Source: an optimization exercise on an open RTL-to-GDS flow (aim: small area and a short achievable clock period). Production flows keep margins and buffers that such runs may drop.
The RTL was checked by simulation tests, not by an equivalence proof against the original design.
Not every run is shown, and edits may drop behaviour that the tests do not exercise.

File: design.v
module parallel_sort #
(
    parameter    DN = 25,     
    parameter    DW = 8,      
    parameter    DW_sequence = $clog2(DN)
)
(
    input                               clk             ,
    input                               rst_n           ,
    input                               sort_sig        ,  
    input       [DW*DN-1:0]             data_unsort     ,  
    output reg  [DW_sequence*DN-1:0]    sequence_sorted ,  
    output reg                          sort_finish        
);
integer i,j;
reg        [DN-1:0]             temp[DN-1:0]        ;  
reg                             temp_vld            ;
reg        [DW_sequence*DN-1:0] rank                ;  
always @(posedge clk or negedge rst_n)
begin
    if(!rst_n) begin
        for(i=0;i<DN;i=i+1)
            temp[i] <= 0;
    end
    else if(sort_sig) begin
        for(i=0;i<DN;i=i+1) begin
            for(j=0;j<DN;j=j+1) begin
                if(i>j) begin
                    if(data_unsort[i*DW+:DW]>=data_unsort[j*DW+:DW])
                        temp[i][j] <= 1;
                    else
                        temp[i][j] <= 0;
                end
                else begin
                    if(data_unsort[i*DW+:DW]>data_unsort[j*DW+:DW])
                        temp[i][j] <= 1;
                    else
                        temp[i][j] <= 0;
                end
            end
        end
    end
end
always @(posedge clk or negedge rst_n)
begin
    if(!rst_n)
        temp_vld <= 1'b0;
    else
        temp_vld <= sort_sig;
end
always @(*)
begin
    for(i=0;i<DN;i=i+1) begin
        rank[i*DW_sequence+:DW_sequence] = 0;
        for(j=0;j<DN;j=j+1)
            rank[i*DW_sequence+:DW_sequence] = rank[i*DW_sequence+:DW_sequence] + temp[i][j];
    end
end
always @(posedge clk or negedge rst_n)
begin
    if(!rst_n)
        sequence_sorted <= 0;
    else if(temp_vld)
        sequence_sorted <= rank;
end
always @(posedge clk or negedge rst_n)
begin
    if(!rst_n)
        sort_finish <= 1'b0;
    else
        sort_finish <= temp_vld;
end
endmodule
module alpha_mean
(
    input   wire            clk                 ,
    input   wire            rst_n               ,
    input   wire            win_vld             ,  
    input   wire  [199:0]   win                 ,  
    output  reg             mean_vld            ,  
    output  reg     [ 7:0]  mean_data              
);
parameter DW = 8                    ;  
parameter DN = 25                   ;  
parameter DW_sequence = $clog2(DN)  ;  
integer k;
wire    [DW_sequence*DN-1:0] sequence_sorted   ;
wire                         sort_finish       ;
reg     [DW*DN-1:0]          win_d1, win_d2    ;
reg     [DW*DN-1:0]          win_d3            ;
reg                          vld_d3            ;
reg     [11:0]               acc               ;
parallel_sort #
(
    .DN                 (DN             ),
    .DW                 (DW             )
)
parallel_sort_inst
(
    .clk                (clk            ),
    .rst_n              (rst_n          ),
    .sort_sig           (win_vld        ),
    .data_unsort        (win            ),
    .sequence_sorted    (sequence_sorted),
    .sort_finish        (sort_finish    )
);
always @(posedge clk or negedge rst_n) begin
    if(!rst_n) begin
        win_d1 <= 0;
        win_d2 <= 0;
    end
    else begin
        win_d1 <= win;
        win_d2 <= win_d1;
    end
end
always @(posedge clk or negedge rst_n) begin
    if(!rst_n) begin
        win_d3 <= 0;
        vld_d3 <= 1'b0;
    end
    else begin
        vld_d3 <= sort_finish;
        for(k=0;k<DN;k=k+1) begin
            if((sequence_sorted[k*DW_sequence+:DW_sequence] < 5'd8) ||
               (sequence_sorted[k*DW_sequence+:DW_sequence] > 5'd16))
                win_d3[k*DW+:DW] <= 8'd0;
            else
                win_d3[k*DW+:DW] <= win_d2[k*DW+:DW];
        end
    end
end
always @(*) begin
    acc = 0;
    for(k=0;k<DN;k=k+1)
        acc = acc + win_d3[k*DW+:DW];
end
always @(posedge clk or negedge rst_n) begin
    if(!rst_n) begin
        mean_data <= 8'd0;
        mean_vld  <= 1'b0;
    end
    else begin
        mean_data <= acc / 9;
        mean_vld  <= vld_d3;
    end
end
endmodule
File: run.sh
#!/bin/bash
# synth_recipe.tcl (not shown) runs the flow's synth.tcl, then flattens the netlist and writes it again
# the make line also repeats each setting of config.mk as NAME=value (left out here)
make -C /OpenROAD-flow-scripts/flow DESIGN_CONFIG=/design/flow/config.mk WORK_HOME=/design/flow/orfs CLKGATE_MAP_FILE= SYNTH_SCRIPT=/design/flow/synth_recipe.tcl finish
File: config.mk
export PLATFORM = sky130hd
export DESIGN_NAME = alpha_mean
export DESIGN_NICKNAME = alpha_mean
export VERILOG_FILES = /design/flow/design.v
export SDC_FILE = /design/flow/constraint.sdc
export NUM_CORES = 4
export LEC_CHECK = 0
export CAP_MARGIN = 20
export CORE_MARGIN = 2
export CORE_UTILIZATION = 45
export PLACE_DENSITY = 0.6
export SLEW_MARGIN = 20
File: constraint.sdc
create_clock -name core_clock -period 12.0 [get_ports {clk}]
set_input_delay 2.4000 -clock core_clock [delete_from_list [all_inputs] [get_ports {clk}]]
set_output_delay 2.4000 -clock core_clock [all_outputs]
set_load 0.01 [all_outputs]
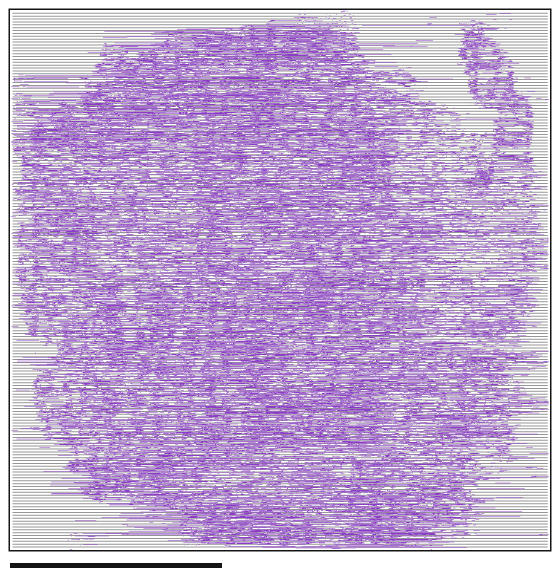
Run 1: met1 routing
The bar under the picture is 200 um long. Supply wires on this layer in gray.
longest straight run: 192 um
main direction: horizontal
share of all routed wire: 38%
wire length on this layer: 195 mm
nets with wire on the layer: 14566
routed vias: 97600
met1 usage: 50.1%
final wirelength: 511000 um

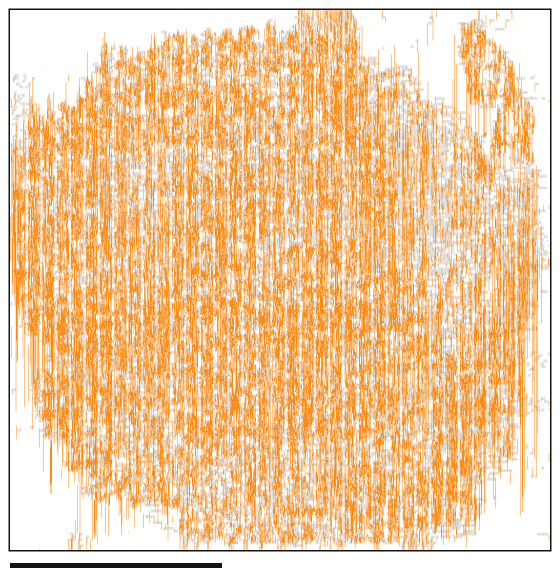
Run 1: M2 wires
The bar under the picture is 200 um long.
wire length on this layer: 207 mm
longest straight run: 242 um
nets with wire on the layer: 12807
main direction: vertical

==> qor.csv, run 1 <==
stage,metric,value,unit
sta,worstMarginPinSlew,1.24,ns
clock_network,clock_sinks,1337,
min_path,hp-class,reg -> reg,
clock_network,clk_pin_slew_worst_paths,0.06,ns
setup_path,slowest_delay,0.55,ns
floorplan,die_area,0.259,mm^2
route,ant_nets,0,
global_routing,antenna_found_initial,72,
sta,period_minus_slack,11.54,ns
setup_path,startpoint_type,flop,
route,drc,0,
final_layout,area_delta_synth_final,12.3,%
yosys,synth.most_common_cell,ha_1,
final_layout,final_cell_mix,"ha_1 (2621), inv_1 (1522), dfrtp_1 (1336), o21ai_0 (894), a21oi_1 (862)",
sta,setup_viol_count_final,0,
yosys,synthCells,11200,
setup_path,cp.required,12.75,ns
placed_design,placed_area,0.123,mm^2
global_routing,top_usage_layer,met2,
min_path,min-delay-start,vld_d3,
route,wl_per_cell,33.4,um
global_routing,grt_pass1_wl,715000,um
route,vias_per_cell,6.37,
global_routing,grt_start_max_net_pins,162,
placed_design,port_buffers,211,
status,status,timing/DRC/antenna clean,
route,met2_length,207000,um
floorplan,initial_core_util,45.2,%
clock_network,clock_latency,0.88,ns
setup_path,end_kind,flop,
yosys,synth_seq_area_share,29.2,%
min_path,holdPathStages,0,
route,wl_met3,61300,um
setup_path,path_delay_family,adder cells,
sta,skew,0.0751,ns
setup_path,startpoint,win_d3[30],
setup_path,critPathKind,reg -> reg,
min_path,holdPathEnd,mean_vld,
global_routing,grt_use_total,39.2,%
sta,relSlewSlack,15.8,%
route,drt-initial-drc-count,11700,
setup_path,crit_arrival,12.29,ns
final_layout,fillers,22700,
final_layout,nNetsFinal,15200,
placed_design,numPlacedInstances,15000,
setup_path,crit_buf_inv,10,
setup_path,cp.depth,45,
yosys,synth_top_area_share,29.2,%
yosys,ys_top_cells_by_count,"ha_1 (2624), inv_1 (1547), dfrtp_1 (1337)",
sta,fin_hold_ws,0.296,ns
setup_path,rr_endpoint,mean_data[0],
sta,max_freq,0.0867,GHz
sta,finalHoldViolCount,0,
yosys,synth_area_leaders,"dfrtp_1 (29%), ha_1 (29%), fa_1 (11%)",
placed_design,dp_slack,-0.0999,ns
setup_path,worstRegToRegCells,45,
global_routing,grt_util_met3,11.1,%
sta,period_share,96.1,%
clock_network,cts_root_buf,clkbuf_16,
clock_network,cts_buffers,162,
global_routing,grt_overflow,0,
floorplan,die_w,509,um
clock_network,htree_levels,4,
placed_design,dp_hpwl,354000,um
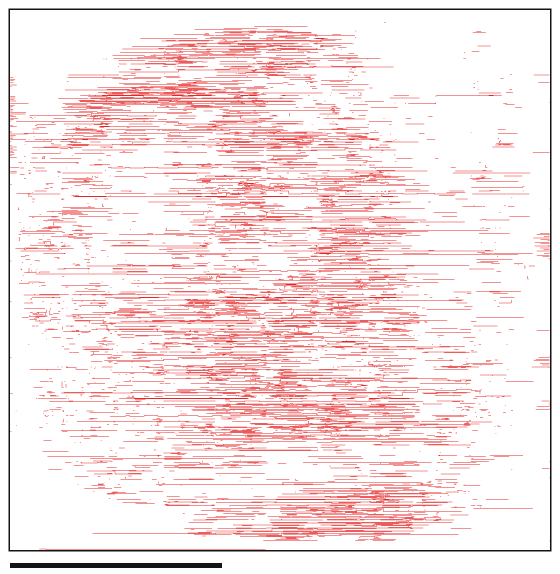
Run 1: the metal 3 layer
The bar under the picture is 200 um long.
longest straight run: 240 um
nets with wire on the layer: 1375
share of all routed wire: 12%

## run 1: kinds of logic after synthesis
logic type               after synthesis  synth area share, %
AND/OR/NAND/NOR                     2333                 11.6
AO/OA/AOI/OAI                       2462                 12.9
buffers and inverters               1687                 5.55
other                                  2              0.00654
multiplexers                         104                0.989
flip-flops                          1337                 29.2
XOR/XNOR                              68                0.545
adder cells (fa/ha/maj)             3235                 39.3
## run 1: sequential cells by signal, indices dropped and copies added, names as in the netlist
| signal | flops |
|---|---|
| mean_data | 8 |
| mean_vld | 1 |
| parallel_sort_inst.sequence_sorted | 125 |
| parallel_sort_inst.sort_finish | 1 |
| parallel_sort_inst.temp | 600 |
| parallel_sort_inst.temp_vld | 1 |
| vld_d3 | 1 |
| win_d1 | 200 |
| win_d2 | 200 |
| win_d3 | 200 |
## run 1: cell type report
cell class	instances	area, um^2	share of cell area (%)
Timing Repair Buffer	527	4350	3.37
Antenna cell	39	97.6	0.0757
Multi-Input combinational cell	8205	75300	58.4
Inverter	1551	5830	4.52
Clock inverter	80	1110	0.862
Tap cell	3366	4210	3.27
Sequential cell	1337	33500	26.0
Clock buffer	211	4560	3.54
==> run 2: too many edits to list; what changed since run 1 <==
design.v: 148 -> 5809 lines; modules unchanged: 0
  alpha_mean: edited, 75 -> 5809 lines
  removed: parallel_sort
==> flow/run.sh (new file) <==
#!/bin/bash
# The standard layout (standard.sh, unchanged synthesis), with ORFS's
# repair_timing asked to reach 8.0 ns of setup slack instead of 0.
# The clock period and all constraints are the design's.
export SETUP_SLACK_MARGIN=8.0
bash standard.sh > standard.log 2>&1
==> standard.sh (new file) <==
#!/bin/bash
# synth_recipe.tcl (not shown) runs the flow's synth.tcl, then flattens the netlist and writes it again
# the make line also repeats each setting of config.mk as NAME=value (left out here)
make -C /OpenROAD-flow-scripts/flow DESIGN_CONFIG=/design/flow/config.mk WORK_HOME=/design/flow/orfs CLKGATE_MAP_FILE= SYNTH_SCRIPT=/design/flow/synth_recipe.tcl "${@:-finish}"
--- a/config.mk
+++ b/config.mk
@@ -6,7 +6,10 @@
 export NUM_CORES = 4
 export LEC_CHECK = 0
+export ABC_AREA = 1
 export CAP_MARGIN = 20
-export CORE_MARGIN = 2
-export CORE_UTILIZATION = 45
-export PLACE_DENSITY = 0.6
+export CORE_AREA = 2.3 2.72 429.64 429.76
+export CTS_CLUSTER_DIAMETER = 100
+export CTS_CLUSTER_SIZE = 30
+export DIE_AREA = 0 0 431.8 431.8
+export PLACE_DENSITY = 0.55
 export SLEW_MARGIN = 20
removed: run.sh
==> run 2 against run 1 <==
Against the previous run: still clean; worst hold slack improved by 0.069 ns; design area is 40% lower; register-to-register slack improved by 7.4 ns; final cell count fell by 22%; wire length decreased by 15%.
==> qor.csv, run 2 <==
stage,metric,value,unit
setup_path,startpoint_type,flop,
sta,fin_hold_ws,0.365,ns
sta,rsz0062_at_grt,yes,
yosys,synthXorXnorAreaFrac,0.964,%
yosys,synth_seq_area_share,25.2,%
global_routing,met2_usage,63.5,%
setup_path,cp.required,12.70,ns
floorplan,initial_core_util,37.8,%
route,drt-initial-drc-count,14700,
route,ant_nets,0,
sta,skew,0.0647,ns
sta,period_share,34.4,%
status,status,timing/DRC/antenna clean,
min_path,hp-class,reg -> reg,
route,drc,0,
setup_path,slowest_delay,0.54,ns
floorplan,die_area,0.186,mm^2
global_routing,antenna_found_initial,35,
global_routing,top_usage_layer,met2,
yosys,avgSynthCellArea,7.12,um^2
sta,finalHoldViolCount,0,
final_layout,largest_reg_flops,8,
placed_design,dp_hpwl,304000,um
yosys,synthCells,9692,
route,wl_met3,63600,um
setup_path,critPathKind,reg -> reg,
setup_path,crit_buf_inv,4,
placed_design,placed_area,0.0726,mm^2
global_routing,grt_use_total,45.5,%
setup_path,end_kind,flop,
setup_path,cp.depth,15,
final_layout,regMostFlops,mean_data,
final_layout,area_delta_synth_final,11.6,%
yosys,yosys.area_share.adder,20.4,%
clock_network,cts_buffers,46,
placed_design,place.gp.congestion,1.12,
clock_network,htree_levels,2,
min_path,holdPathStages,0,
setup_path,worstRegToRegCells,15,
clock_network,cts_root_buf,clkbuf_16,
yosys,synthMuxAreaShare,0,%
global_routing,grt_start_max_net_pins,42,
yosys,ys_top_cells_by_count,"nand2_1 (2789), inv_1 (1447), o22ai_1 (1233)",
yosys,synth.most_common_cell,nand2_1,
global_routing,grt_overflow,0,
yosys,synth_compound_area_share,18.8,%
clock_network,clock_sinks,867,
yosys,synth_top_family_by_area,simple AND/OR/NAND/NOR gates,
placed_design,port_buffers,211,
route,vias_per_cell,6.40,
route,met2_length,171000,um
clock_network,clk_pin_slew_worst_paths,0.11,ns
sta,max_freq,0.242,GHz
final_layout,final_cell_mix,"nand2_1 (2759), inv_1 (1404), o22ai_1 (1193), dfxtp_1 (842), fa_1 (621)",
final_layout,nNetsFinal,10500,
final_layout,top_regs,"mean_data x8, vld x6",
sta,worstMarginPinSlew,1.17,ns
setup_path,path_delay_family,adder cells,
yosys,synth_area_leaders,"dfxtp_1 (25%), fa_1 (18%), nand2_1 (15%)",
floorplan,die_w,432,um
yosys,synth_simple_gate_area_share,20.5,%
setup_path,crit_arrival,4.83,ns
global_routing,grt_pass1_wl,585000,um
clock_network,clock_latency,0.78,ns
sta,relSlewSlack,22.1,%
## run 2: worst paths after layout
| path | startpoint | to | slack (ns) |
|---|---|---|---|
| max | s1_58 | s2_3513 | 7.87 |
| min | vld[4] | vld[5] | 0.36 |
| max reg2reg | s1_58 | s2_3513 | 7.87 |
| min reg2reg | vld[4] | vld[5] | 0.36 |
| max in group asynchronous | rst_n | vld[2] | 9.84 |
| min in group asynchronous | rst_n | vld[4] | 1.92 |
## run 2: through the flow
| stage | instances | setup slack [ns] |
|---|---|---|
| 3_5_place_dp | 11800 | 7.44 |
| 5_1_grt | 11900 | 7.91 |
| 6_report | 12000 | 7.87 |
| 2_1_floorplan | 9692 | 8.87 |
| 4_1_cts | 11900 | 7.95 |
| 3_3_place_gp | 11800 | 7.41 |
## run 2: final cells by class
type / instances / area, um^2
diodes: 17 / 42.5
well taps: 2385 / 2980
repair buffers: 623 / 5830
inverters: 1542 / 6110
clock buffers: 48 / 1160
fillers: 18600 / 105000
clock inverters: 25 / 474
multi-input cells: 6435 / 42900
repair inverters: 17 / 128
flip-flops and latches: 867 / 17400
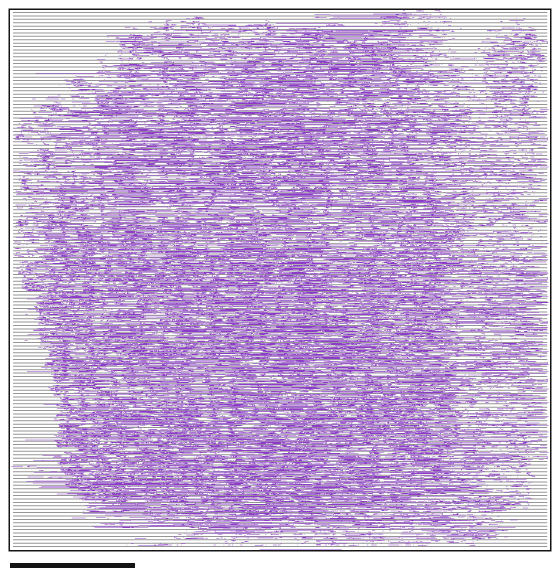
Run 2: met1 routing
The bar under the picture is 100 um long. Supply wires on this layer in gray.
wire length on this layer: 153 mm
nets with wire on the layer: 9786
routed vias: 76500
met1 usage: 55.5%

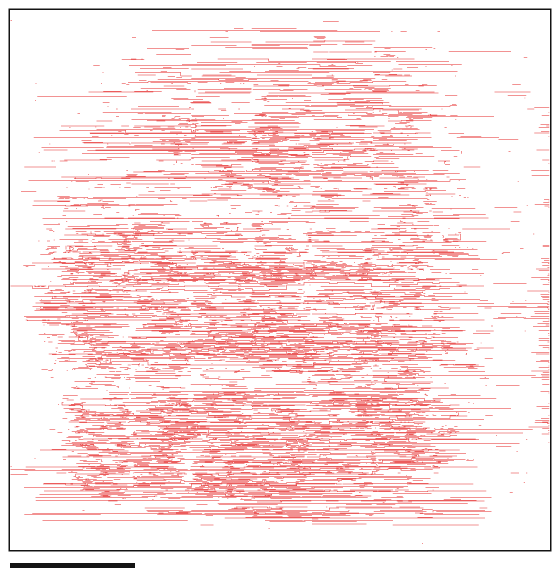
Run 2: the metal 3 layer
The bar under the picture is 100 um long.
wire length on this layer: 63.6 mm
share of all routed wire: 15%
main direction: horizontal
longest straight run: 333 um
M3 GR Usage: 16.2%
final wirelength: 436000 um

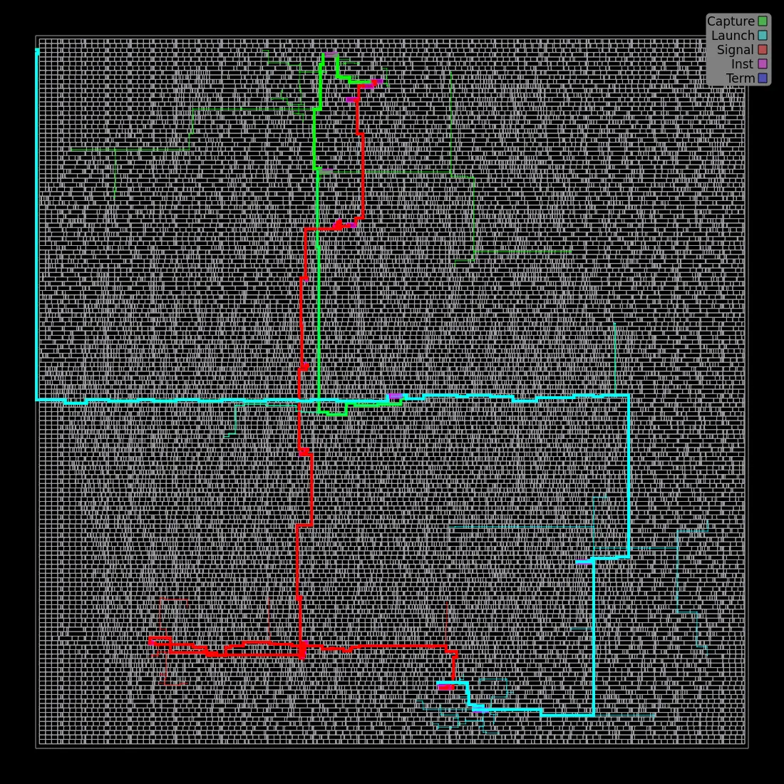
Run 2: critical path on the layout
fin util: 42.2%
Tmin final: 4.13 ns
setup tns final: 0 ns

## Run 3: what changed since run 2
--- a/config.mk
+++ b/config.mk
@@ -7,9 +7,11 @@
 export LEC_CHECK = 0
 export ABC_AREA = 1
 export CAP_MARGIN = 20
-export CORE_AREA = 2.3 2.72 429.64 429.76
+export CELL_PAD_IN_SITES_DETAIL_PLACEMENT = 1
+export CELL_PAD_IN_SITES_GLOBAL_PLACEMENT = 2
+export CORE_AREA = 2.3 2.72 456.78 456.96
 export CTS_CLUSTER_DIAMETER = 100
 export CTS_CLUSTER_SIZE = 30
-export DIE_AREA = 0 0 431.8 431.8
-export PLACE_DENSITY = 0.55
+export DIE_AREA = 0 0 459.0 459.0
+export PLACE_DENSITY = 0.5
 export SLEW_MARGIN = 20
==> run 3 against run 2 <==
Against the previous run: still clean on timing, DRC and antenna; sequential cell count unchanged; critical path depth down 4; clock skew up 0.0095 ns; die area up 13%; worst setup slack better by 0.0041 ns; sequential share of layout area down 0.23 points; clock-buffer cell count up 1; area after synthesis unchanged; worst hold slack worse by 0.023 ns; highest routed layer unchanged.
==> qor.csv, run 3 <==
stage,metric,value,unit
setup_path,critPathKind,reg -> reg,
placed_design,placed_area,0.0735,mm^2
setup_path,cp.depth,11,
route,vias_per_cell,6.28,
setup_path,r2r_slack,7.87,ns
clock_network,clk_pin_slew_worst_paths,0.11,ns
final_layout,fin_cells,12300,
final_layout,seqCellArea,0.0174,mm^2
route,drt-initial-drc-count,11200,
final_layout,largest_reg_flops,8,
yosys,ys_top_cells_by_count,"nand2_1 (2789), inv_1 (1447), o22ai_1 (1233)",
final_layout,top_regs,"mean_data x8, vld x6",
yosys,synthCells,9692,
yosys,synth_area_leaders,"dfxtp_1 (25%), fa_1 (18%), nand2_1 (15%)",
yosys,synth.most_common_cell,nand2_1,
clock_network,clock_sinks,867,
final_layout,utilization,37.8,%
floorplan,initial_core_util,33.4,%
placed_design,numPlacedInstances,12100,
setup_path,cp.required,12.69,ns
yosys,synth_top_area_share,24.9,%
floorplan,die_area,0.211,mm^2
setup_path,crit_buf_inv,3,
setup_path,worstRegToRegCells,11,
setup_path,slowest_delay,0.56,ns
sta,fin_hold_ws,0.342,ns
global_routing,grt_use_total,45.9,%
yosys,avgSynthCellArea,7.12,um^2
setup_path,crit_path_end,s2_3540,
placed_design,port_buffers,211,
setup_path,end_kind,flop,
sta,relSlewSlack,18.1,%
final_layout,multi_input_area,0.0430,mm^2
setup_path,path_delay_family,adder cells,
status,status,timing/DRC/antenna clean,
final_layout,nNetsFinal,10500,
min_path,holdPathStages,0,
setup_path,reg2reg_from,s1_20,
route,drt_wl_total,500000,um
sta,layout_setup_ws,7.87,ns
clock_network,cts_buffers,46,
sta,setup_viol_count_final,0,
global_routing,antenna_found_initial,39,
sta,period_share,34.4,%
sta,max_freq,0.242,GHz
placed_design,place.gp.congestion,1.01,
route,wl_per_cell,40.6,um
final_layout,area_delta_synth_final,13.0,%
final_layout,regMostFlops,mean_data,
[run 3: cell counts after synthesis]
No cell type changed its count.
[run 3: layer usage]
metal	vias to the layer above	wire, um	global-route usage (%)
met1	39100	191000	58.3
met3	1517	54800	10.7
met2	5616	206000	67.5
met4	10	47500	34.8
li1	31000	-	-
met5	-	55	0
[run 3: logic make-up (layout without fill, tap and decap cells)]
logic type / Yosys count / in the layout / share of synthesized area [%]
flops: 867 / 867 / 25.2
xor+xnor: 76 / 76 / 0.964
buf+inv: 2390 / 2275 / 14.2
fa+ha+maj: 747 / 747 / 20.4
other cells: 0 / 24 / 0
simple gates: 3596 / 3596 / 20.5
compound gates: 2016 / 2016 / 18.8
[run 3: final cells by class]
type / instances / share of cell area [%]
multi-input cells: 6435 / 55.2
flip-flops and latches: 867 / 22.4
repair buffers: 649 / 8.03
inverters: 1542 / 7.80
well taps: 2704 / 4.34
clock buffers: 49 / 1.49
clock inverters: 29 / 0.668
diodes: 24 / 0.0770
repair inverters: 6 / 0.0578
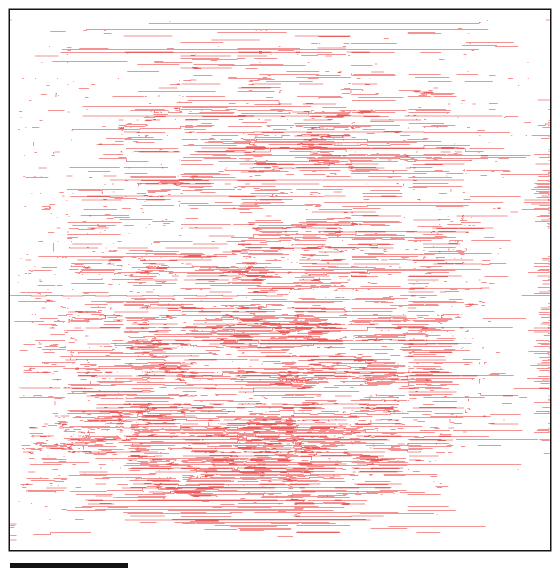
Run 3: the metal 3 layer
The bar under the picture is 100 um long.
nets with wire on the layer: 1368
main direction: horizontal
longest straight run: 354 um
share of all routed wire: 11%

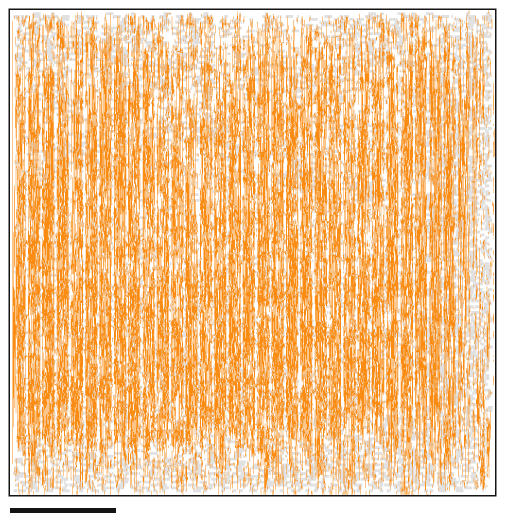
Run 3: M2 wires
The bar under the picture is 100 um long.
nets with wire on the layer: 8797
wire length on this layer: 206 mm
share of all routed wire: 41%

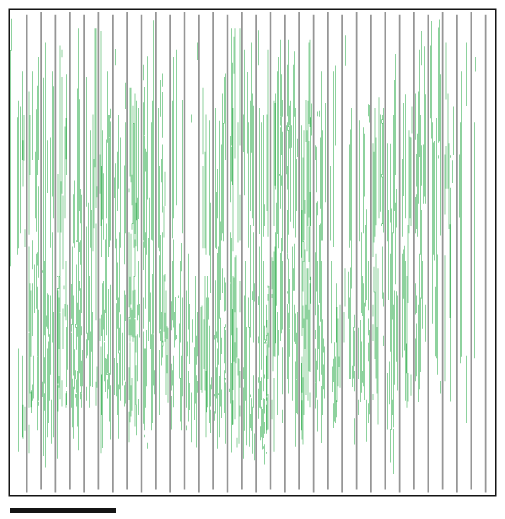
Run 3: M4 wires
The bar under the picture is 100 um long. Supply wires on this layer in gray.
longest straight run: 402 um
main direction: vertical

## Run 4: what changed since run 3
==> flow/run.sh (replaced) <==
#!/bin/bash
# The standard layout (standard.sh, unchanged synthesis), with ORFS's
# repair_timing asked to reach 8.3 ns of setup slack instead of 0.
# The clock period and all constraints are the design's.
export SETUP_SLACK_MARGIN=8.3
bash standard.sh > standard.log 2>&1
==> run 4 against run 3 <==
Against the previous run: still clean on timing, DRC and antenna; non-clock buffer count is 154 higher; global-route usage is 1.2 points higher; wire length is 4.7% higher; register-to-register slack better by 0.30 ns; first-iteration DRC count is 5.4% higher; clock-buffer cell count stayed put; critical path type unchanged; critical endpoint is now s2_3360.
==> qor.csv, run 4 <==
stage,metric,value,unit
status,status,timing/DRC/antenna clean,
global_routing,top_usage_layer,met2,
yosys,synthCells,9692,
global_routing,grt_overflow,0,
route,drt-initial-drc-count,11800,
placed_design,dp_slack,6.93,ns
sta,skew,0.0667,ns
setup_path,critPathKind,reg -> reg,
sta,max_freq,0.261,GHz
setup_path,crit_buf_inv,3,
yosys,synth.most_common_cell,nand2_1,
clock_network,clock_sinks,867,
setup_path,reg2reg_from,s1_13,
setup_path,cp.depth,14,
placed_design,dp_hpwl,357000,um
setup_path,slowest_delay,0.51,ns
setup_path,startpoint_type,flop,
route,vias_per_cell,6.37,
clock_network,cts_root_buf,clkbuf_16,
final_layout,area_delta_synth_final,20.8,%
sta,period_share,31.9,%
route,wl_met3,63600,um
final_layout,top_regs,"mean_data x8, vld x6",
yosys,synth_area_leaders,"dfxtp_1 (25%), fa_1 (18%), nand2_1 (15%)",
yosys,synth_seq_area_share,25.2,%
sta,setup_viol_count_final,0,
global_routing,grt_pass1_wl,674000,um
sta,rsz0062_at_grt,yes,
min_path,min-delay-start,s4_4642,
global_routing,grt_start_max_net_pins,42,
sta,worstMarginPinSlew,1.04,ns
min_path,hp-class,reg -> reg,
setup_path,path_delay_family,adder cells,
clock_network,clockBufferDepth,3,
min_path,holdPathStages,0,
global_routing,grt_use_total,47.1,%
setup_path,rr_endpoint,s2_3360,
clock_network,htree_levels,2,
clock_network,cts_buffers,46,
placed_design,port_buffers,211,
route,drt-met1-wl,196000,um
yosys,synth_top_area_share,24.9,%
yosys,avgSynthCellArea,7.12,um^2
setup_path,worstRegToRegCells,14,
floorplan,die_area,0.211,mm^2
yosys,ys_top_cells_by_count,"nand2_1 (2789), inv_1 (1447), o22ai_1 (1233)",
final_layout,regMostFlops,mean_data,
sta,tns,0,ns
clock_network,clk_pin_slew_worst_paths,0.12,ns
min_path,holdPathEnd,s5_4713,
global_routing,antenna_found_initial,44,
setup_path,crit_path_end,s2_3360,
clock_network,clock_latency,0.77,ns
route,top_layer_used,met5,
floorplan,die_w,459,um
sta,finalHoldViolCount,0,
setup_path,startpoint,s1_13,
route,drc,0,
final_layout,final_cell_mix,"nand2_1 (2669), inv_1 (1392), o22ai_1 (1173), dfxtp_1 (789), fa_1 (599)",
setup_path,r2r_slack,8.17,ns
placed_design,placed_area,0.0735,mm^2
final_layout,largest_reg_flops,8,
setup_path,end_kind,flop,
setup_path,crit_arrival,4.48,ns
placed_design,place.gp.congestion,1.01,
route,ant_nets,0,
final_layout,nNetsFinal,10700,
route,wl_per_cell,42.0,um
sta,fin_hold_ws,0.342,ns
placed_design,numPlacedInstances,12100,
sta,relSlewSlack,30.4,%
[run 4: cell counts after synthesis]
Identical to the previous run, type by type.
[run 4: repair_timing]
| action | 4_1_cts | 5_1_grt |
|---|---|---|
| gates cloned | 27 | 26 |
| setup endpoints to repair | 208 | 165 |
| resized for setup | 988 | 505 |
| setup buffers | 87 | 92 |
| pin swaps | 52 | 92 |
[run 4: kinds of logic (layout without fill, tap and decap cells)]
family | after synthesis | after routing | share of synthesized area (%)
AO/OA/AOI/OAI | 2016 | 2016 | 18.8
flip-flops | 867 | 867 | 25.2
buffers and inverters | 2390 | 2431 | 14.2
AND/OR/NAND/NOR | 3596 | 3596 | 20.5
adder cells (fa/ha/maj) | 747 | 747 | 20.4
other | 0 | 33 | 0
XOR/XNOR | 76 | 76 | 0.964
[run 4: cell type report]
type / count / area [um^2]
Sequential cell: 867 / 17600
Timing Repair inverter: 8 / 61.3
Inverter: 1542 / 6320
Antenna cell: 33 / 82.6
Clock buffer: 49 / 1160
Clock inverter: 29 / 520
Tap cell: 2704 / 3380
Multi-Input combinational cell: 6435 / 44800
Timing Repair Buffer: 803 / 9460
Fill cell: 24900 / 123000
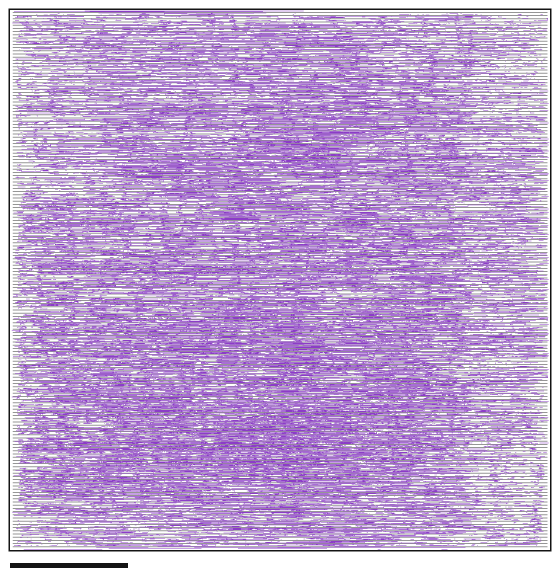
Run 4: met1 routing
The bar under the picture is 100 um long. Supply wires on this layer in gray.
wire length on this layer: 196 mm
main direction: horizontal
longest straight run: 186 um
share of all routed wire: 38%
nets with wire on the layer: 9920
routed vias: 79500
final wirelength: 523000 um
met1 usage: 58.7%

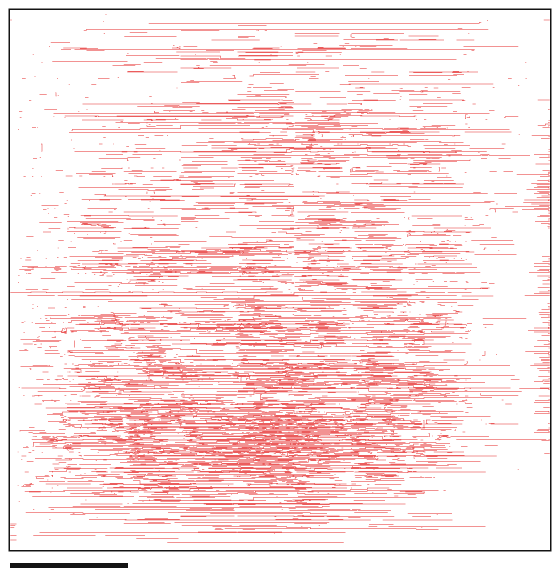
Run 4: the metal 3 layer
The bar under the picture is 100 um long.
share of all routed wire: 12%
wire length on this layer: 63.6 mm
M3 GR Usage: 13.4%

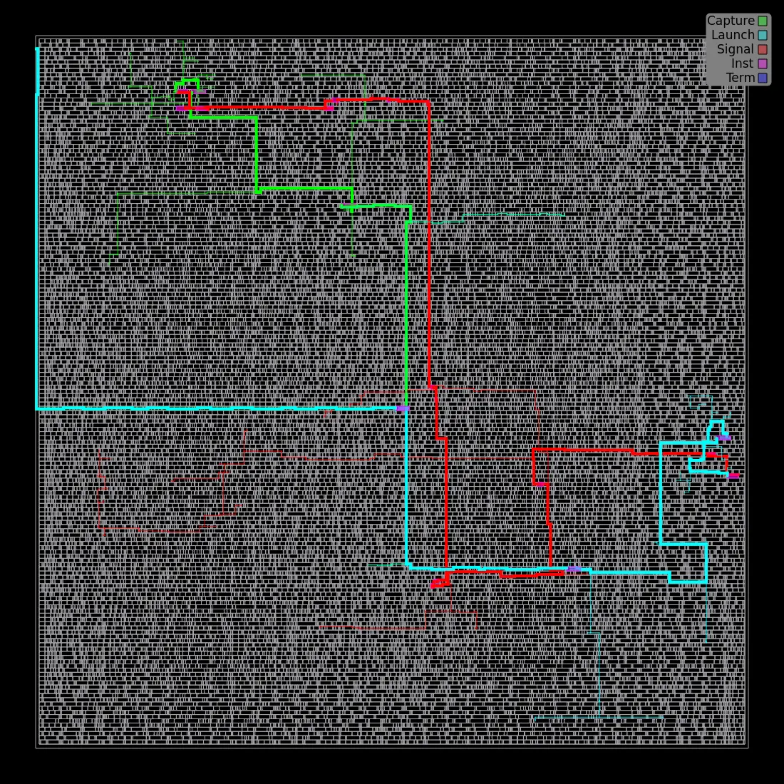
Run 4: critical path on the layout
fin util: 40.4%
Tmin final: 3.83 ns
Non-Filler Instances: 12500
setup slack after layout: 8.17 ns

## Run 5: what changed since run 4
==> flow/run.sh (replaced) <==
#!/bin/bash
# The standard layout (standard.sh, unchanged synthesis), with ORFS's
# repair_timing asked to reach 8.3 ns of setup slack instead of 0, and every
# input and output port buffered with sky130_fd_sc_hd__buf_1 (instead of the
# delay cell buffer_ports picks by default).
# The clock period and all constraints are the design's.
export SETUP_SLACK_MARGIN=8.3
export BUFFER_PORTS_ARGS="-buffer_cell sky130_fd_sc_hd__buf_1"
bash standard.sh > standard.log 2>&1
==> run 5 against run 4 <==
Against the previous run: sequential share of layout area decreased by 0.19 points; critical endpoint is now s2_3423; wire length increased by 1.5%; clock skew increased by 0.029 ns; critical path type unchanged; worst setup slack got worse by 0.019 ns; final cell count increased by 0.69%; non-clock buffer count increased by 68; sequential cell count unchanged.
==> qor.csv, run 5 <==
stage,metric,value,unit
status,status,timing/DRC/antenna clean,
setup_path,path_delay_family,adder cells,
yosys,synthCells,9692,
sta,period_minus_slack,3.85,ns
placed_design,dp_slack,6.75,ns
route,met2_length,214000,um
yosys,synthXorXnorAreaFrac,0.964,%
sta,period_share,32.1,%
route,drt-initial-drc-count,13200,
yosys,synth_area_leaders,"dfxtp_1 (25%), fa_1 (18%), nand2_1 (15%)",
setup_path,cp.depth,15,
final_layout,nNetsFinal,10700,
clock_network,cts_buffers,52,
yosys,synth_compound_area_share,18.8,%
final_layout,num-nonclk-inverters,1549,
sta,finalHoldViolCount,0,
floorplan,die_area,0.211,mm^2
sta,layout_setup_ws,8.15,ns
placed_design,port_buffers,211,
min_path,hp-class,reg -> reg,
final_layout,seq_cells,867,
global_routing,grt_util_met3,15.4,%
placed_design,place.gp.congestion,1.07,
sta,skew,0.0956,ns
final_layout,signal_buffers,871,
final_layout,nonClkBufAreaFrac,10.9,%
setup_path,cp.required,12.63,ns
yosys,ys_top_cells_by_count,"nand2_1 (2789), inv_1 (1447), o22ai_1 (1233)",
min_path,min-delay-start,vld[1],
route,drc,0,
setup_path,slowest_delay,0.64,ns
final_layout,multi_input_area,0.0456,mm^2
global_routing,grt_use_total,48.0,%
final_layout,clock_cell_area_share,2.33,%
global_routing,use_met1,58.5,%
floorplan,initial_core_util,33.4,%
final_layout,area_delta_synth_final,22.1,%
clock_network,htree_levels,2,
final_layout,multi_input_area_share,54.1,%
global_routing,grt_pass1_wl,687000,um
setup_path,worstRegToRegCells,15,
route,vias_per_cell,6.45,
sta,setup_viol_count_final,0,
route,wl_per_cell,42.3,um
min_path,holdPathStages,0,
route,wl_met3,69200,um
yosys,synth_simple_gate_area_share,20.5,%
floorplan,die_w,459,um
yosys,yosys.area_share.adder,20.4,%
final_layout,seq_share,20.9,%
final_layout,largest_class,multi-input combinational cells,
final_layout,fin_cells,12600,
setup_path,reg2reg_from,s1_84,
sta,tns,0,ns
sta,rsz0062_at_grt,yes,
global_routing,top_usage_layer,met2,
setup_path,end_kind,flop,
clock_network,clock_latency,0.81,ns
yosys,avgSynthCellArea,7.12,um^2
yosys,synth_seq_area_share,25.2,%
setup_path,r2r_slack,8.15,ns
setup_path,critPathKind,reg -> reg,
clock_network,clk_pin_slew_worst_paths,0.12,ns
setup_path,crit_buf_inv,3,
final_layout,largest_reg_flops,8,
final_layout,regMostFlops,mean_data,
yosys,synth_top_family_by_area,simple AND/OR/NAND/NOR gates,
global_routing,grt_start_max_net_pins,38,
sta,relSlewSlack,15.5,%
sta,max_freq,0.260,GHz
final_layout,top_regs,"mean_data x8, vld x6",
route,drt-met1-wl,194000,um
final_layout,diodes,42,
setup_path,rr_endpoint,s2_3423,
yosys,synth.most_common_cell,nand2_1,
setup_path,crit_arrival,4.49,ns
## run 5: cell count changes in the layout (fill, tap and decap cells not counted), sizes merged
cell,delta
inv,-2
bufbuf,+12
clkinv,+9
clkdlybuf4s50,-202
clkdlybuf4s15,-2
buf,+267
diode,+9
clkinvlp,-5
## run 5: how the worst max path moves through the flow
stage,startpoint,to,slack [ns]
6_report,s1_84,s2_3423,8.15
5_1_grt,s1_89,s2_3450,8.17
4_1_cts,s1_50,s2_3405,8.23
3_5_place_dp,s1_171,s2_3540,6.75
3_3_place_gp,s1_171,s2_3540,6.80
2_1_floorplan,s1_34,s2_3414,8.87
## run 5: metrics by stage
step	instance area, um^2	util (%)	hold slack (ns)
6_report	84300	40.8	0.365
5_1_grt	84200	40.8	0.373
4_1_cts	80700	39.1	0.369
3_5_place_dp	72200	35.0	0.337
3_3_place_gp	72200	35.0	0.335
2_1_floorplan	69000	-	0.310
## run 5: what timing repair did
| item | 4_1_cts | 5_1_grt |
|---|---|---|
| buffers inserted | 136 | 97 |
| pin swaps | 86 | 157 |
| gates cloned | 40 | 23 |
| endpoints found under the setup margin | 217 | 154 |
| gates resized for setup | 1161 | 506 |
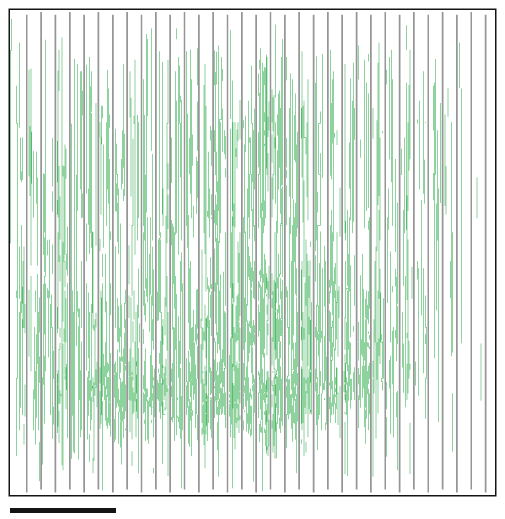
Run 5: M4 wires
The bar under the picture is 100 um long. Supply wires on this layer in gray.
main direction: vertical
wire length on this layer: 53.3 mm

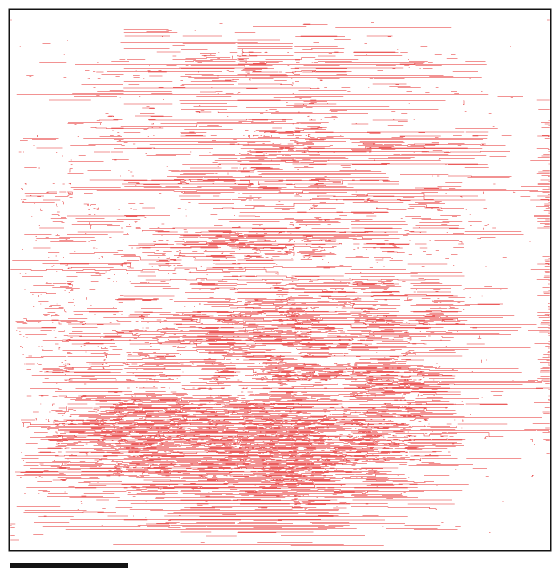
Run 5: the metal 3 layer
The bar under the picture is 100 um long.
main direction: horizontal
longest straight run: 400 um
wire length on this layer: 69.2 mm
share of all routed wire: 13%

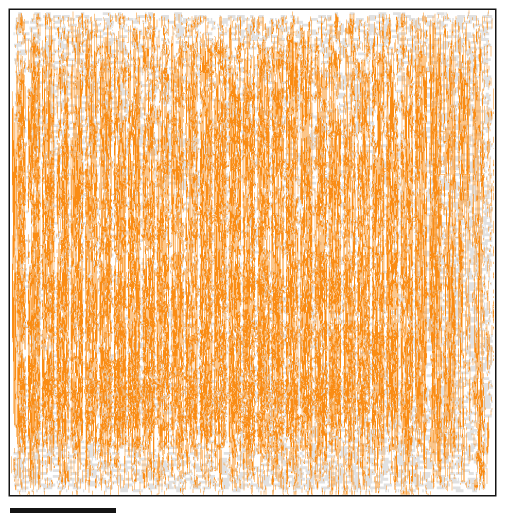
Run 5: M2 wires
The bar under the picture is 100 um long.
share of all routed wire: 40%
nets with wire on the layer: 9203
wire length on this layer: 214 mm
longest straight run: 189 um
met2 Resource Use GR: 70.0%
final wirelength: 531000 um
routed vias: 80900

## Run 6: what changed since run 5
--- a/config.mk
+++ b/config.mk
@@ -13,5 +13,7 @@
 export CTS_CLUSTER_DIAMETER = 100
 export CTS_CLUSTER_SIZE = 30
 export DIE_AREA = 0 0 459.0 459.0
+export GPL_TIMING_DRIVEN = 1
 export PLACE_DENSITY = 0.5
 export SLEW_MARGIN = 20
+export TNS_END_PERCENT = 5
==> run 6 against run 5 <==
Against the previous run: final cell count decreased by 0.81%; critical path depth shrank 3; register-to-register slack got worse by 0.06 ns; die area did not move; clock-buffer cell count did not move; non-clock buffer count decreased by 85; maximum frequency shrank 1.5%; clock skew is 0.0025 ns higher; sequential cell count stayed put; design area decreased by 3.5%; critical endpoint is now s2_3522.
==> qor.csv, run 6 <==
stage,metric,value,unit
final_layout,nonClkBufAreaFrac,9.33,%
sta,rsz0062_at_grt,yes,
placed_design,placed_area,0.0722,mm^2
route,drt-met1-wl,192000,um
floorplan,die_w,459,um
route,ant_nets,0,
yosys,synth_seq_area_share,25.2,%
route,wl_met3,63000,um
final_layout,area_delta_synth_final,17.9,%
setup_path,critPathKind,reg -> reg,
global_routing,antenna_found_initial,46,
final_layout,diodes,25,
sta,setup_viol_count_final,0,
final_layout,multi_input_area,0.0444,mm^2
clock_network,clock_sinks,867,
floorplan,initial_core_util,33.4,%
floorplan,tap_cells,2704,
clock_network,clock_latency,0.82,ns
final_layout,multi_input_area_share,54.6,%
final_layout,largest_reg_flops,8,
sta,finalHoldViolCount,0,
clock_network,clockBufferDepth,3,
setup_path,r2r_slack,8.09,ns
sta,max_freq,0.256,GHz
floorplan,die_area,0.211,mm^2
yosys,ys_top_cells_by_count,"nand2_1 (2789), inv_1 (1447), o22ai_1 (1233)",
setup_path,reg2reg_from,s1_91,
final_layout,final_cell_mix,"nand2_1 (2688), inv_1 (1391), o22ai_1 (1174), dfxtp_1 (798), fa_1 (591)",
global_routing,met2_usage,68.9,%
route,drc,0,
route,met2_length,212000,um
final_layout,top_regs,"mean_data x8, vld x6",
final_layout,num-nonclk-inverters,1549,
final_layout,clock_buffers,56,
status,status,timing/DRC/antenna clean,
setup_path,crit_arrival,4.59,ns
clock_network,cts_root_buf,clkbuf_16,
global_routing,use_met1,57.6,%
sta,skew,0.0981,ns
placed_design,port_buffers,211,
global_routing,grt_pass1_wl,670000,um
route,wl_per_cell,41.5,um
sta,relSlewSlack,26.0,%
setup_path,startpoint_type,flop,
setup_path,end_kind,flop,
yosys,synth.most_common_cell,nand2_1,
final_layout,largest_class,multi-input combinational cells,
clock_network,clk_pin_slew_worst_paths,0.11,ns
global_routing,grt_use_total,46.7,%
global_routing,grt_overflow,0,
global_routing,top_usage_layer,met2,
route,top_layer_used,met5,
sta,tns,0,ns
route,drt-initial-drc-count,12100,
route,vias_per_cell,6.37,
yosys,synthCells,9692,
sta,period_share,32.6,%
min_path,min-delay-start,vld[1],
placed_design,place.gp.congestion,1.07,
final_layout,seq_share,21.6,%
sta,fin_hold_ws,0.365,ns
placed_design,dp_hpwl,358000,um
clock_network,cts_buffers,52,
setup_path,rr_endpoint,s2_3522,
min_path,hp-class,reg -> reg,
min_path,holdPathStages,0,
final_layout,nNetsFinal,10600,
final_layout,seqCellArea,0.0176,mm^2
final_layout,fillers,25100,
sta,worstMarginPinSlew,1.11,ns
min_path,holdPathEnd,vld[2],
==> run 6: cell counts after synthesis <==
No cell type changed its count.
==> run 6: what timing repair did <==
item                                    CTS  global route
endpoints found under the setup margin  217           173
cloned                                   19            24
hold buffers                              0             0
gates resized for setup                 825           456
pin swaps                                33            85
buffers inserted                         87            81
==> run 6: kinds of logic after synthesis <==
logic type	count (synthesis)	synth area share (%)
flops	867	25.2
xor+xnor	76	0.964
compound gates	2016	18.8
simple gates	3596	20.5
fa+ha+maj	747	20.4
buf+inv	2390	14.2
==> run 6: worst max path at each step <==
stage          cells past startpoint    from  slack [ns]      end
2_1_floorplan                     15   s1_34        8.87  s2_3414
3_3_place_gp                      10  s1_171        6.80  s2_3540
3_5_place_dp                      10  s1_171        6.75  s2_3540
4_1_cts                           13   s1_74        8.14  s2_3432
5_1_grt                           13    s1_2        8.11  s2_3522
6_report                          12   s1_91        8.09  s2_3522
==> run 6: worst max-delay path: stages (launching register included) <==
cell	delay [ns]
dfxtp_4	0.44
buf_12	0.20
clkinvlp_4	0.13
buf_6	0.21
o221ai_1	0.61
nand3_1	0.17
nand2_1	0.13
nand2_1	0.11
a21oi_1	0.19
fa_2	0.53
inv_1	0.11
fa_1	0.42
fa_1	0.47
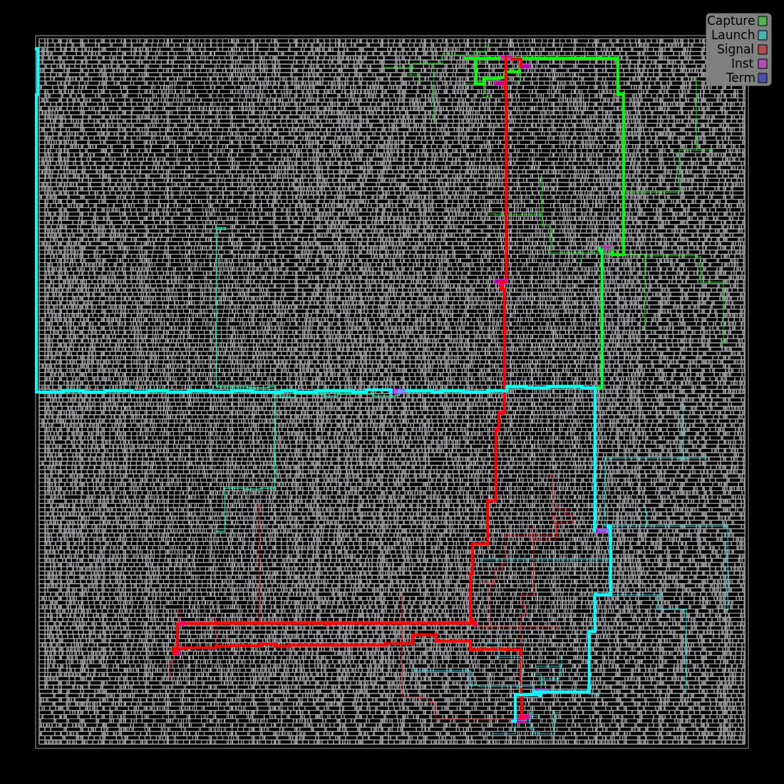
Run 6: critical path on the layout
Non-Filler Instances: 12500
setup slack after layout: 8.09 ns
Tmin final: 3.91 ns
fin util: 39.4%

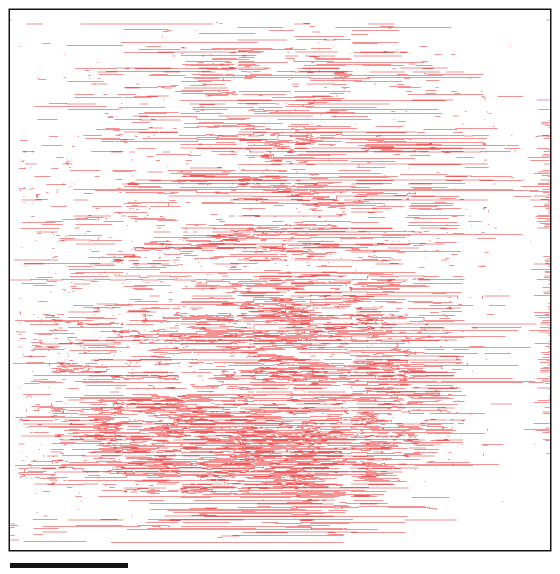
Run 6: the metal 3 layer
The bar under the picture is 100 um long.
wire length on this layer: 63.0 mm
longest straight run: 374 um
share of all routed wire: 12%
M3 GR Usage: 13.2%
final wirelength: 517000 um

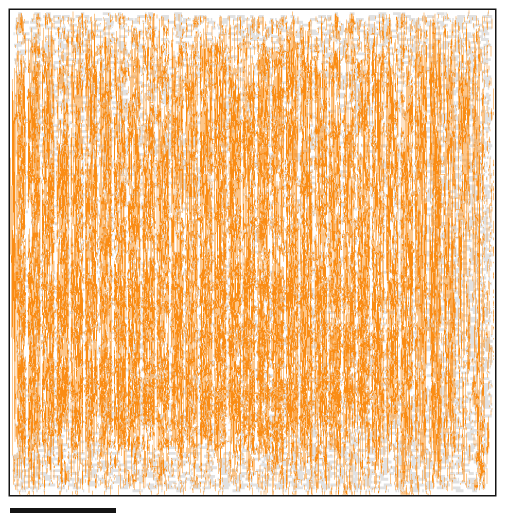
Run 6: M2 wires
The bar under the picture is 100 um long.
wire length on this layer: 212 mm
main direction: vertical

## Run 7: what changed since run 6
==> flow/run.sh (replaced) <==
#!/bin/bash
# The standard layout (standard.sh, unchanged synthesis), with ORFS's
# repair_timing asked to reach 8.1 ns of setup slack instead of 0, and every
# input and output port buffered with sky130_fd_sc_hd__buf_1 (instead of the
# delay cell buffer_ports picks by default).
# The clock period and all constraints are the design's.
export SETUP_SLACK_MARGIN=8.1
export BUFFER_PORTS_ARGS="-buffer_cell sky130_fd_sc_hd__buf_1"
bash standard.sh > standard.log 2>&1
--- a/config.mk
+++ b/config.mk
@@ -16,4 +16,3 @@
 export GPL_TIMING_DRIVEN = 1
 export PLACE_DENSITY = 0.5
 export SLEW_MARGIN = 20
-export TNS_END_PERCENT = 5
==> run 7 against run 6 <==
Against the previous run: still clean on timing, DRC and antenna; global-route usage down 0.46 points; sequential cell count unchanged; final cell count decreased by 0.67%; worst setup slack got worse by 0.13 ns; area after synthesis did not move; synthesized cell count unchanged; clock-buffer cell count unchanged; clock skew shrank 0.013 ns; first-iteration DRC count shrank 3.8%; sequential share of layout area grew 0.51 points; worst hold slack improved by 0.0011 ns.
==> qor.csv, run 7 <==
stage,metric,value,unit
yosys,avgSynthCellArea,7.12,um^2
clock_network,clk_pin_slew_worst_paths,0.11,ns
final_layout,signal_buffers,707,
clock_network,cts_root_buf,clkbuf_16,
yosys,synthCells,9692,
sta,fin_hold_ws,0.366,ns
placed_design,dp_slack,6.75,ns
clock_network,htree_levels,2,
sta,setup_viol_count_final,0,
final_layout,largest_class,multi-input combinational cells,
final_layout,fillers,25300,
floorplan,die_w,459,um
setup_path,path_delay_family,adder cells,
final_layout,final_cell_mix,"nand2_1 (2729), inv_1 (1395), o22ai_1 (1177), dfxtp_1 (819), fa_1 (603)",
final_layout,num-nonclk-inverters,1549,
sta,skew,0.0852,ns
clock_network,clockBufferDepth,3,
final_layout,seq_cells,867,
final_layout,clock_cell_area_share,2.48,%
final_layout,multi_input_area_share,55.4,%
yosys,synth.most_common_cell,nand2_1,
setup_path,critPathKind,reg -> reg,
yosys,synth_area_leaders,"dfxtp_1 (25%), fa_1 (18%), nand2_1 (15%)",
final_layout,seqCellArea,0.0175,mm^2
setup_path,worstPathCellList,buf_4 > clkinv_4 > nor2_1 > a21oi_1 > o21bai_1 > nand3_1 > a21oi_2 > fa_1 > fa_1 > fa_1,
final_layout,multi_input_area,0.0439,mm^2
floorplan,initial_core_util,33.4,%
setup_path,r2r_slack,7.96,ns
final_layout,seq_share,22.1,%
global_routing,antenna_found_initial,47,
final_layout,nonClkBufAreaFrac,7.76,%
final_layout,nNetsFinal,10600,
route,wl_per_cell,41.0,um
route,ant_nets,0,
clock_network,clock_latency,0.80,ns
setup_path,startpoint,s1_196,
route,drt-initial-drc-count,11700,
sta,worstMarginPinSlew,1.12,ns
min_path,holdPathEnd,vld[3],
setup_path,crit_arrival,4.71,ns
final_layout,regMostFlops,mean_data,
min_path,min-delay-start,vld[2],
setup_path,cp.depth,10,
clock_network,clock_sinks,867,
final_layout,diodes,20,
setup_path,worstRegToRegCells,10,
floorplan,tap_cells,2704,
setup_path,cpMaxStageDelayCell,fa_1,
placed_design,dp_hpwl,358000,um
final_layout,utilization,38.3,%
floorplan,die_area,0.211,mm^2
placed_design,numPlacedInstances,12100,
placed_design,place.gp.congestion,1.07,
setup_path,end_kind,flop,
placed_design,port_buffers,211,
sta,finalHoldViolCount,0,
yosys,synth_seq_area_share,25.2,%
final_layout,top_regs,"mean_data x8, vld x6",
sta,relSlewSlack,24.8,%
setup_path,reg2reg_from,s1_196,
final_layout,finalInstanceArea,0.0792,mm^2
clock_network,cts_resized,609,
setup_path,crit_buf_inv,2,
status,status,timing/DRC/antenna clean,
setup_path,rr_endpoint,s2_3567,
sta,layout_setup_ws,7.96,ns
clock_network,cts_buffers,52,
route,vias_per_cell,6.32,
sta,max_freq,0.247,GHz
setup_path,timing.critical_path.mode_cell,fa_1,
setup_path,crit_path_end,s2_3567,
global_routing,grt_overflow,0,
sta,period_minus_slack,4.04,ns
min_path,hp-class,reg -> reg,
global_routing,grt_use_total,46.3,%
final_layout,area_delta_synth_final,14.7,%
sta,tns,0,ns
min_path,holdPathStages,0,
[run 7: cell count changes in the layout (fill, tap and decap cells not counted), moves of 12 or more]
cell / before / now
dfxtp_1: 798 / 819
buf_8: 12 / 27
dfxtp_4: 41 / 23
nand2_2: 97 / 60
a21oi_1: 127 / 140
clkbuf_16: 76 / 63
nand2_1: 2688 / 2729
buf_12: 110 / 72
fa_2: 35 / 23
buf_4: 345 / 315
fa_1: 591 / 603
[run 7: logic make-up (layout without fill, tap and decap cells)]
kind of cell             Yosys count  after routing  synth area share, %
flip-flops                       867            867                 25.2
AND/OR/NAND/NOR                 3596           3596                 20.5
buffers and inverters           2390           2344                 14.2
AO/OA/AOI/OAI                   2016           2016                 18.8
other                              0             20                    0
XOR/XNOR                          76             76                0.964
adder cells (fa/ha/maj)          747            747                 20.4
[run 7: metal layers]
layer	track usage (%)	wire, um	up-vias
met5	0.0689	52	-
met4	35.2	48300	8
met3	12.2	59500	1693
met2	68.4	210000	5862
met1	57.5	189000	39500
li1	-	-	31100
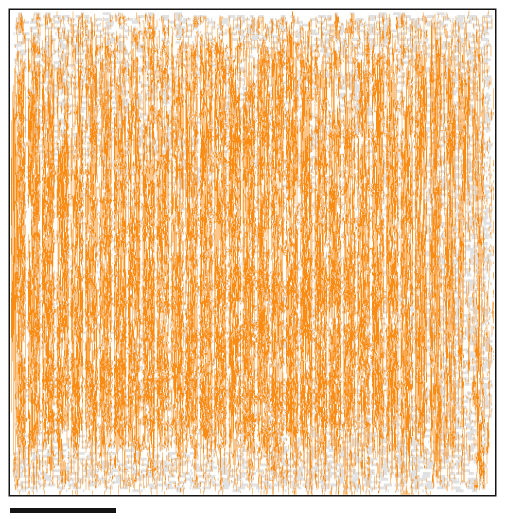
Run 7: M2 wires
The bar under the picture is 100 um long.
longest straight run: 350 um
nets with wire on the layer: 8926
main direction: vertical

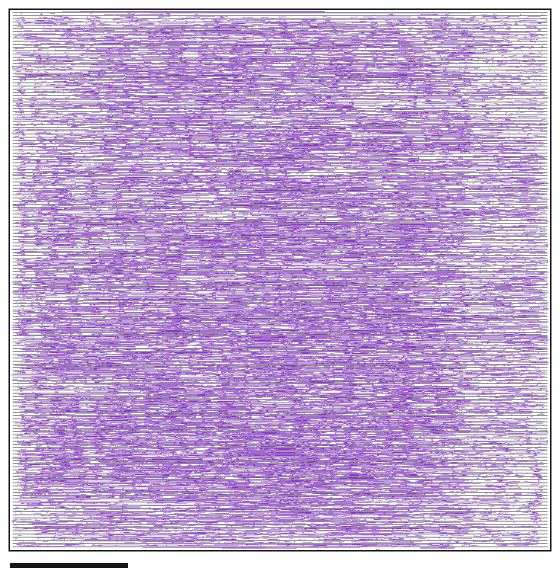
Run 7: met1 routing
The bar under the picture is 100 um long. Supply wires on this layer in gray.
longest straight run: 272 um
main direction: horizontal
routed vias: 78200
met1 usage: 57.5%

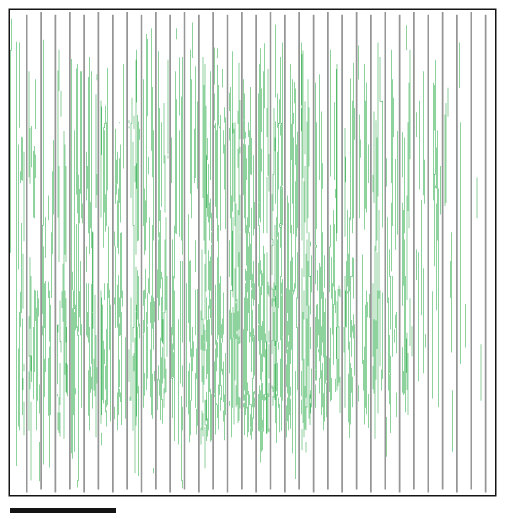
Run 7: M4 wires
The bar under the picture is 100 um long. Supply wires on this layer in gray.
wire length on this layer: 48.3 mm
main direction: vertical
nets with wire on the layer: 603
longest straight run: 401 um
share of all routed wire: 9.5%

## Run 8: what changed since run 7
--- a/config.mk
+++ b/config.mk
@@ -16,3 +16,4 @@
 export GPL_TIMING_DRIVEN = 1
 export PLACE_DENSITY = 0.5
 export SLEW_MARGIN = 20
+export TNS_END_PERCENT = 5
==> run 8 against run 7 <==
Against the previous run: final cell count decreased by 0.34%; worst hold slack about the same; sequential share of layout area increased by 0.37 points; synthesized cell count unchanged; design area decreased by 1.9%; global-route usage about the same; area after synthesis unchanged; via count decreased by 0.62%; worst setup slack got worse by 0.12 ns; register-to-register slack got worse by 0.12 ns; largest cell class unchanged.
==> qor.csv, run 8 <==
stage,metric,value,unit
sta,relSlewSlack,20.9,%
yosys,ys_top_cells_by_count,"nand2_1 (2789), inv_1 (1447), o22ai_1 (1233)",
setup_path,crit_arrival,4.78,ns
sta,finalHoldViolCount,0,
final_layout,regMostFlops,mean_data,
setup_path,slowest_delay,0.58,ns
min_path,holdPathEnd,vld[3],
yosys,synthCells,9692,
route,drt-initial-drc-count,11000,
placed_design,dp_slack,6.75,ns
final_layout,top_regs,"mean_data x8, vld x6",
global_routing,antenna_found_initial,44,
final_layout,area_delta_synth_final,12.5,%
final_layout,final_cell_mix,"nand2_1 (2757), inv_1 (1400), o22ai_1 (1189), dfxtp_1 (832), fa_1 (608)",
route,wl_per_cell,40.7,um
sta,skew,0.0843,ns
clock_network,cts_root_buf,clkbuf_16,
placed_design,place.gp.congestion,1.07,
setup_path,crit_buf_inv,2,
flow_run,maxCapViolCount,0,
setup_path,cp.depth,9,
sta,period_share,34.7,%
final_layout,fin_cells,12300,
setup_path,path_delay_family,adder cells,
final_layout,seqCellArea,0.0175,mm^2
yosys,synth_top_family_by_area,simple AND/OR/NAND/NOR gates,
yosys,synth_seq_area_share,25.2,%
final_layout,utilization,37.6,%
yosys,synth_simple_gate_area_share,20.5,%
sta,period_minus_slack,4.16,ns
sta,layout_setup_ws,7.84,ns
min_path,holdPathStages,0,
min_path,hp-class,reg -> reg,
yosys,synth_area_leaders,"dfxtp_1 (25%), fa_1 (18%), nand2_1 (15%)",
clock_network,htree_levels,2,
final_layout,multi_input_area,0.0433,mm^2
setup_path,worstPathCellList,buf_4 > inv_2 > o22ai_1 > o21bai_1 > nand3_1 > a21oi_1 > fa_1 > fa_1 > fa_1,
yosys,syn_area,0.0690,mm^2
floorplan,die_area,0.211,mm^2
placed_design,dp_hpwl,358000,um
route,vias_per_cell,6.30,
route,ant_nets,0,
placed_design,port_buffers,211,
sta,tns,0,ns
floorplan,initial_core_util,33.4,%
yosys,synthMuxAreaShare,0,%
setup_path,cpMaxStageDelayCell,inv_2,
placed_design,numPlacedInstances,12100,
clock_network,cts_buffers,52,
setup_path,critPathKind,reg -> reg,
setup_path,end_kind,flop,
setup_path,timing.critical_path.mode_cell,fa_1,
setup_path,startpoint_type,flop,
clock_network,clock_latency,0.80,ns
setup_path,r2r_slack,7.84,ns
final_layout,largest_reg_flops,8,
global_routing,grt_pass1_vias,75900,
setup_path,cp.required,12.62,ns
clock_network,hold_buffers,0,
clock_network,clock_sinks,867,
setup_path,reg2reg_from,s1_69,
route,drc,0,
final_layout,nNetsFinal,10500,
floorplan,die_w,459,um
clock_network,clk_pin_slew_worst_paths,0.11,ns
global_routing,grt_use_total,46.3,%
yosys,yosys.area_share.adder,20.4,%
yosys,synth_compound_area_share,18.8,%
sta,fin_hold_ws,0.366,ns
final_layout,fillers,25400,
status,status,timing/DRC/antenna clean,
final_layout,finalInstanceArea,0.0777,mm^2
yosys,synthXorXnorAreaFrac,0.964,%
yosys,synth_top_area_share,24.9,%
placed_design,placed_area,0.0722,mm^2
setup_path,worstRegToRegCells,9,
yosys,synth.most_common_cell,nand2_1,
global_routing,grt_overflow,0,
setup_path,rr_endpoint,s2_3531,
global_routing,grt_start_max_net_pins,42,
yosys,avgSynthCellArea,7.12,um^2
global_routing,grt_pass1_wl,664000,um
sta,max_freq,0.240,GHz
[run 8: layout make-up]
| cell class | instances | share of cell area, % |
|---|---|---|
| flip-flops and latches | 867 | 22.5 |
| clock buffers | 56 | 1.71 |
| well taps | 2704 | 4.36 |
| repair buffers | 665 | 6.83 |
| clock inverters | 32 | 0.821 |
| repair inverters | 7 | 0.0644 |
| inverters | 1542 | 7.90 |
| multi-input cells | 6435 | 55.8 |
| diodes | 20 | 0.0644 |
[run 8: how the worst max path moves through the flow]
stage                       from  endpoint  slack (ns)
after global routing       s1_92   s2_3450        7.94
final                      s1_69   s2_3531        7.84
after floorplan            s1_34   s2_3414        8.87
after CTS                 s1_131   s2_3459        8.07
after detailed placement  s1_171   s2_3540        6.75
after global placement    s1_171   s2_3540        6.80
[run 8: layer usage]
metal / vias to the layer above / global-route usage, % / part of all wire, %
met1: 39400 / 57.4 / 38
met5: - / 0.0689 / 0.015
met2: 5671 / 68.7 / 42
li1: 31100 / - / -
met3: 1582 / 12.2 / 11
met4: 12 / 35.0 / 9.5
[run 8: timing repair]
action,CTS,global route
gates cloned,9,4
gates resized for setup,568,159
setup endpoints to repair,164,150
pin swaps,9,23
setup buffers,62,15
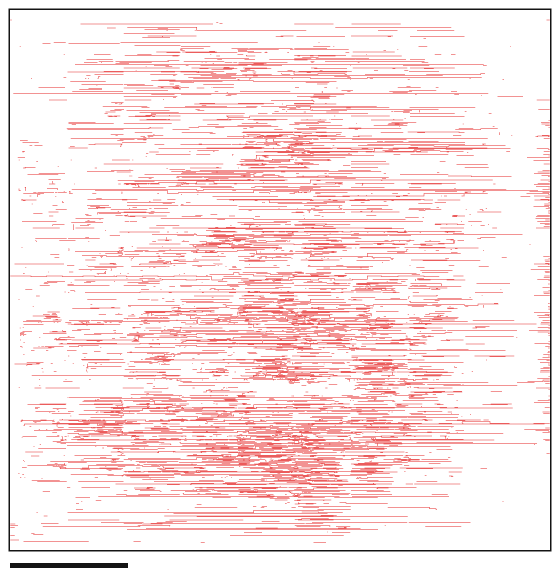
Run 8: the metal 3 layer
The bar under the picture is 100 um long.
main direction: horizontal
wire length on this layer: 56.6 mm
longest straight run: 403 um
routed vias: 77700
M3 GR Usage: 12.2%
final wirelength: 502000 um

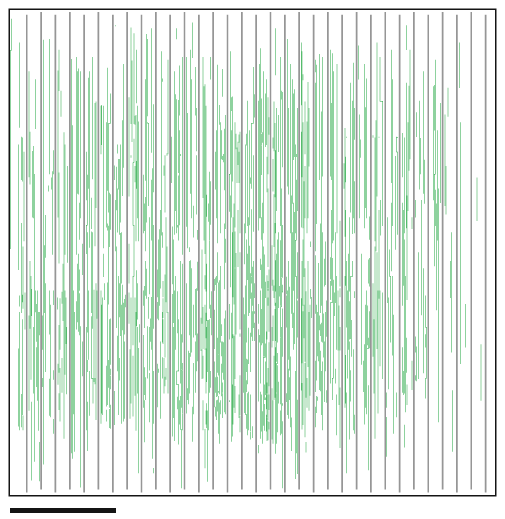
Run 8: M4 wires
The bar under the picture is 100 um long. Supply wires on this layer in gray.
wire length on this layer: 47.5 mm
share of all routed wire: 9.5%

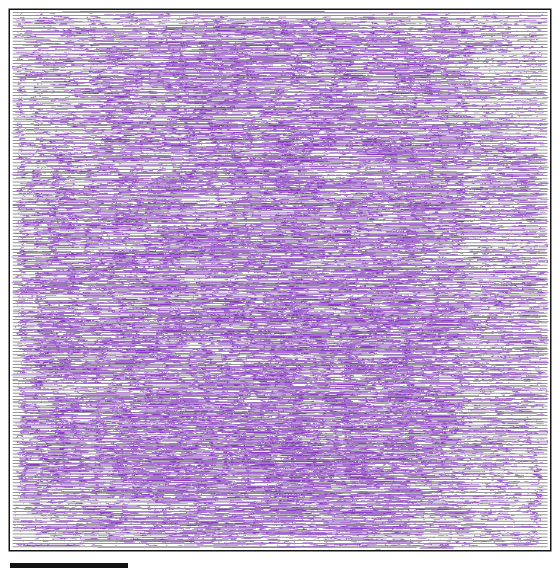
Run 8: met1 routing
The bar under the picture is 100 um long. Supply wires on this layer in gray.
share of all routed wire: 38%
longest straight run: 272 um
nets with wire on the layer: 9761

## Run 9: what changed since run 8
==> flow/run.sh (replaced) <==
#!/bin/bash
# The standard layout (standard.sh, unchanged synthesis), with ORFS's
# repair_timing asked to reach 8.45 ns of setup slack instead of 0, and every
# input and output port buffered with sky130_fd_sc_hd__buf_1 (instead of the
# delay cell buffer_ports picks by default).
# The clock period and all constraints are the design's.
export SETUP_SLACK_MARGIN=8.45
export BUFFER_PORTS_ARGS="-buffer_cell sky130_fd_sc_hd__buf_1"
bash standard.sh > standard.log 2>&1
==> run 9 against run 8 <==
Against the previous run: design area increased by 6.7%; worst hold slack about the same; maximum frequency increased by 7.0%; via count increased by 2.9%; register-to-register slack improved by 0.27 ns; clock skew increased by 0.0057 ns; critical path type unchanged; highest routed layer unchanged.
==> qor.csv, run 9 <==
stage,metric,value,unit
final_layout,nNetsFinal,10700,
yosys,avgSynthCellArea,7.12,um^2
final_layout,largest_reg_flops,8,
global_routing,grt_use_total,47.4,%
final_layout,num-nonclk-inverters,1549,
yosys,synthXorXnorAreaFrac,0.964,%
sta,max_freq,0.257,GHz
setup_path,timing.critical_path.mode_cell,nand2_1,
placed_design,dp_slack,6.75,ns
clock_network,clock_latency,0.81,ns
yosys,synthMuxAreaShare,0,%
route,vias_per_cell,6.39,
global_routing,antenna_found_initial,46,
route,drt-met1-wl,194000,um
final_layout,final_cell_mix,"nand2_1 (2650), inv_1 (1391), o22ai_1 (1177), dfxtp_1 (786), fa_1 (586)",
setup_path,path_delay_family,simple AND/OR/NAND/NOR gates,
route,wl_met3,66000,um
setup_path,startpoint_type,flop,
yosys,synth_simple_gate_area_share,20.5,%
yosys,synthCells,9692,
placed_design,port_buffers,211,
final_layout,multi_input_area_share,54.2,%
setup_path,cp.required,12.63,ns
yosys,synth_top_family_by_area,simple AND/OR/NAND/NOR gates,
final_layout,largest_class,multi-input combinational cells,
yosys,synth_compound_area_share,18.8,%
setup_path,critPathKind,reg -> reg,
final_layout,signal_buffers,839,
yosys,synth.most_common_cell,nand2_1,
clock_network,clock_sinks,867,
floorplan,tap_cells,2704,
final_layout,fillers,25000,
setup_path,crit_arrival,4.53,ns
route,ant_nets,0,
sta,fin_hold_ws,0.366,ns
final_layout,top_regs,"mean_data x8, vld x6",
final_layout,seqCellArea,0.0176,mm^2
sta,rsz0062_at_grt,yes,
setup_path,worstRegToRegCells,16,
setup_path,cpMaxStageDelayCell,a21boi_1,
global_routing,grt_overflow,0,
global_routing,top_usage_layer,met2,
route,wl_per_cell,42.0,um
setup_path,r2r_slack,8.11,ns
status,status,timing/DRC/antenna clean,
final_layout,seq_share,21.3,%
yosys,synth_top_area_share,24.9,%
sta,worstMarginPinSlew,1.36,ns
final_layout,regMostFlops,mean_data,
sta,skew,0.0901,ns
clock_network,clockBufferDepth,3,
setup_path,end_kind,flop,
sta,tns,0,ns
final_layout,area_delta_synth_final,20.0,%
yosys,syn_area,0.0690,mm^2
global_routing,grt_pass1_wl,679000,um
final_layout,nMultiInputCombCells,6435,
sta,setup_viol_count_final,0,
floorplan,initial_core_util,33.4,%
setup_path,crit_path_end,s2_3355,
global_routing,use_met1,58.5,%
final_layout,diodes,34,
placed_design,placed_area,0.0722,mm^2
-- run 9: cell counts after synthesis --
No cell type changed its count.
-- run 9: worst min path at each step --
stage / startpoint / endpoint / slack, ns / depth (start not counted)
final: vld[2] / vld[3] / 0.37 / 0
after global routing: vld[0] / vld[1] / 0.37 / 0
after CTS: vld[2] / vld[3] / 0.37 / 0
after detailed placement: vld[0] / vld[1] / 0.34 / 0
after global placement: vld[2] / vld[3] / 0.34 / 0
after floorplan: s4_4642 / s5_4713 / 0.31 / 0
-- run 9: cells by family (layout without fill, tap and decap cells) --
group / Yosys count / after routing
AOI/OAI and AO/OA: 2016 / 2016
xor gates and xnor gates: 76 / 76
adders and majority gates: 747 / 747
buffers and inverters: 2390 / 2476
DFF: 867 / 867
other: 0 / 34
and+or+nand+nor: 3596 / 3596
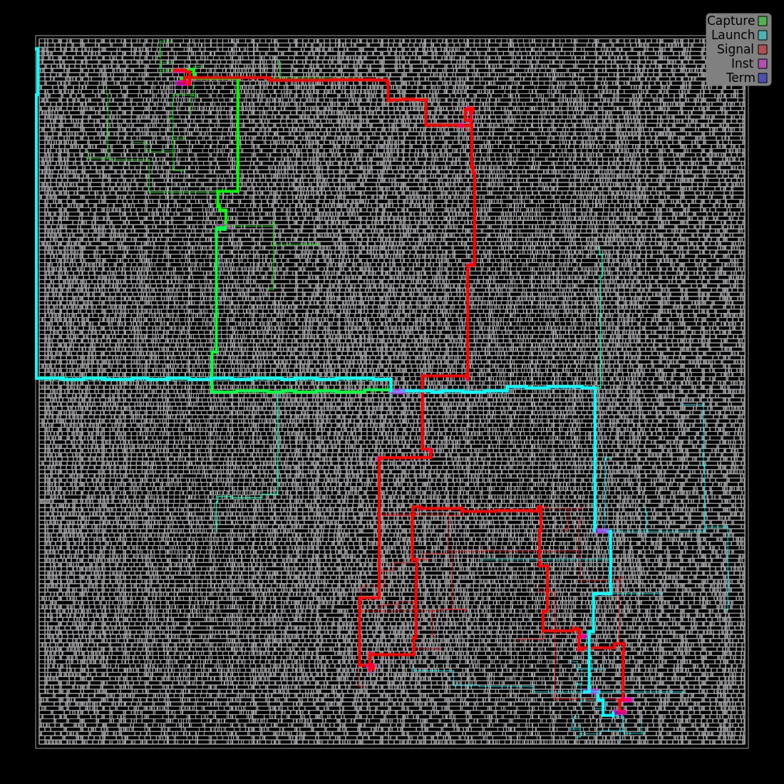
Run 9: critical path on the layout
fin util: 40.1%
Non-Filler Instances: 12500
Tmin final: 3.89 ns
setup slack after layout: 8.11 ns

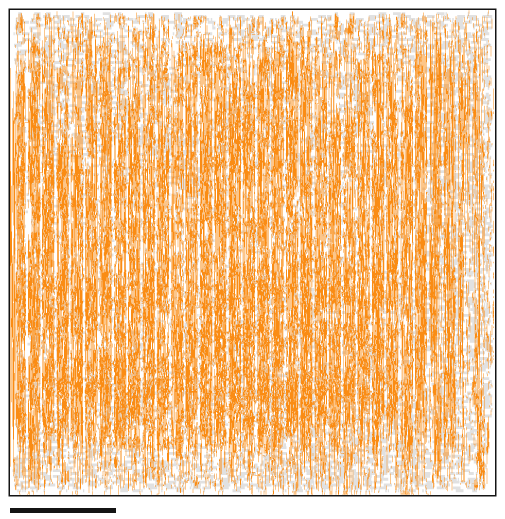
Run 9: M2 wires
The bar under the picture is 100 um long.
share of all routed wire: 40%
main direction: vertical
longest straight run: 280 um
met2 Resource Use GR: 69.1%
final wirelength: 526000 um
routed vias: 79900

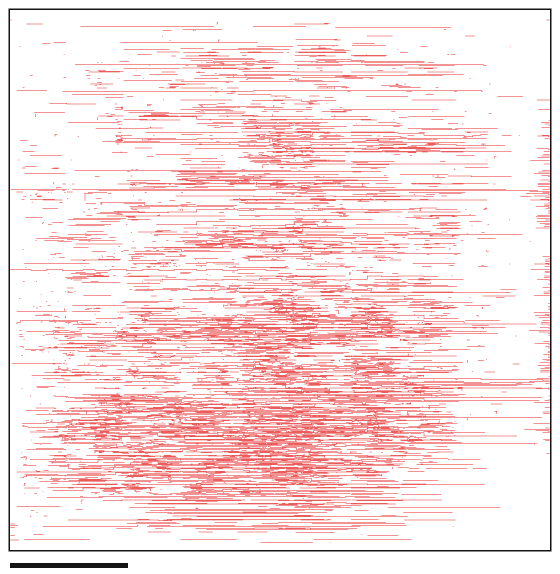
Run 9: the metal 3 layer
The bar under the picture is 100 um long.
main direction: horizontal
share of all routed wire: 13%

## Run 10: what changed since run 9
==> flow/run.sh (replaced) <==
#!/bin/bash
# The standard layout (standard.sh, unchanged synthesis), with ORFS's
# repair_timing asked to reach 8.4 ns of setup slack instead of 0.
# The clock period and all constraints are the design's.
export SETUP_SLACK_MARGIN=8.4
bash standard.sh > standard.log 2>&1
--- a/config.mk
+++ b/config.mk
@@ -13,7 +13,6 @@
 export CTS_CLUSTER_DIAMETER = 100
 export CTS_CLUSTER_SIZE = 30
 export DIE_AREA = 0 0 459.0 459.0
-export GPL_TIMING_DRIVEN = 1
 export PLACE_DENSITY = 0.5
 export SLEW_MARGIN = 20
 export TNS_END_PERCENT = 5
==> run 10 against run 9 <==
Against the previous run: still clean; maximum frequency increased by 0.56%; design area is 1.1% higher; first-iteration DRC count rose by 2.4%; worst hold slack lost 0.024 ns; area after synthesis unchanged; non-clock buffer count shrank 18; sequential cell count is the same; critical endpoint is now s2_3540.
==> qor.csv, run 10 <==
stage,metric,value,unit
sta,worstMarginPinSlew,1.12,ns
route,ant_nets,0,
route,drt-initial-drc-count,12400,
global_routing,grt_pass1_wl,678000,um
yosys,synth_top_area_cell,dfxtp_1,
setup_path,startpoint_type,flop,
final_layout,fillers,24900,
clock_network,cts_root_buf,clkbuf_16,
final_layout,largest_reg_flops,8,
global_routing,grt_use_total,47.4,%
final_layout,mostFrequentLayoutCell,nand2_1,
yosys,synthMuxAreaShare,0,%
sta,fin_hold_ws,0.342,ns
sta,setup_viol_count_final,0,
route,drc,0,
setup_path,crit_buf_inv,3,
global_routing,grt_overflow,0,
yosys,synth_seq_area_share,25.2,%
setup_path,path_delay_family,adder cells,
yosys,synthXorXnorAreaFrac,0.964,%
setup_path,cp.required,12.69,ns
setup_path,r2r_slack,8.13,ns
yosys,synth_area_leaders,"dfxtp_1 (25%), fa_1 (18%), nand2_1 (15%)",
setup_path,worstPathCellList,clkinv_4 > buf_8 > o221ai_2 > nand3_1 > nand2_1 > a21oi_1 > nor2_2 > fa_1 > inv_1 > fa_2 > fa_1,
yosys,ys_top_cells_by_count,"nand2_1 (2789), inv_1 (1447), o22ai_1 (1233)",
placed_design,placed_area,0.0735,mm^2
setup_path,cpMaxStageDelayCell,fa_1,
floorplan,initial_core_util,33.4,%
status,status,timing/DRC/antenna clean,
final_layout,multi_input_area,0.0448,mm^2
sta,relSlewSlack,25.3,%
yosys,synth_top_family_by_area,simple AND/OR/NAND/NOR gates,
setup_path,crit_arrival,4.56,ns
floorplan,die_w,459,um
placed_design,place.gp.congestion,1.01,
yosys,syn_area,0.0690,mm^2
sta,tns,0,ns
yosys,synth_simple_gate_area_share,20.5,%
sta,layout_setup_ws,8.13,ns
yosys,yosys.area_share.adder,20.4,%
sta,rsz0062_at_grt,yes,
setup_path,critPathKind,reg -> reg,
final_layout,utilization,40.6,%
clock_network,clk_pin_slew_worst_paths,0.11,ns
route,vias,80500,
global_routing,antenna_found_initial,48,
global_routing,grt_pass1_vias,76300,
setup_path,slowest_delay,0.54,ns
clock_network,clockBufferDepth,3,
flow_run,maxCapViolCount,0,
sta,period_share,32.3,%
sta,skew,0.0649,ns
clock_network,clock_sinks,867,
route,vias_per_cell,6.45,
clock_network,htree_levels,2,
final_layout,regMostFlops,mean_data,
yosys,synthCells,9692,
clock_network,cts_buffers,46,
yosys,synth_top_area_share,24.9,%
sta,max_freq,0.258,GHz
yosys,avgSynthCellArea,7.12,um^2
final_layout,seqCellArea,0.0176,mm^2
min_path,hp-class,reg -> reg,
final_layout,nNetsFinal,10700,
setup_path,end_kind,flop,
sta,finalHoldViolCount,0,
route,wl_per_cell,42.2,um
placed_design,dp_hpwl,357000,um
final_layout,finalInstanceArea,0.0838,mm^2
placed_design,dp_slack,6.93,ns
floorplan,die_area,0.211,mm^2
setup_path,timing.critical_path.mode_cell,fa_1,
yosys,synth.most_common_cell,nand2_1,
final_layout,area_delta_synth_final,21.4,%
final_layout,fin_cells,12500,
clock_network,clock_latency,0.77,ns
yosys,synth_compound_area_share,18.8,%
sta,period_minus_slack,3.87,ns
final_layout,final_cell_mix,"nand2_1 (2659), inv_1 (1391), o22ai_1 (1175), dfxtp_1 (787), fa_1 (594)",
global_routing,grt_start_max_net_pins,42,
placed_design,port_buffers,211,
placed_design,numPlacedInstances,12100,
## run 10: per-layer routing
layer | GRT usage [%] | share of wire, % | vias to the layer above
met5 | 0 | 0.067 | -
met1 | 59.1 | 37 | 40700
met3 | 13.7 | 12 | 1942
met2 | 68.8 | 40 | 6518
met4 | 36.2 | 10 | 12
li1 | - | - | 31400
## run 10: layout make-up
class                   instances  area share (%)
diodes                         34           0.102
clock buffers                  49            1.39
clock inverters                29           0.621
inverters                    1542            7.54
multi-input cells            6435            53.5
flip-flops and latches        867            21.0
well taps                    2704            4.04
repair buffers                821            11.7
repair inverters                8          0.0732
## run 10: worst paths after layout
check / start / endpoint / cells past startpoint
setup reg to reg: s1_20 / s2_3540 / 11
max in group asynchronous: rst_n / mean_vld / 1
min in group asynchronous: rst_n / vld[1] / 1
hold reg to reg: s4_4642 / s5_4713 / 0
setup / recovery: s1_20 / s2_3540 / 11
hold / removal: s4_4642 / s5_4713 / 0
## run 10: what timing repair did
item                       4_1_cts  5_1_grt
pin swaps                       65       86
gates resized for setup       1036      447
setup endpoints to repair      245      216
hold buffers                     0        0
gates cloned                    32       25
setup buffers                  112       81
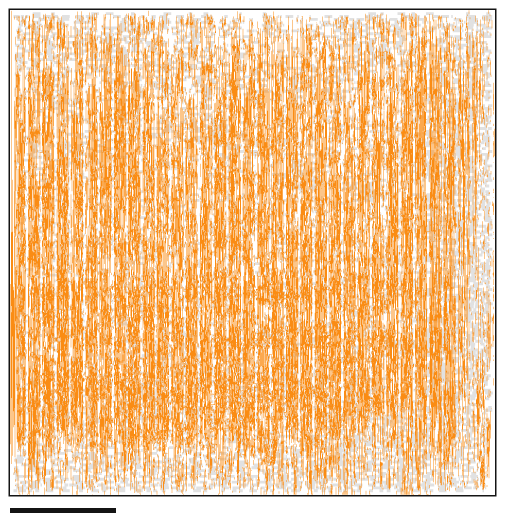
Run 10: M2 wires
The bar under the picture is 100 um long.
main direction: vertical
nets with wire on the layer: 9088

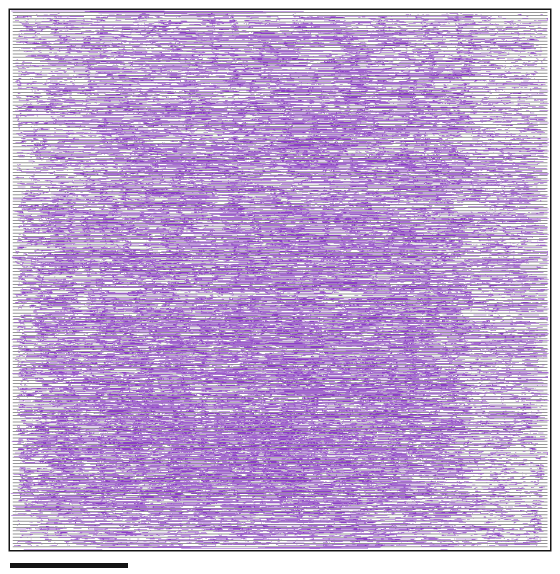
Run 10: met1 routing
The bar under the picture is 100 um long. Supply wires on this layer in gray.
wire length on this layer: 197 mm
nets with wire on the layer: 9926
main direction: horizontal
share of all routed wire: 37%
longest straight run: 186 um
met1 usage: 59.1%
final wirelength: 527000 um

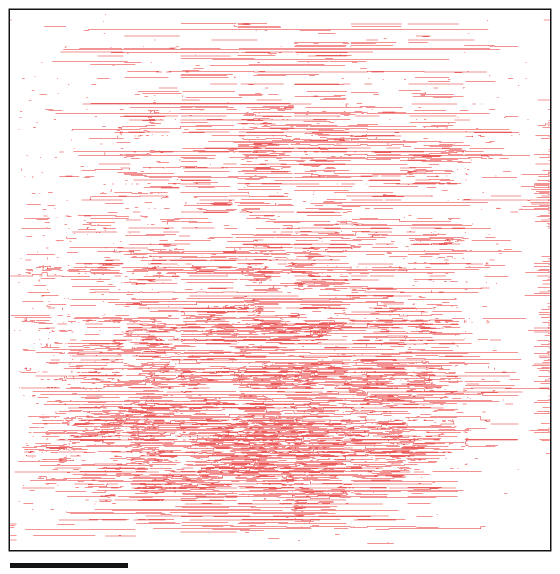
Run 10: the metal 3 layer
The bar under the picture is 100 um long.
share of all routed wire: 12%
main direction: horizontal
nets with wire on the layer: 1507

## Run 11: what changed since run 10
==> flow/run.sh (replaced) <==
#!/bin/bash
# The standard layout (standard.sh, unchanged synthesis), with ORFS's
# repair_timing asked to reach 8.5 ns of setup slack instead of 0.
# The clock period and all constraints are the design's.
export SETUP_SLACK_MARGIN=8.5
bash standard.sh > standard.log 2>&1
==> config.mk (replaced) <==
export PLATFORM = sky130hd
export DESIGN_NAME = alpha_mean
export DESIGN_NICKNAME = alpha_mean
export VERILOG_FILES = /design/flow/design.v
export SDC_FILE = /design/flow/constraint.sdc
export NUM_CORES = 4
export LEC_CHECK = 0
export ABC_AREA = 1
export CAP_MARGIN = 20
export CORE_MARGIN = 2
export CORE_UTILIZATION = 55
export CTS_CLUSTER_DIAMETER = 150
export CTS_CLUSTER_SIZE = 30
export PLACE_DENSITY = 0.65
export SLEW_MARGIN = 20
==> run 11 against run 10 <==
Against the previous run: the flow now stops in 5_1_grt; synthesized cell count is the same; area after synthesis unchanged.
==> qor.csv, run 11 <==
stage,metric,value,unit
clock_network,clockBufferDepth,3,
yosys,yosys.area_share.adder,20.4,%
floorplan,ios,212,
yosys,synth_simple_gate_area_share,20.5,%
placed_design,place.gp.congestion,1.15,
yosys,ys_top_cells_by_count,"nand2_1 (2789), inv_1 (1447), o22ai_1 (1233)",
yosys,synth.most_common_cell,nand2_1,
yosys,ys_async_sr_fraction,0.807,%
status,haltStage,5_1_grt,
clock_network,cts_root_buf,clkbuf_16,
yosys,synth_top_area_cell,dfxtp_1,
global_routing,grt_start_max_net_pins,42,
yosys,synthXorXnorAreaFrac,0.964,%
floorplan,rows,129,
floorplan,dieHeight,358,um
floorplan,die_w,358,um
placed_design,placed_area,0.0714,mm^2
yosys,synth-seq-cells,867,
yosys,synth-edff-count,0,
status,tool.error,[ERROR GRT-0116] Global routing finished with congestion. Check the congestion regions in the DRC Viewer.,
clock_network,hold_buffers,0,
placed_design,dp_hpwl,281000,um
yosys,synth_compound_area_share,18.8,%
clock_network,clock_sinks,867,
yosys,synthDistinctLibCells,44,
yosys,synth_area_leaders,"dfxtp_1 (25%), fa_1 (18%), nand2_1 (15%)",
yosys,yosys_warnings,1,
yosys,synth_ff_type,dfxtp_1,
clock_network,cts_buffers,36,
yosys,synth_seq_area_share,25.2,%
status,status,did not finish,
yosys,avgSynthCellArea,7.12,um^2
yosys,syn_area,0.0690,mm^2
floorplan,initial_core_util,55.6,%
yosys,synthMuxAreaShare,0,%
yosys,synth_top_family_by_area,simple AND/OR/NAND/NOR gates,
yosys,synthCells,9692,
yosys,synth_top_area_share,24.9,%
placed_design,dp_slack,6.89,ns
clock_network,htree_levels,2,
placed_design,port_buffers,211,
[run 11: metrics by stage]
stage                     instances
after floorplan                9692
after global placement        11000
after detailed placement      11000
after CTS                     11300
[run 11: worst min-delay path by stage]
| stage | startpoint | endpoint | slack [ns] | cells past startpoint |
|---|---|---|---|---|
| floorplan | s4_4642 | s5_4713 | 0.31 | 0 |
| CTS | s4_4642 | s5_4713 | 0.34 | 0 |
| global placement | s4_4642 | s5_4713 | 0.31 | 0 |
| detailed placement | s4_4642 | s5_4713 | 0.31 | 0 |
[run 11: logic make-up after synthesis]
logic type                 count (synthesis)
DFF                                      867
xor gates and xnor gates                  76
adders and majority gates                747
buffers and inverters                   2390
AOI/OAI and AO/OA                       2016
and+or+nand+nor                         3596
[run 11: what timing repair did]
action,CTS
setup buffers,258
pin swaps,121
setup endpoints to repair,239
gates cloned,66
gates resized for setup,1196
## Run 12: what changed since run 11
==> flow/run.sh (replaced) <==
#!/bin/bash
# The standard layout (standard.sh, unchanged synthesis), with ORFS's
# repair_timing asked to reach 8.1 ns of setup slack instead of 0, and every
# input and output port buffered with sky130_fd_sc_hd__buf_1 (instead of the
# delay cell buffer_ports picks by default).
# The clock period and all constraints are the design's.
export SETUP_SLACK_MARGIN=8.1
export BUFFER_PORTS_ARGS="-buffer_cell sky130_fd_sc_hd__buf_1"
bash standard.sh > standard.log 2>&1
==> config.mk (replaced) <==
export PLATFORM = sky130hd
export DESIGN_NAME = alpha_mean
export DESIGN_NICKNAME = alpha_mean
export VERILOG_FILES = /design/flow/design.v
export SDC_FILE = /design/flow/constraint.sdc
export NUM_CORES = 4
export LEC_CHECK = 0
export ABC_AREA = 1
export CAP_MARGIN = 20
export CELL_PAD_IN_SITES_DETAIL_PLACEMENT = 1
export CELL_PAD_IN_SITES_GLOBAL_PLACEMENT = 2
export CORE_AREA = 2.3 2.72 415.84 416.16
export CTS_CLUSTER_DIAMETER = 80
export CTS_CLUSTER_SIZE = 20
export DIE_AREA = 0 0 418.21 418.21
export GPL_TIMING_DRIVEN = 1
export PLACE_DENSITY = 0.55
export SLEW_MARGIN = 20
==> run 12 against run 11 <==
Against the previous run: now clean on timing, DRC and antenna; area after synthesis stayed put; synthesized cell count stayed put.
==> qor.csv, run 12 <==
stage,metric,value,unit
yosys,synth_ff_type,dfxtp_1,
setup_path,r2r_slack,7.92,ns
final_layout,seqCellArea,0.0175,mm^2
placed_design,dp_hpwl,335000,um
yosys,synth_area_leaders,"dfxtp_1 (25%), fa_1 (18%), nand2_1 (15%)",
final_layout,seq_share,22.4,%
yosys,syn_area,0.0690,mm^2
sta,rsz0062_at_grt,yes,
placed_design,numPlacedInstances,11600,
route,wl_met3,66400,um
yosys,yosys_warnings,1,
status,status,timing/DRC/antenna clean,
yosys,synthCells,9692,
final_layout,num-nonclk-inverters,1554,
setup_path,worstPathCellList,clkinvlp_4 > o22ai_1 > o21bai_1 > nand3_1 > nand3_1 > nand2_1 > fa_1 > inv_1 > fa_1 > fa_1,
clock_network,clock_latency,0.84,ns
placed_design,placed_area,0.0713,mm^2
clock_network,cts_buffers,69,
route,drt-met1-wl,167000,um
final_layout,nonClkBufAreaFrac,7.02,%
route,drt_wl_total,478000,um
final_layout,multi_input_area_share,55.7,%
yosys,synth_top_area_share,24.9,%
final_layout,clock_buffers,76,
floorplan,ios,212,
sta,setup_viol_count_final,0,
final_layout,multi_input_area,0.0434,mm^2
global_routing,grt_use_total,52.9,%
setup_path,startpoint,s1_53,
yosys,synth_seq_area_share,25.2,%
route,ant_nets,0,
final_layout,utilization,45.6,%
yosys,avgSynthCellArea,7.12,um^2
global_routing,grt_util_met3,19.6,%
yosys,synth-edff-count,0,
yosys,synth-seq-cells,867,
global_routing,top_usage_layer,met2,
setup_path,end_kind,flop,
-- run 12: cell counts after synthesis --
No cell type changed its count.
-- run 12: logic make-up (layout without fill, tap and decap cells) --
kind of cell / count (synthesis) / after routing / synth area share [%]
buffers and inverters: 2390 / 2345 / 14.2
AND/OR/NAND/NOR: 3596 / 3596 / 20.5
other: 0 / 43 / 0
flip-flops: 867 / 867 / 25.2
adder cells (fa/ha/maj): 747 / 747 / 20.4
AO/OA/AOI/OAI: 2016 / 2016 / 18.8
XOR/XNOR: 76 / 76 / 0.964
-- run 12: what timing repair did --
item                       4_1_cts  5_1_grt
gates cloned                    12       10
gates resized for setup        416      368
pin swaps                        8       28
setup buffers                   72       49
setup endpoints to repair      163      138
hold buffers                     0        0
-- run 12: worst max-delay path: cells and delay by family (launching register included) --
kind	cells	cell delay, ns
buffers and inverters	2	0.72
DFF	1	0.55
AOI/OAI and AO/OA	2	0.57
adders and majority gates	3	1.65
and+or+nand+nor	3	0.44
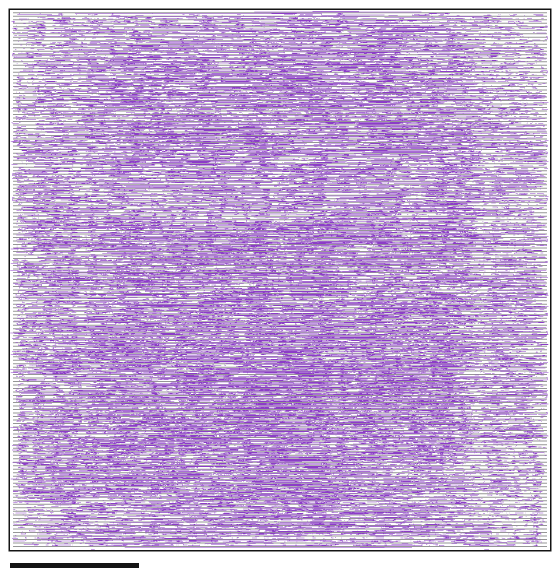
Run 12: met1 routing
The bar under the picture is 100 um long. Supply wires on this layer in gray.
nets with wire on the layer: 9807
longest straight run: 222 um

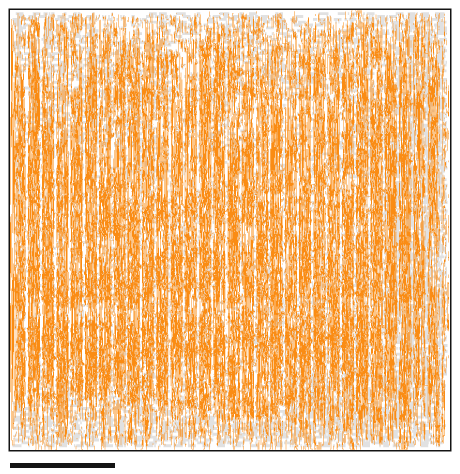
Run 12: M2 wires
The bar under the picture is 100 um long.
longest straight run: 167 um
wire length on this layer: 189 mm
main direction: vertical
nets with wire on the layer: 9037

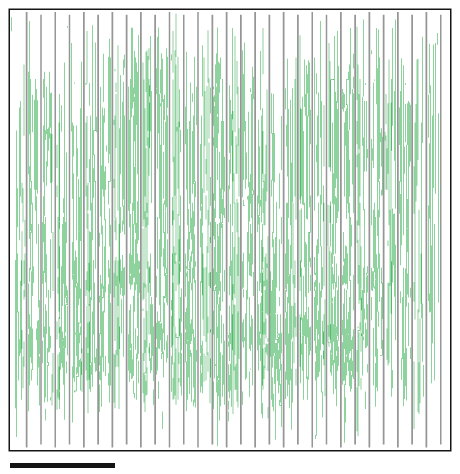
Run 12: M4 wires
The bar under the picture is 100 um long. Supply wires on this layer in gray.
share of all routed wire: 12%
wire length on this layer: 55.2 mm

==> run 13: too many edits to list; what changed since run 12 <==
design.v: 5809 -> 5809 lines; modules unchanged: 0
  alpha_mean: edited, 5809 -> 5809 lines
==> run 13 against run 12 <==
Against the previous run: still clean on timing, DRC and antenna; critical path depth rose by 1; clock-buffer cell count fell by 2; worst setup slack improved by 0.050 ns; final cell count rose by 1.1%.
==> qor.csv, run 13 <==
stage,metric,value,unit
floorplan,dieHeight,418,um
clock_network,postCtsSetupBuffers,94,
route,drt-initial-drc-count,13600,
floorplan,initial_core_util,40.6,%
setup_path,worstRegToRegCells,11,
yosys,synth_compound_area_share,19.6,%
status,status,timing/DRC/antenna clean,
global_routing,grt_use_total,53.5,%
setup_path,cp.required,12.59,ns
yosys,synthXorXnorAreaFrac,1.06,%
placed_design,dp_hpwl,338000,um
setup_path,crit_buf_inv,2,
yosys,synth_top_family_by_area,simple AND/OR/NAND/NOR gates,
global_routing,antenna_found_initial,44,
flow_run,maxCapViolCount,0,
clock_network,cts_resized,437,
yosys,synth-edff-count,0,
setup_path,r2r_slack,7.97,ns
setup_path,worstPathCellList,buf_12 > inv_4 > o221ai_1 > a21oi_2 > o21bai_1 > o221ai_2 > nand2_1 > o21ai_0 > fa_1 > fa_1 > fa_1,
clock_network,cts_buffers,67,
placed_design,numPlacedInstances,11700,
sta,rsz0062_at_grt,yes,
yosys,synth_top_area_cell,dfxtp_1,
setup_path,rr_endpoint,s2_3369,
clock_network,cts_root_buf,clkbuf_16,
yosys,synth_seq_area_share,25.0,%
setup_path,slowest_delay,0.60,ns
floorplan,die_area,0.175,mm^2
placed_design,place.gp.congestion,1.07,
sta,relSlewSlack,26.8,%
sta,skew,0.0718,ns
yosys,ys_async_sr_fraction,0.807,%
setup_path,end_kind,flop,
yosys,synthDistinctLibCells,47,
clock_network,clock_sinks,867,
sta,setup_viol_count_final,0,
setup_path,path_delay_family,adder cells,
min_path,holdPathEnd,s5_4714,
global_routing,top_usage_layer,met2,
yosys,synthCells,9776,
sta,period_minus_slack,4.03,ns
placed_design,placed_area,0.0717,mm^2
global_routing,grt_start_max_net_pins,39,
min_path,hp-class,reg -> reg,
final_layout,fin_cells,12100,
sta,tns,0,ns
yosys,synth_ff_type,dfxtp_1,
[run 13: area by class of cell]
| type | instances | area (um^2) | share of cell area [%] |
|---|---|---|---|
| Antenna cell | 26 | 65.1 | 0.0823 |
| Clock buffer | 74 | 1740 | 2.20 |
| Clock inverter | 28 | 389 | 0.492 |
| Inverter | 1549 | 6240 | 7.89 |
| Multi-Input combinational cell | 6502 | 43700 | 55.2 |
| Sequential cell | 867 | 17500 | 22.1 |
| Tap cell | 2233 | 2790 | 3.53 |
| Timing Repair Buffer | 766 | 6570 | 8.31 |
| Timing Repair inverter | 15 | 114 | 0.144 |
[run 13: how the worst max path moves through the flow]
stage / start / endpoint / slack, ns / cells past startpoint
3_3_place_gp: s1_2 / s2_3351 / 6.90 / 13
4_1_cts: s1_68 / s2_3351 / 8.09 / 14
2_1_floorplan: s1_106 / s2_3423 / 8.82 / 13
5_1_grt: s1_146 / s2_3513 / 8.02 / 14
6_report: s1_91 / s2_3369 / 7.97 / 11
3_5_place_dp: s1_2 / s2_3351 / 7.00 / 13
[run 13: layer usage]
metal	share of wire [%]	wire, um
met3	15	71800
met2	39	191000
met1	35	170000
met5	0.16	788
met4	11	55800
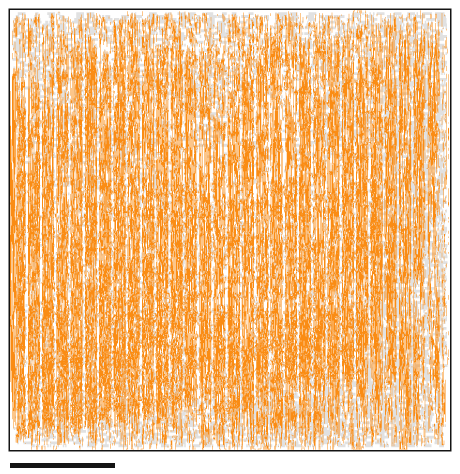
Run 13: M2 wires
The bar under the picture is 100 um long.
main direction: vertical
wire length on this layer: 191 mm
longest straight run: 118 um
nets with wire on the layer: 9191
routed vias: 81700
final wirelength: 489000 um
met2 Resource Use GR: 74.8%

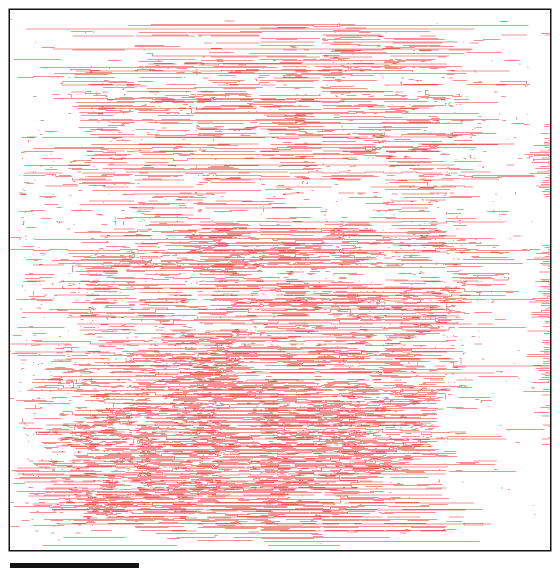
Run 13: the metal 3 layer
The bar under the picture is 100 um long.
wire length on this layer: 71.8 mm
share of all routed wire: 15%
M3 GR Usage: 21.4%

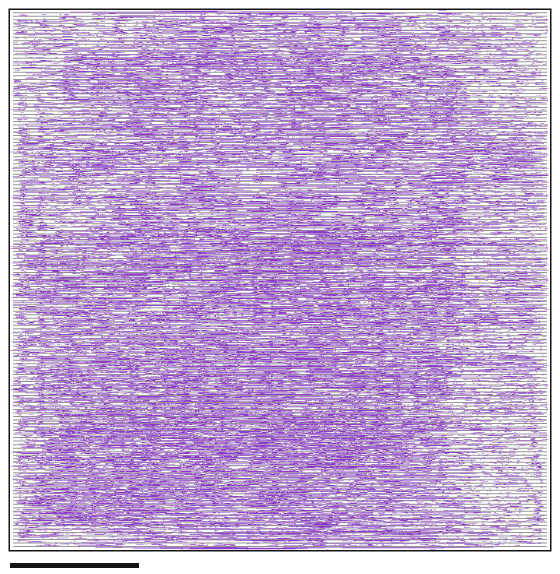
Run 13: met1 routing
The bar under the picture is 100 um long. Supply wires on this layer in gray.
longest straight run: 156 um
nets with wire on the layer: 9957
met1 usage: 62.8%

==> run 14: too many edits to list; what changed since run 13 <==
design.v: 5809 -> 5959 lines; modules unchanged: 0
  alpha_mean: edited, 5809 -> 5959 lines
==> flow/run.sh (replaced) <==
#!/bin/bash
# The standard layout (standard.sh, unchanged synthesis), with ORFS's
# repair_timing asked to reach 8.0 ns of setup slack instead of 0.
# The clock period and all constraints are the design's.
export SETUP_SLACK_MARGIN=8.0
bash standard.sh > standard.log 2>&1
--- a/config.mk
+++ b/config.mk
@@ -10,9 +10,8 @@
 export CELL_PAD_IN_SITES_DETAIL_PLACEMENT = 1
 export CELL_PAD_IN_SITES_GLOBAL_PLACEMENT = 2
-export CORE_AREA = 2.3 2.72 415.84 416.16
-export CTS_CLUSTER_DIAMETER = 80
-export CTS_CLUSTER_SIZE = 20
-export DIE_AREA = 0 0 418.21 418.21
-export GPL_TIMING_DRIVEN = 1
-export PLACE_DENSITY = 0.55
+export CORE_AREA = 2.3 2.72 456.78 456.96
+export CTS_CLUSTER_DIAMETER = 100
+export CTS_CLUSTER_SIZE = 30
+export DIE_AREA = 0 0 459.0 459.0
+export PLACE_DENSITY = 0.5
 export SLEW_MARGIN = 20
==> run 14 against run 13 <==
Against the previous run: still clean on timing, DRC and antenna; non-clock buffer count shrank 201; worst setup slack lost 0.12 ns; die area grew 20%; highest routed layer unchanged; worst hold slack gained 0.019 ns; sequential share of layout area grew 2.0 points; utilization shrank 8.2 points; wire length grew 1.1%; via count shrank 5.5%; design area shrank 0.77%; maximum frequency shrank 2.8%; register-to-register slack lost 0.12 ns.
==> qor.csv, run 14 <==
stage,metric,value,unit
final_layout,seq_cells,942,
sta,period_share,34.6,%
route,drt-met1-wl,186000,um
final_layout,clock_buffers,58,
route,ant_nets,0,
global_routing,grt_start_max_net_pins,48,
final_layout,nonClkBufAreaFrac,6.23,%
setup_path,slowest_delay,0.65,ns
floorplan,initial_core_util,34.7,%
route,met2_length,206000,um
setup_path,startpoint_type,flop,
yosys,synth_seq_area_share,26.4,%
clock_network,clock_latency,0.83,ns
setup_path,crit_arrival,4.81,ns
setup_path,cpMaxStageDelayCell,clkinvlp_4,
yosys,synthCells,9952,
route,drc,0,
sta,tns,0,ns
placed_design,port_buffers,211,
setup_path,cp.required,12.67,ns
status,status,timing/DRC/antenna clean,
final_layout,multi_input_area,0.0425,mm^2
placed_design,numPlacedInstances,12300,
floorplan,rows,167,
clock_network,clk_pin_slew_worst_paths,0.12,ns
sta,relSlewSlack,20.4,%
placed_design,placed_area,0.0758,mm^2
setup_path,end_kind,flop,
yosys,ys_async_sr_fraction,0.743,%
clock_network,htree_levels,2,
route,drt-initial-drc-count,10700,
route,top_layer_used,met5,
final_layout,signal_buffers,565,
sta,fin_hold_ws,0.354,ns
route,wl_per_cell,39.7,um
min_path,min-delay-start,s4_4717,
flow_run,maxCapViolCount,0,
sta,finalHoldViolCount,0,
final_layout,largest_class,multi-input combinational cells,
setup_path,worstRegToRegCells,9,
## run 14: cell types whose count changed in the layout (fill, tap and decap cells not counted), sizes merged, moves of 75 or more
cell / previous run / this run
o21ai: 324 / 217
clkdlybuf4s50: 0 / 202
buf: 738 / 352
dfxtp: 860 / 935
nor2: 387 / 296
nand2: 2650 / 2818
inv: 1485 / 1694
## run 14: cell families (layout without fill, tap and decap cells)
logic type	Yosys count	after routing	synth area share [%]
mux	1	1	0.0140
xor+xnor	69	69	0.844
fa+ha+maj	769	769	20.3
flops	942	942	26.4
compound gates	1959	1959	18.0
other cells	0	13	0
simple gates	3623	3623	20.0
buf+inv	2589	2383	14.5
## run 14: what timing repair did
| item | 4_1_cts | 5_1_grt |
|---|---|---|
| endpoints found under the hold margin | 0 | 0 |
| setup endpoints to repair | 90 | 108 |
| setup buffers | 3 | 14 |
| gates cloned | 0 | 2 |
| gates resized for setup | 38 | 73 |
## run 14: metal layers
metal  track usage [%]  up-vias
li1                  -    31400
met1              56.6    39100
met2              68.0     5300
met3              11.4     1394
met4              34.5       14
met5                 0        -
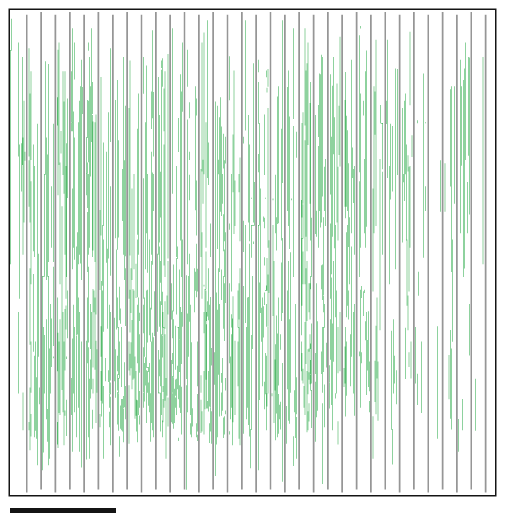
Run 14: M4 wires
The bar under the picture is 100 um long. Supply wires on this layer in gray.
main direction: vertical
wire length on this layer: 47.1 mm

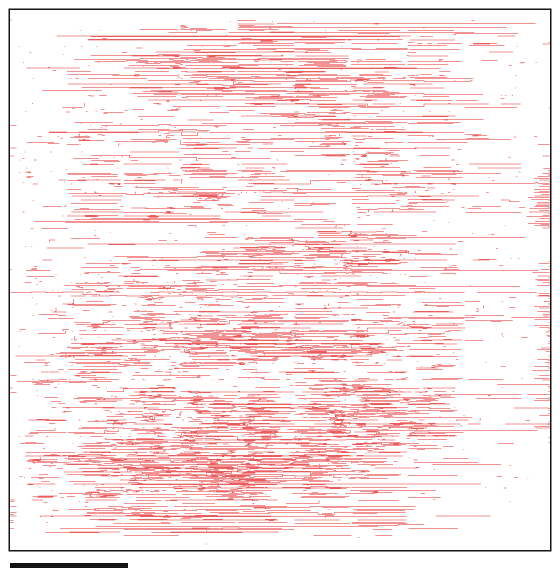
Run 14: the metal 3 layer
The bar under the picture is 100 um long.
wire length on this layer: 54.7 mm
nets with wire on the layer: 1315
final wirelength: 495000 um
routed vias: 77200

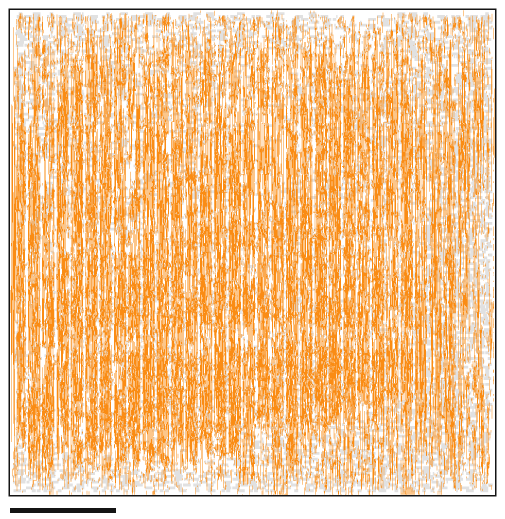
Run 14: M2 wires
The bar under the picture is 100 um long.
longest straight run: 354 um
main direction: vertical
wire length on this layer: 206 mm


==> layout pictures side by side <==
Met1 routing.
The bar under the picture is 100 um long. Supply wires on this layer in gray.
(a)
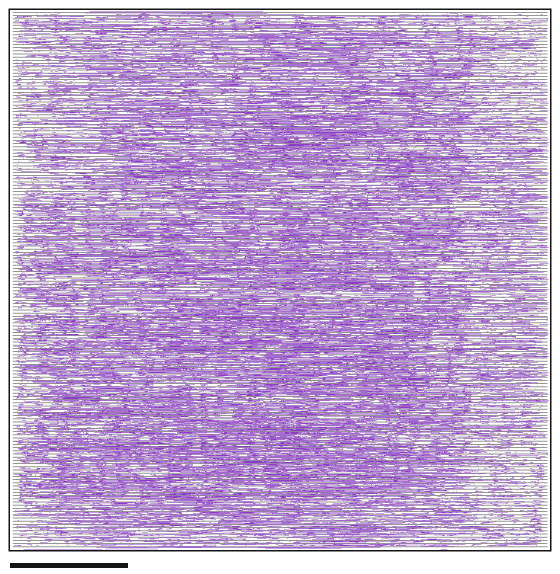
(b)
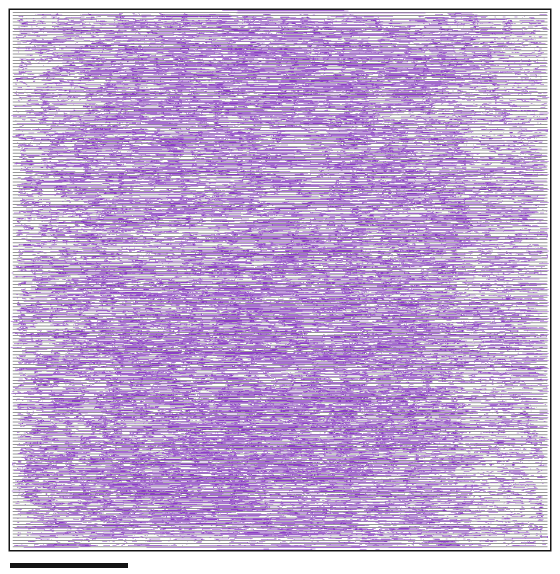
- run 3 = (a)
- run 14 = (b)

Key to (b):
nets with wire on the layer: 10050
share of all routed wire: 38%
wire length on this layer: 186 mm
main direction: horizontal
longest straight run: 182 um


==> gallery <==
M2 wires.
The bar under the picture is 100 um long.
image #1
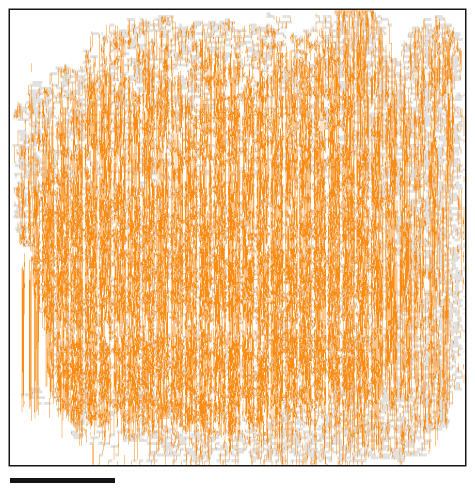
image #2
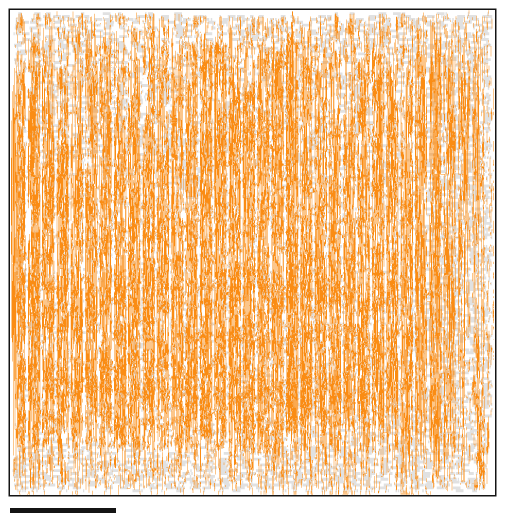
Image #2 is run 8.
Image #1 is run 2.

## static timing again, ports no longer ideal
Ports are ideal in the flow. The routed layouts listed here were re-timed in OpenROAD. Step 1 (the two cells are an assumption about what drives the block):
set clk [get_ports {clk}]
set_driving_cell -lib_cell sky130_fd_sc_hd__clkbuf_16 $clk
set_driving_cell -lib_cell sky130_fd_sc_hd__buf_2 [delete_from_list [all_inputs] $clk]
Step 2, shift: input delay + t, output delay - t, t = (earliest + latest rising clock arrival at the registers) / 2. This alone moves slack from input paths to output paths. Slacks: ideal ports / drivers / drivers and shift; pairs: ideal ports / drivers.
run | shift t [ns] | slack for setup (ns) | worst register clock-pin slew, ns
run 1 | 0.942 | 0.464 / 0.464 / 0.464 | 0.07 / 0.07
run 2 | 0.829 | 7.867 / 7.867 / 7.867 | 0.12 / 0.12
run 3 | 0.823 | 7.871 / 7.871 / 7.871 | 0.12 / 0.12
run 4 | 0.831 | 8.167 / 8.167 / 8.167 | 0.12 / 0.12
run 5 | 0.860 | 8.148 / 8.148 / 8.148 | 0.12 / 0.12
run 6 | 0.869 | 8.090 / 8.090 / 8.090 | 0.12 / 0.12
run 7 | 0.862 | 7.955 / 7.955 / 7.955 | 0.12 / 0.12
run 8 | 0.854 | 7.836 / 7.836 / 7.836 | 0.12 / 0.12
run 9 | 0.868 | 8.107 / 8.107 / 8.107 | 0.12 / 0.12
run 10 | 0.832 | 8.129 / 8.129 / 8.129 | 0.12 / 0.12
run 12 | 0.901 | 7.918 / 7.918 / 7.918 | 0.09 / 0.09
run 13 | 0.821 | 7.969 / 7.969 / 7.969 | 0.09 / 0.09
run 14 | 0.901 | 7.852 / 7.852 / 7.852 | 0.12 / 0.12
After both steps every run listed still meets setup and hold.
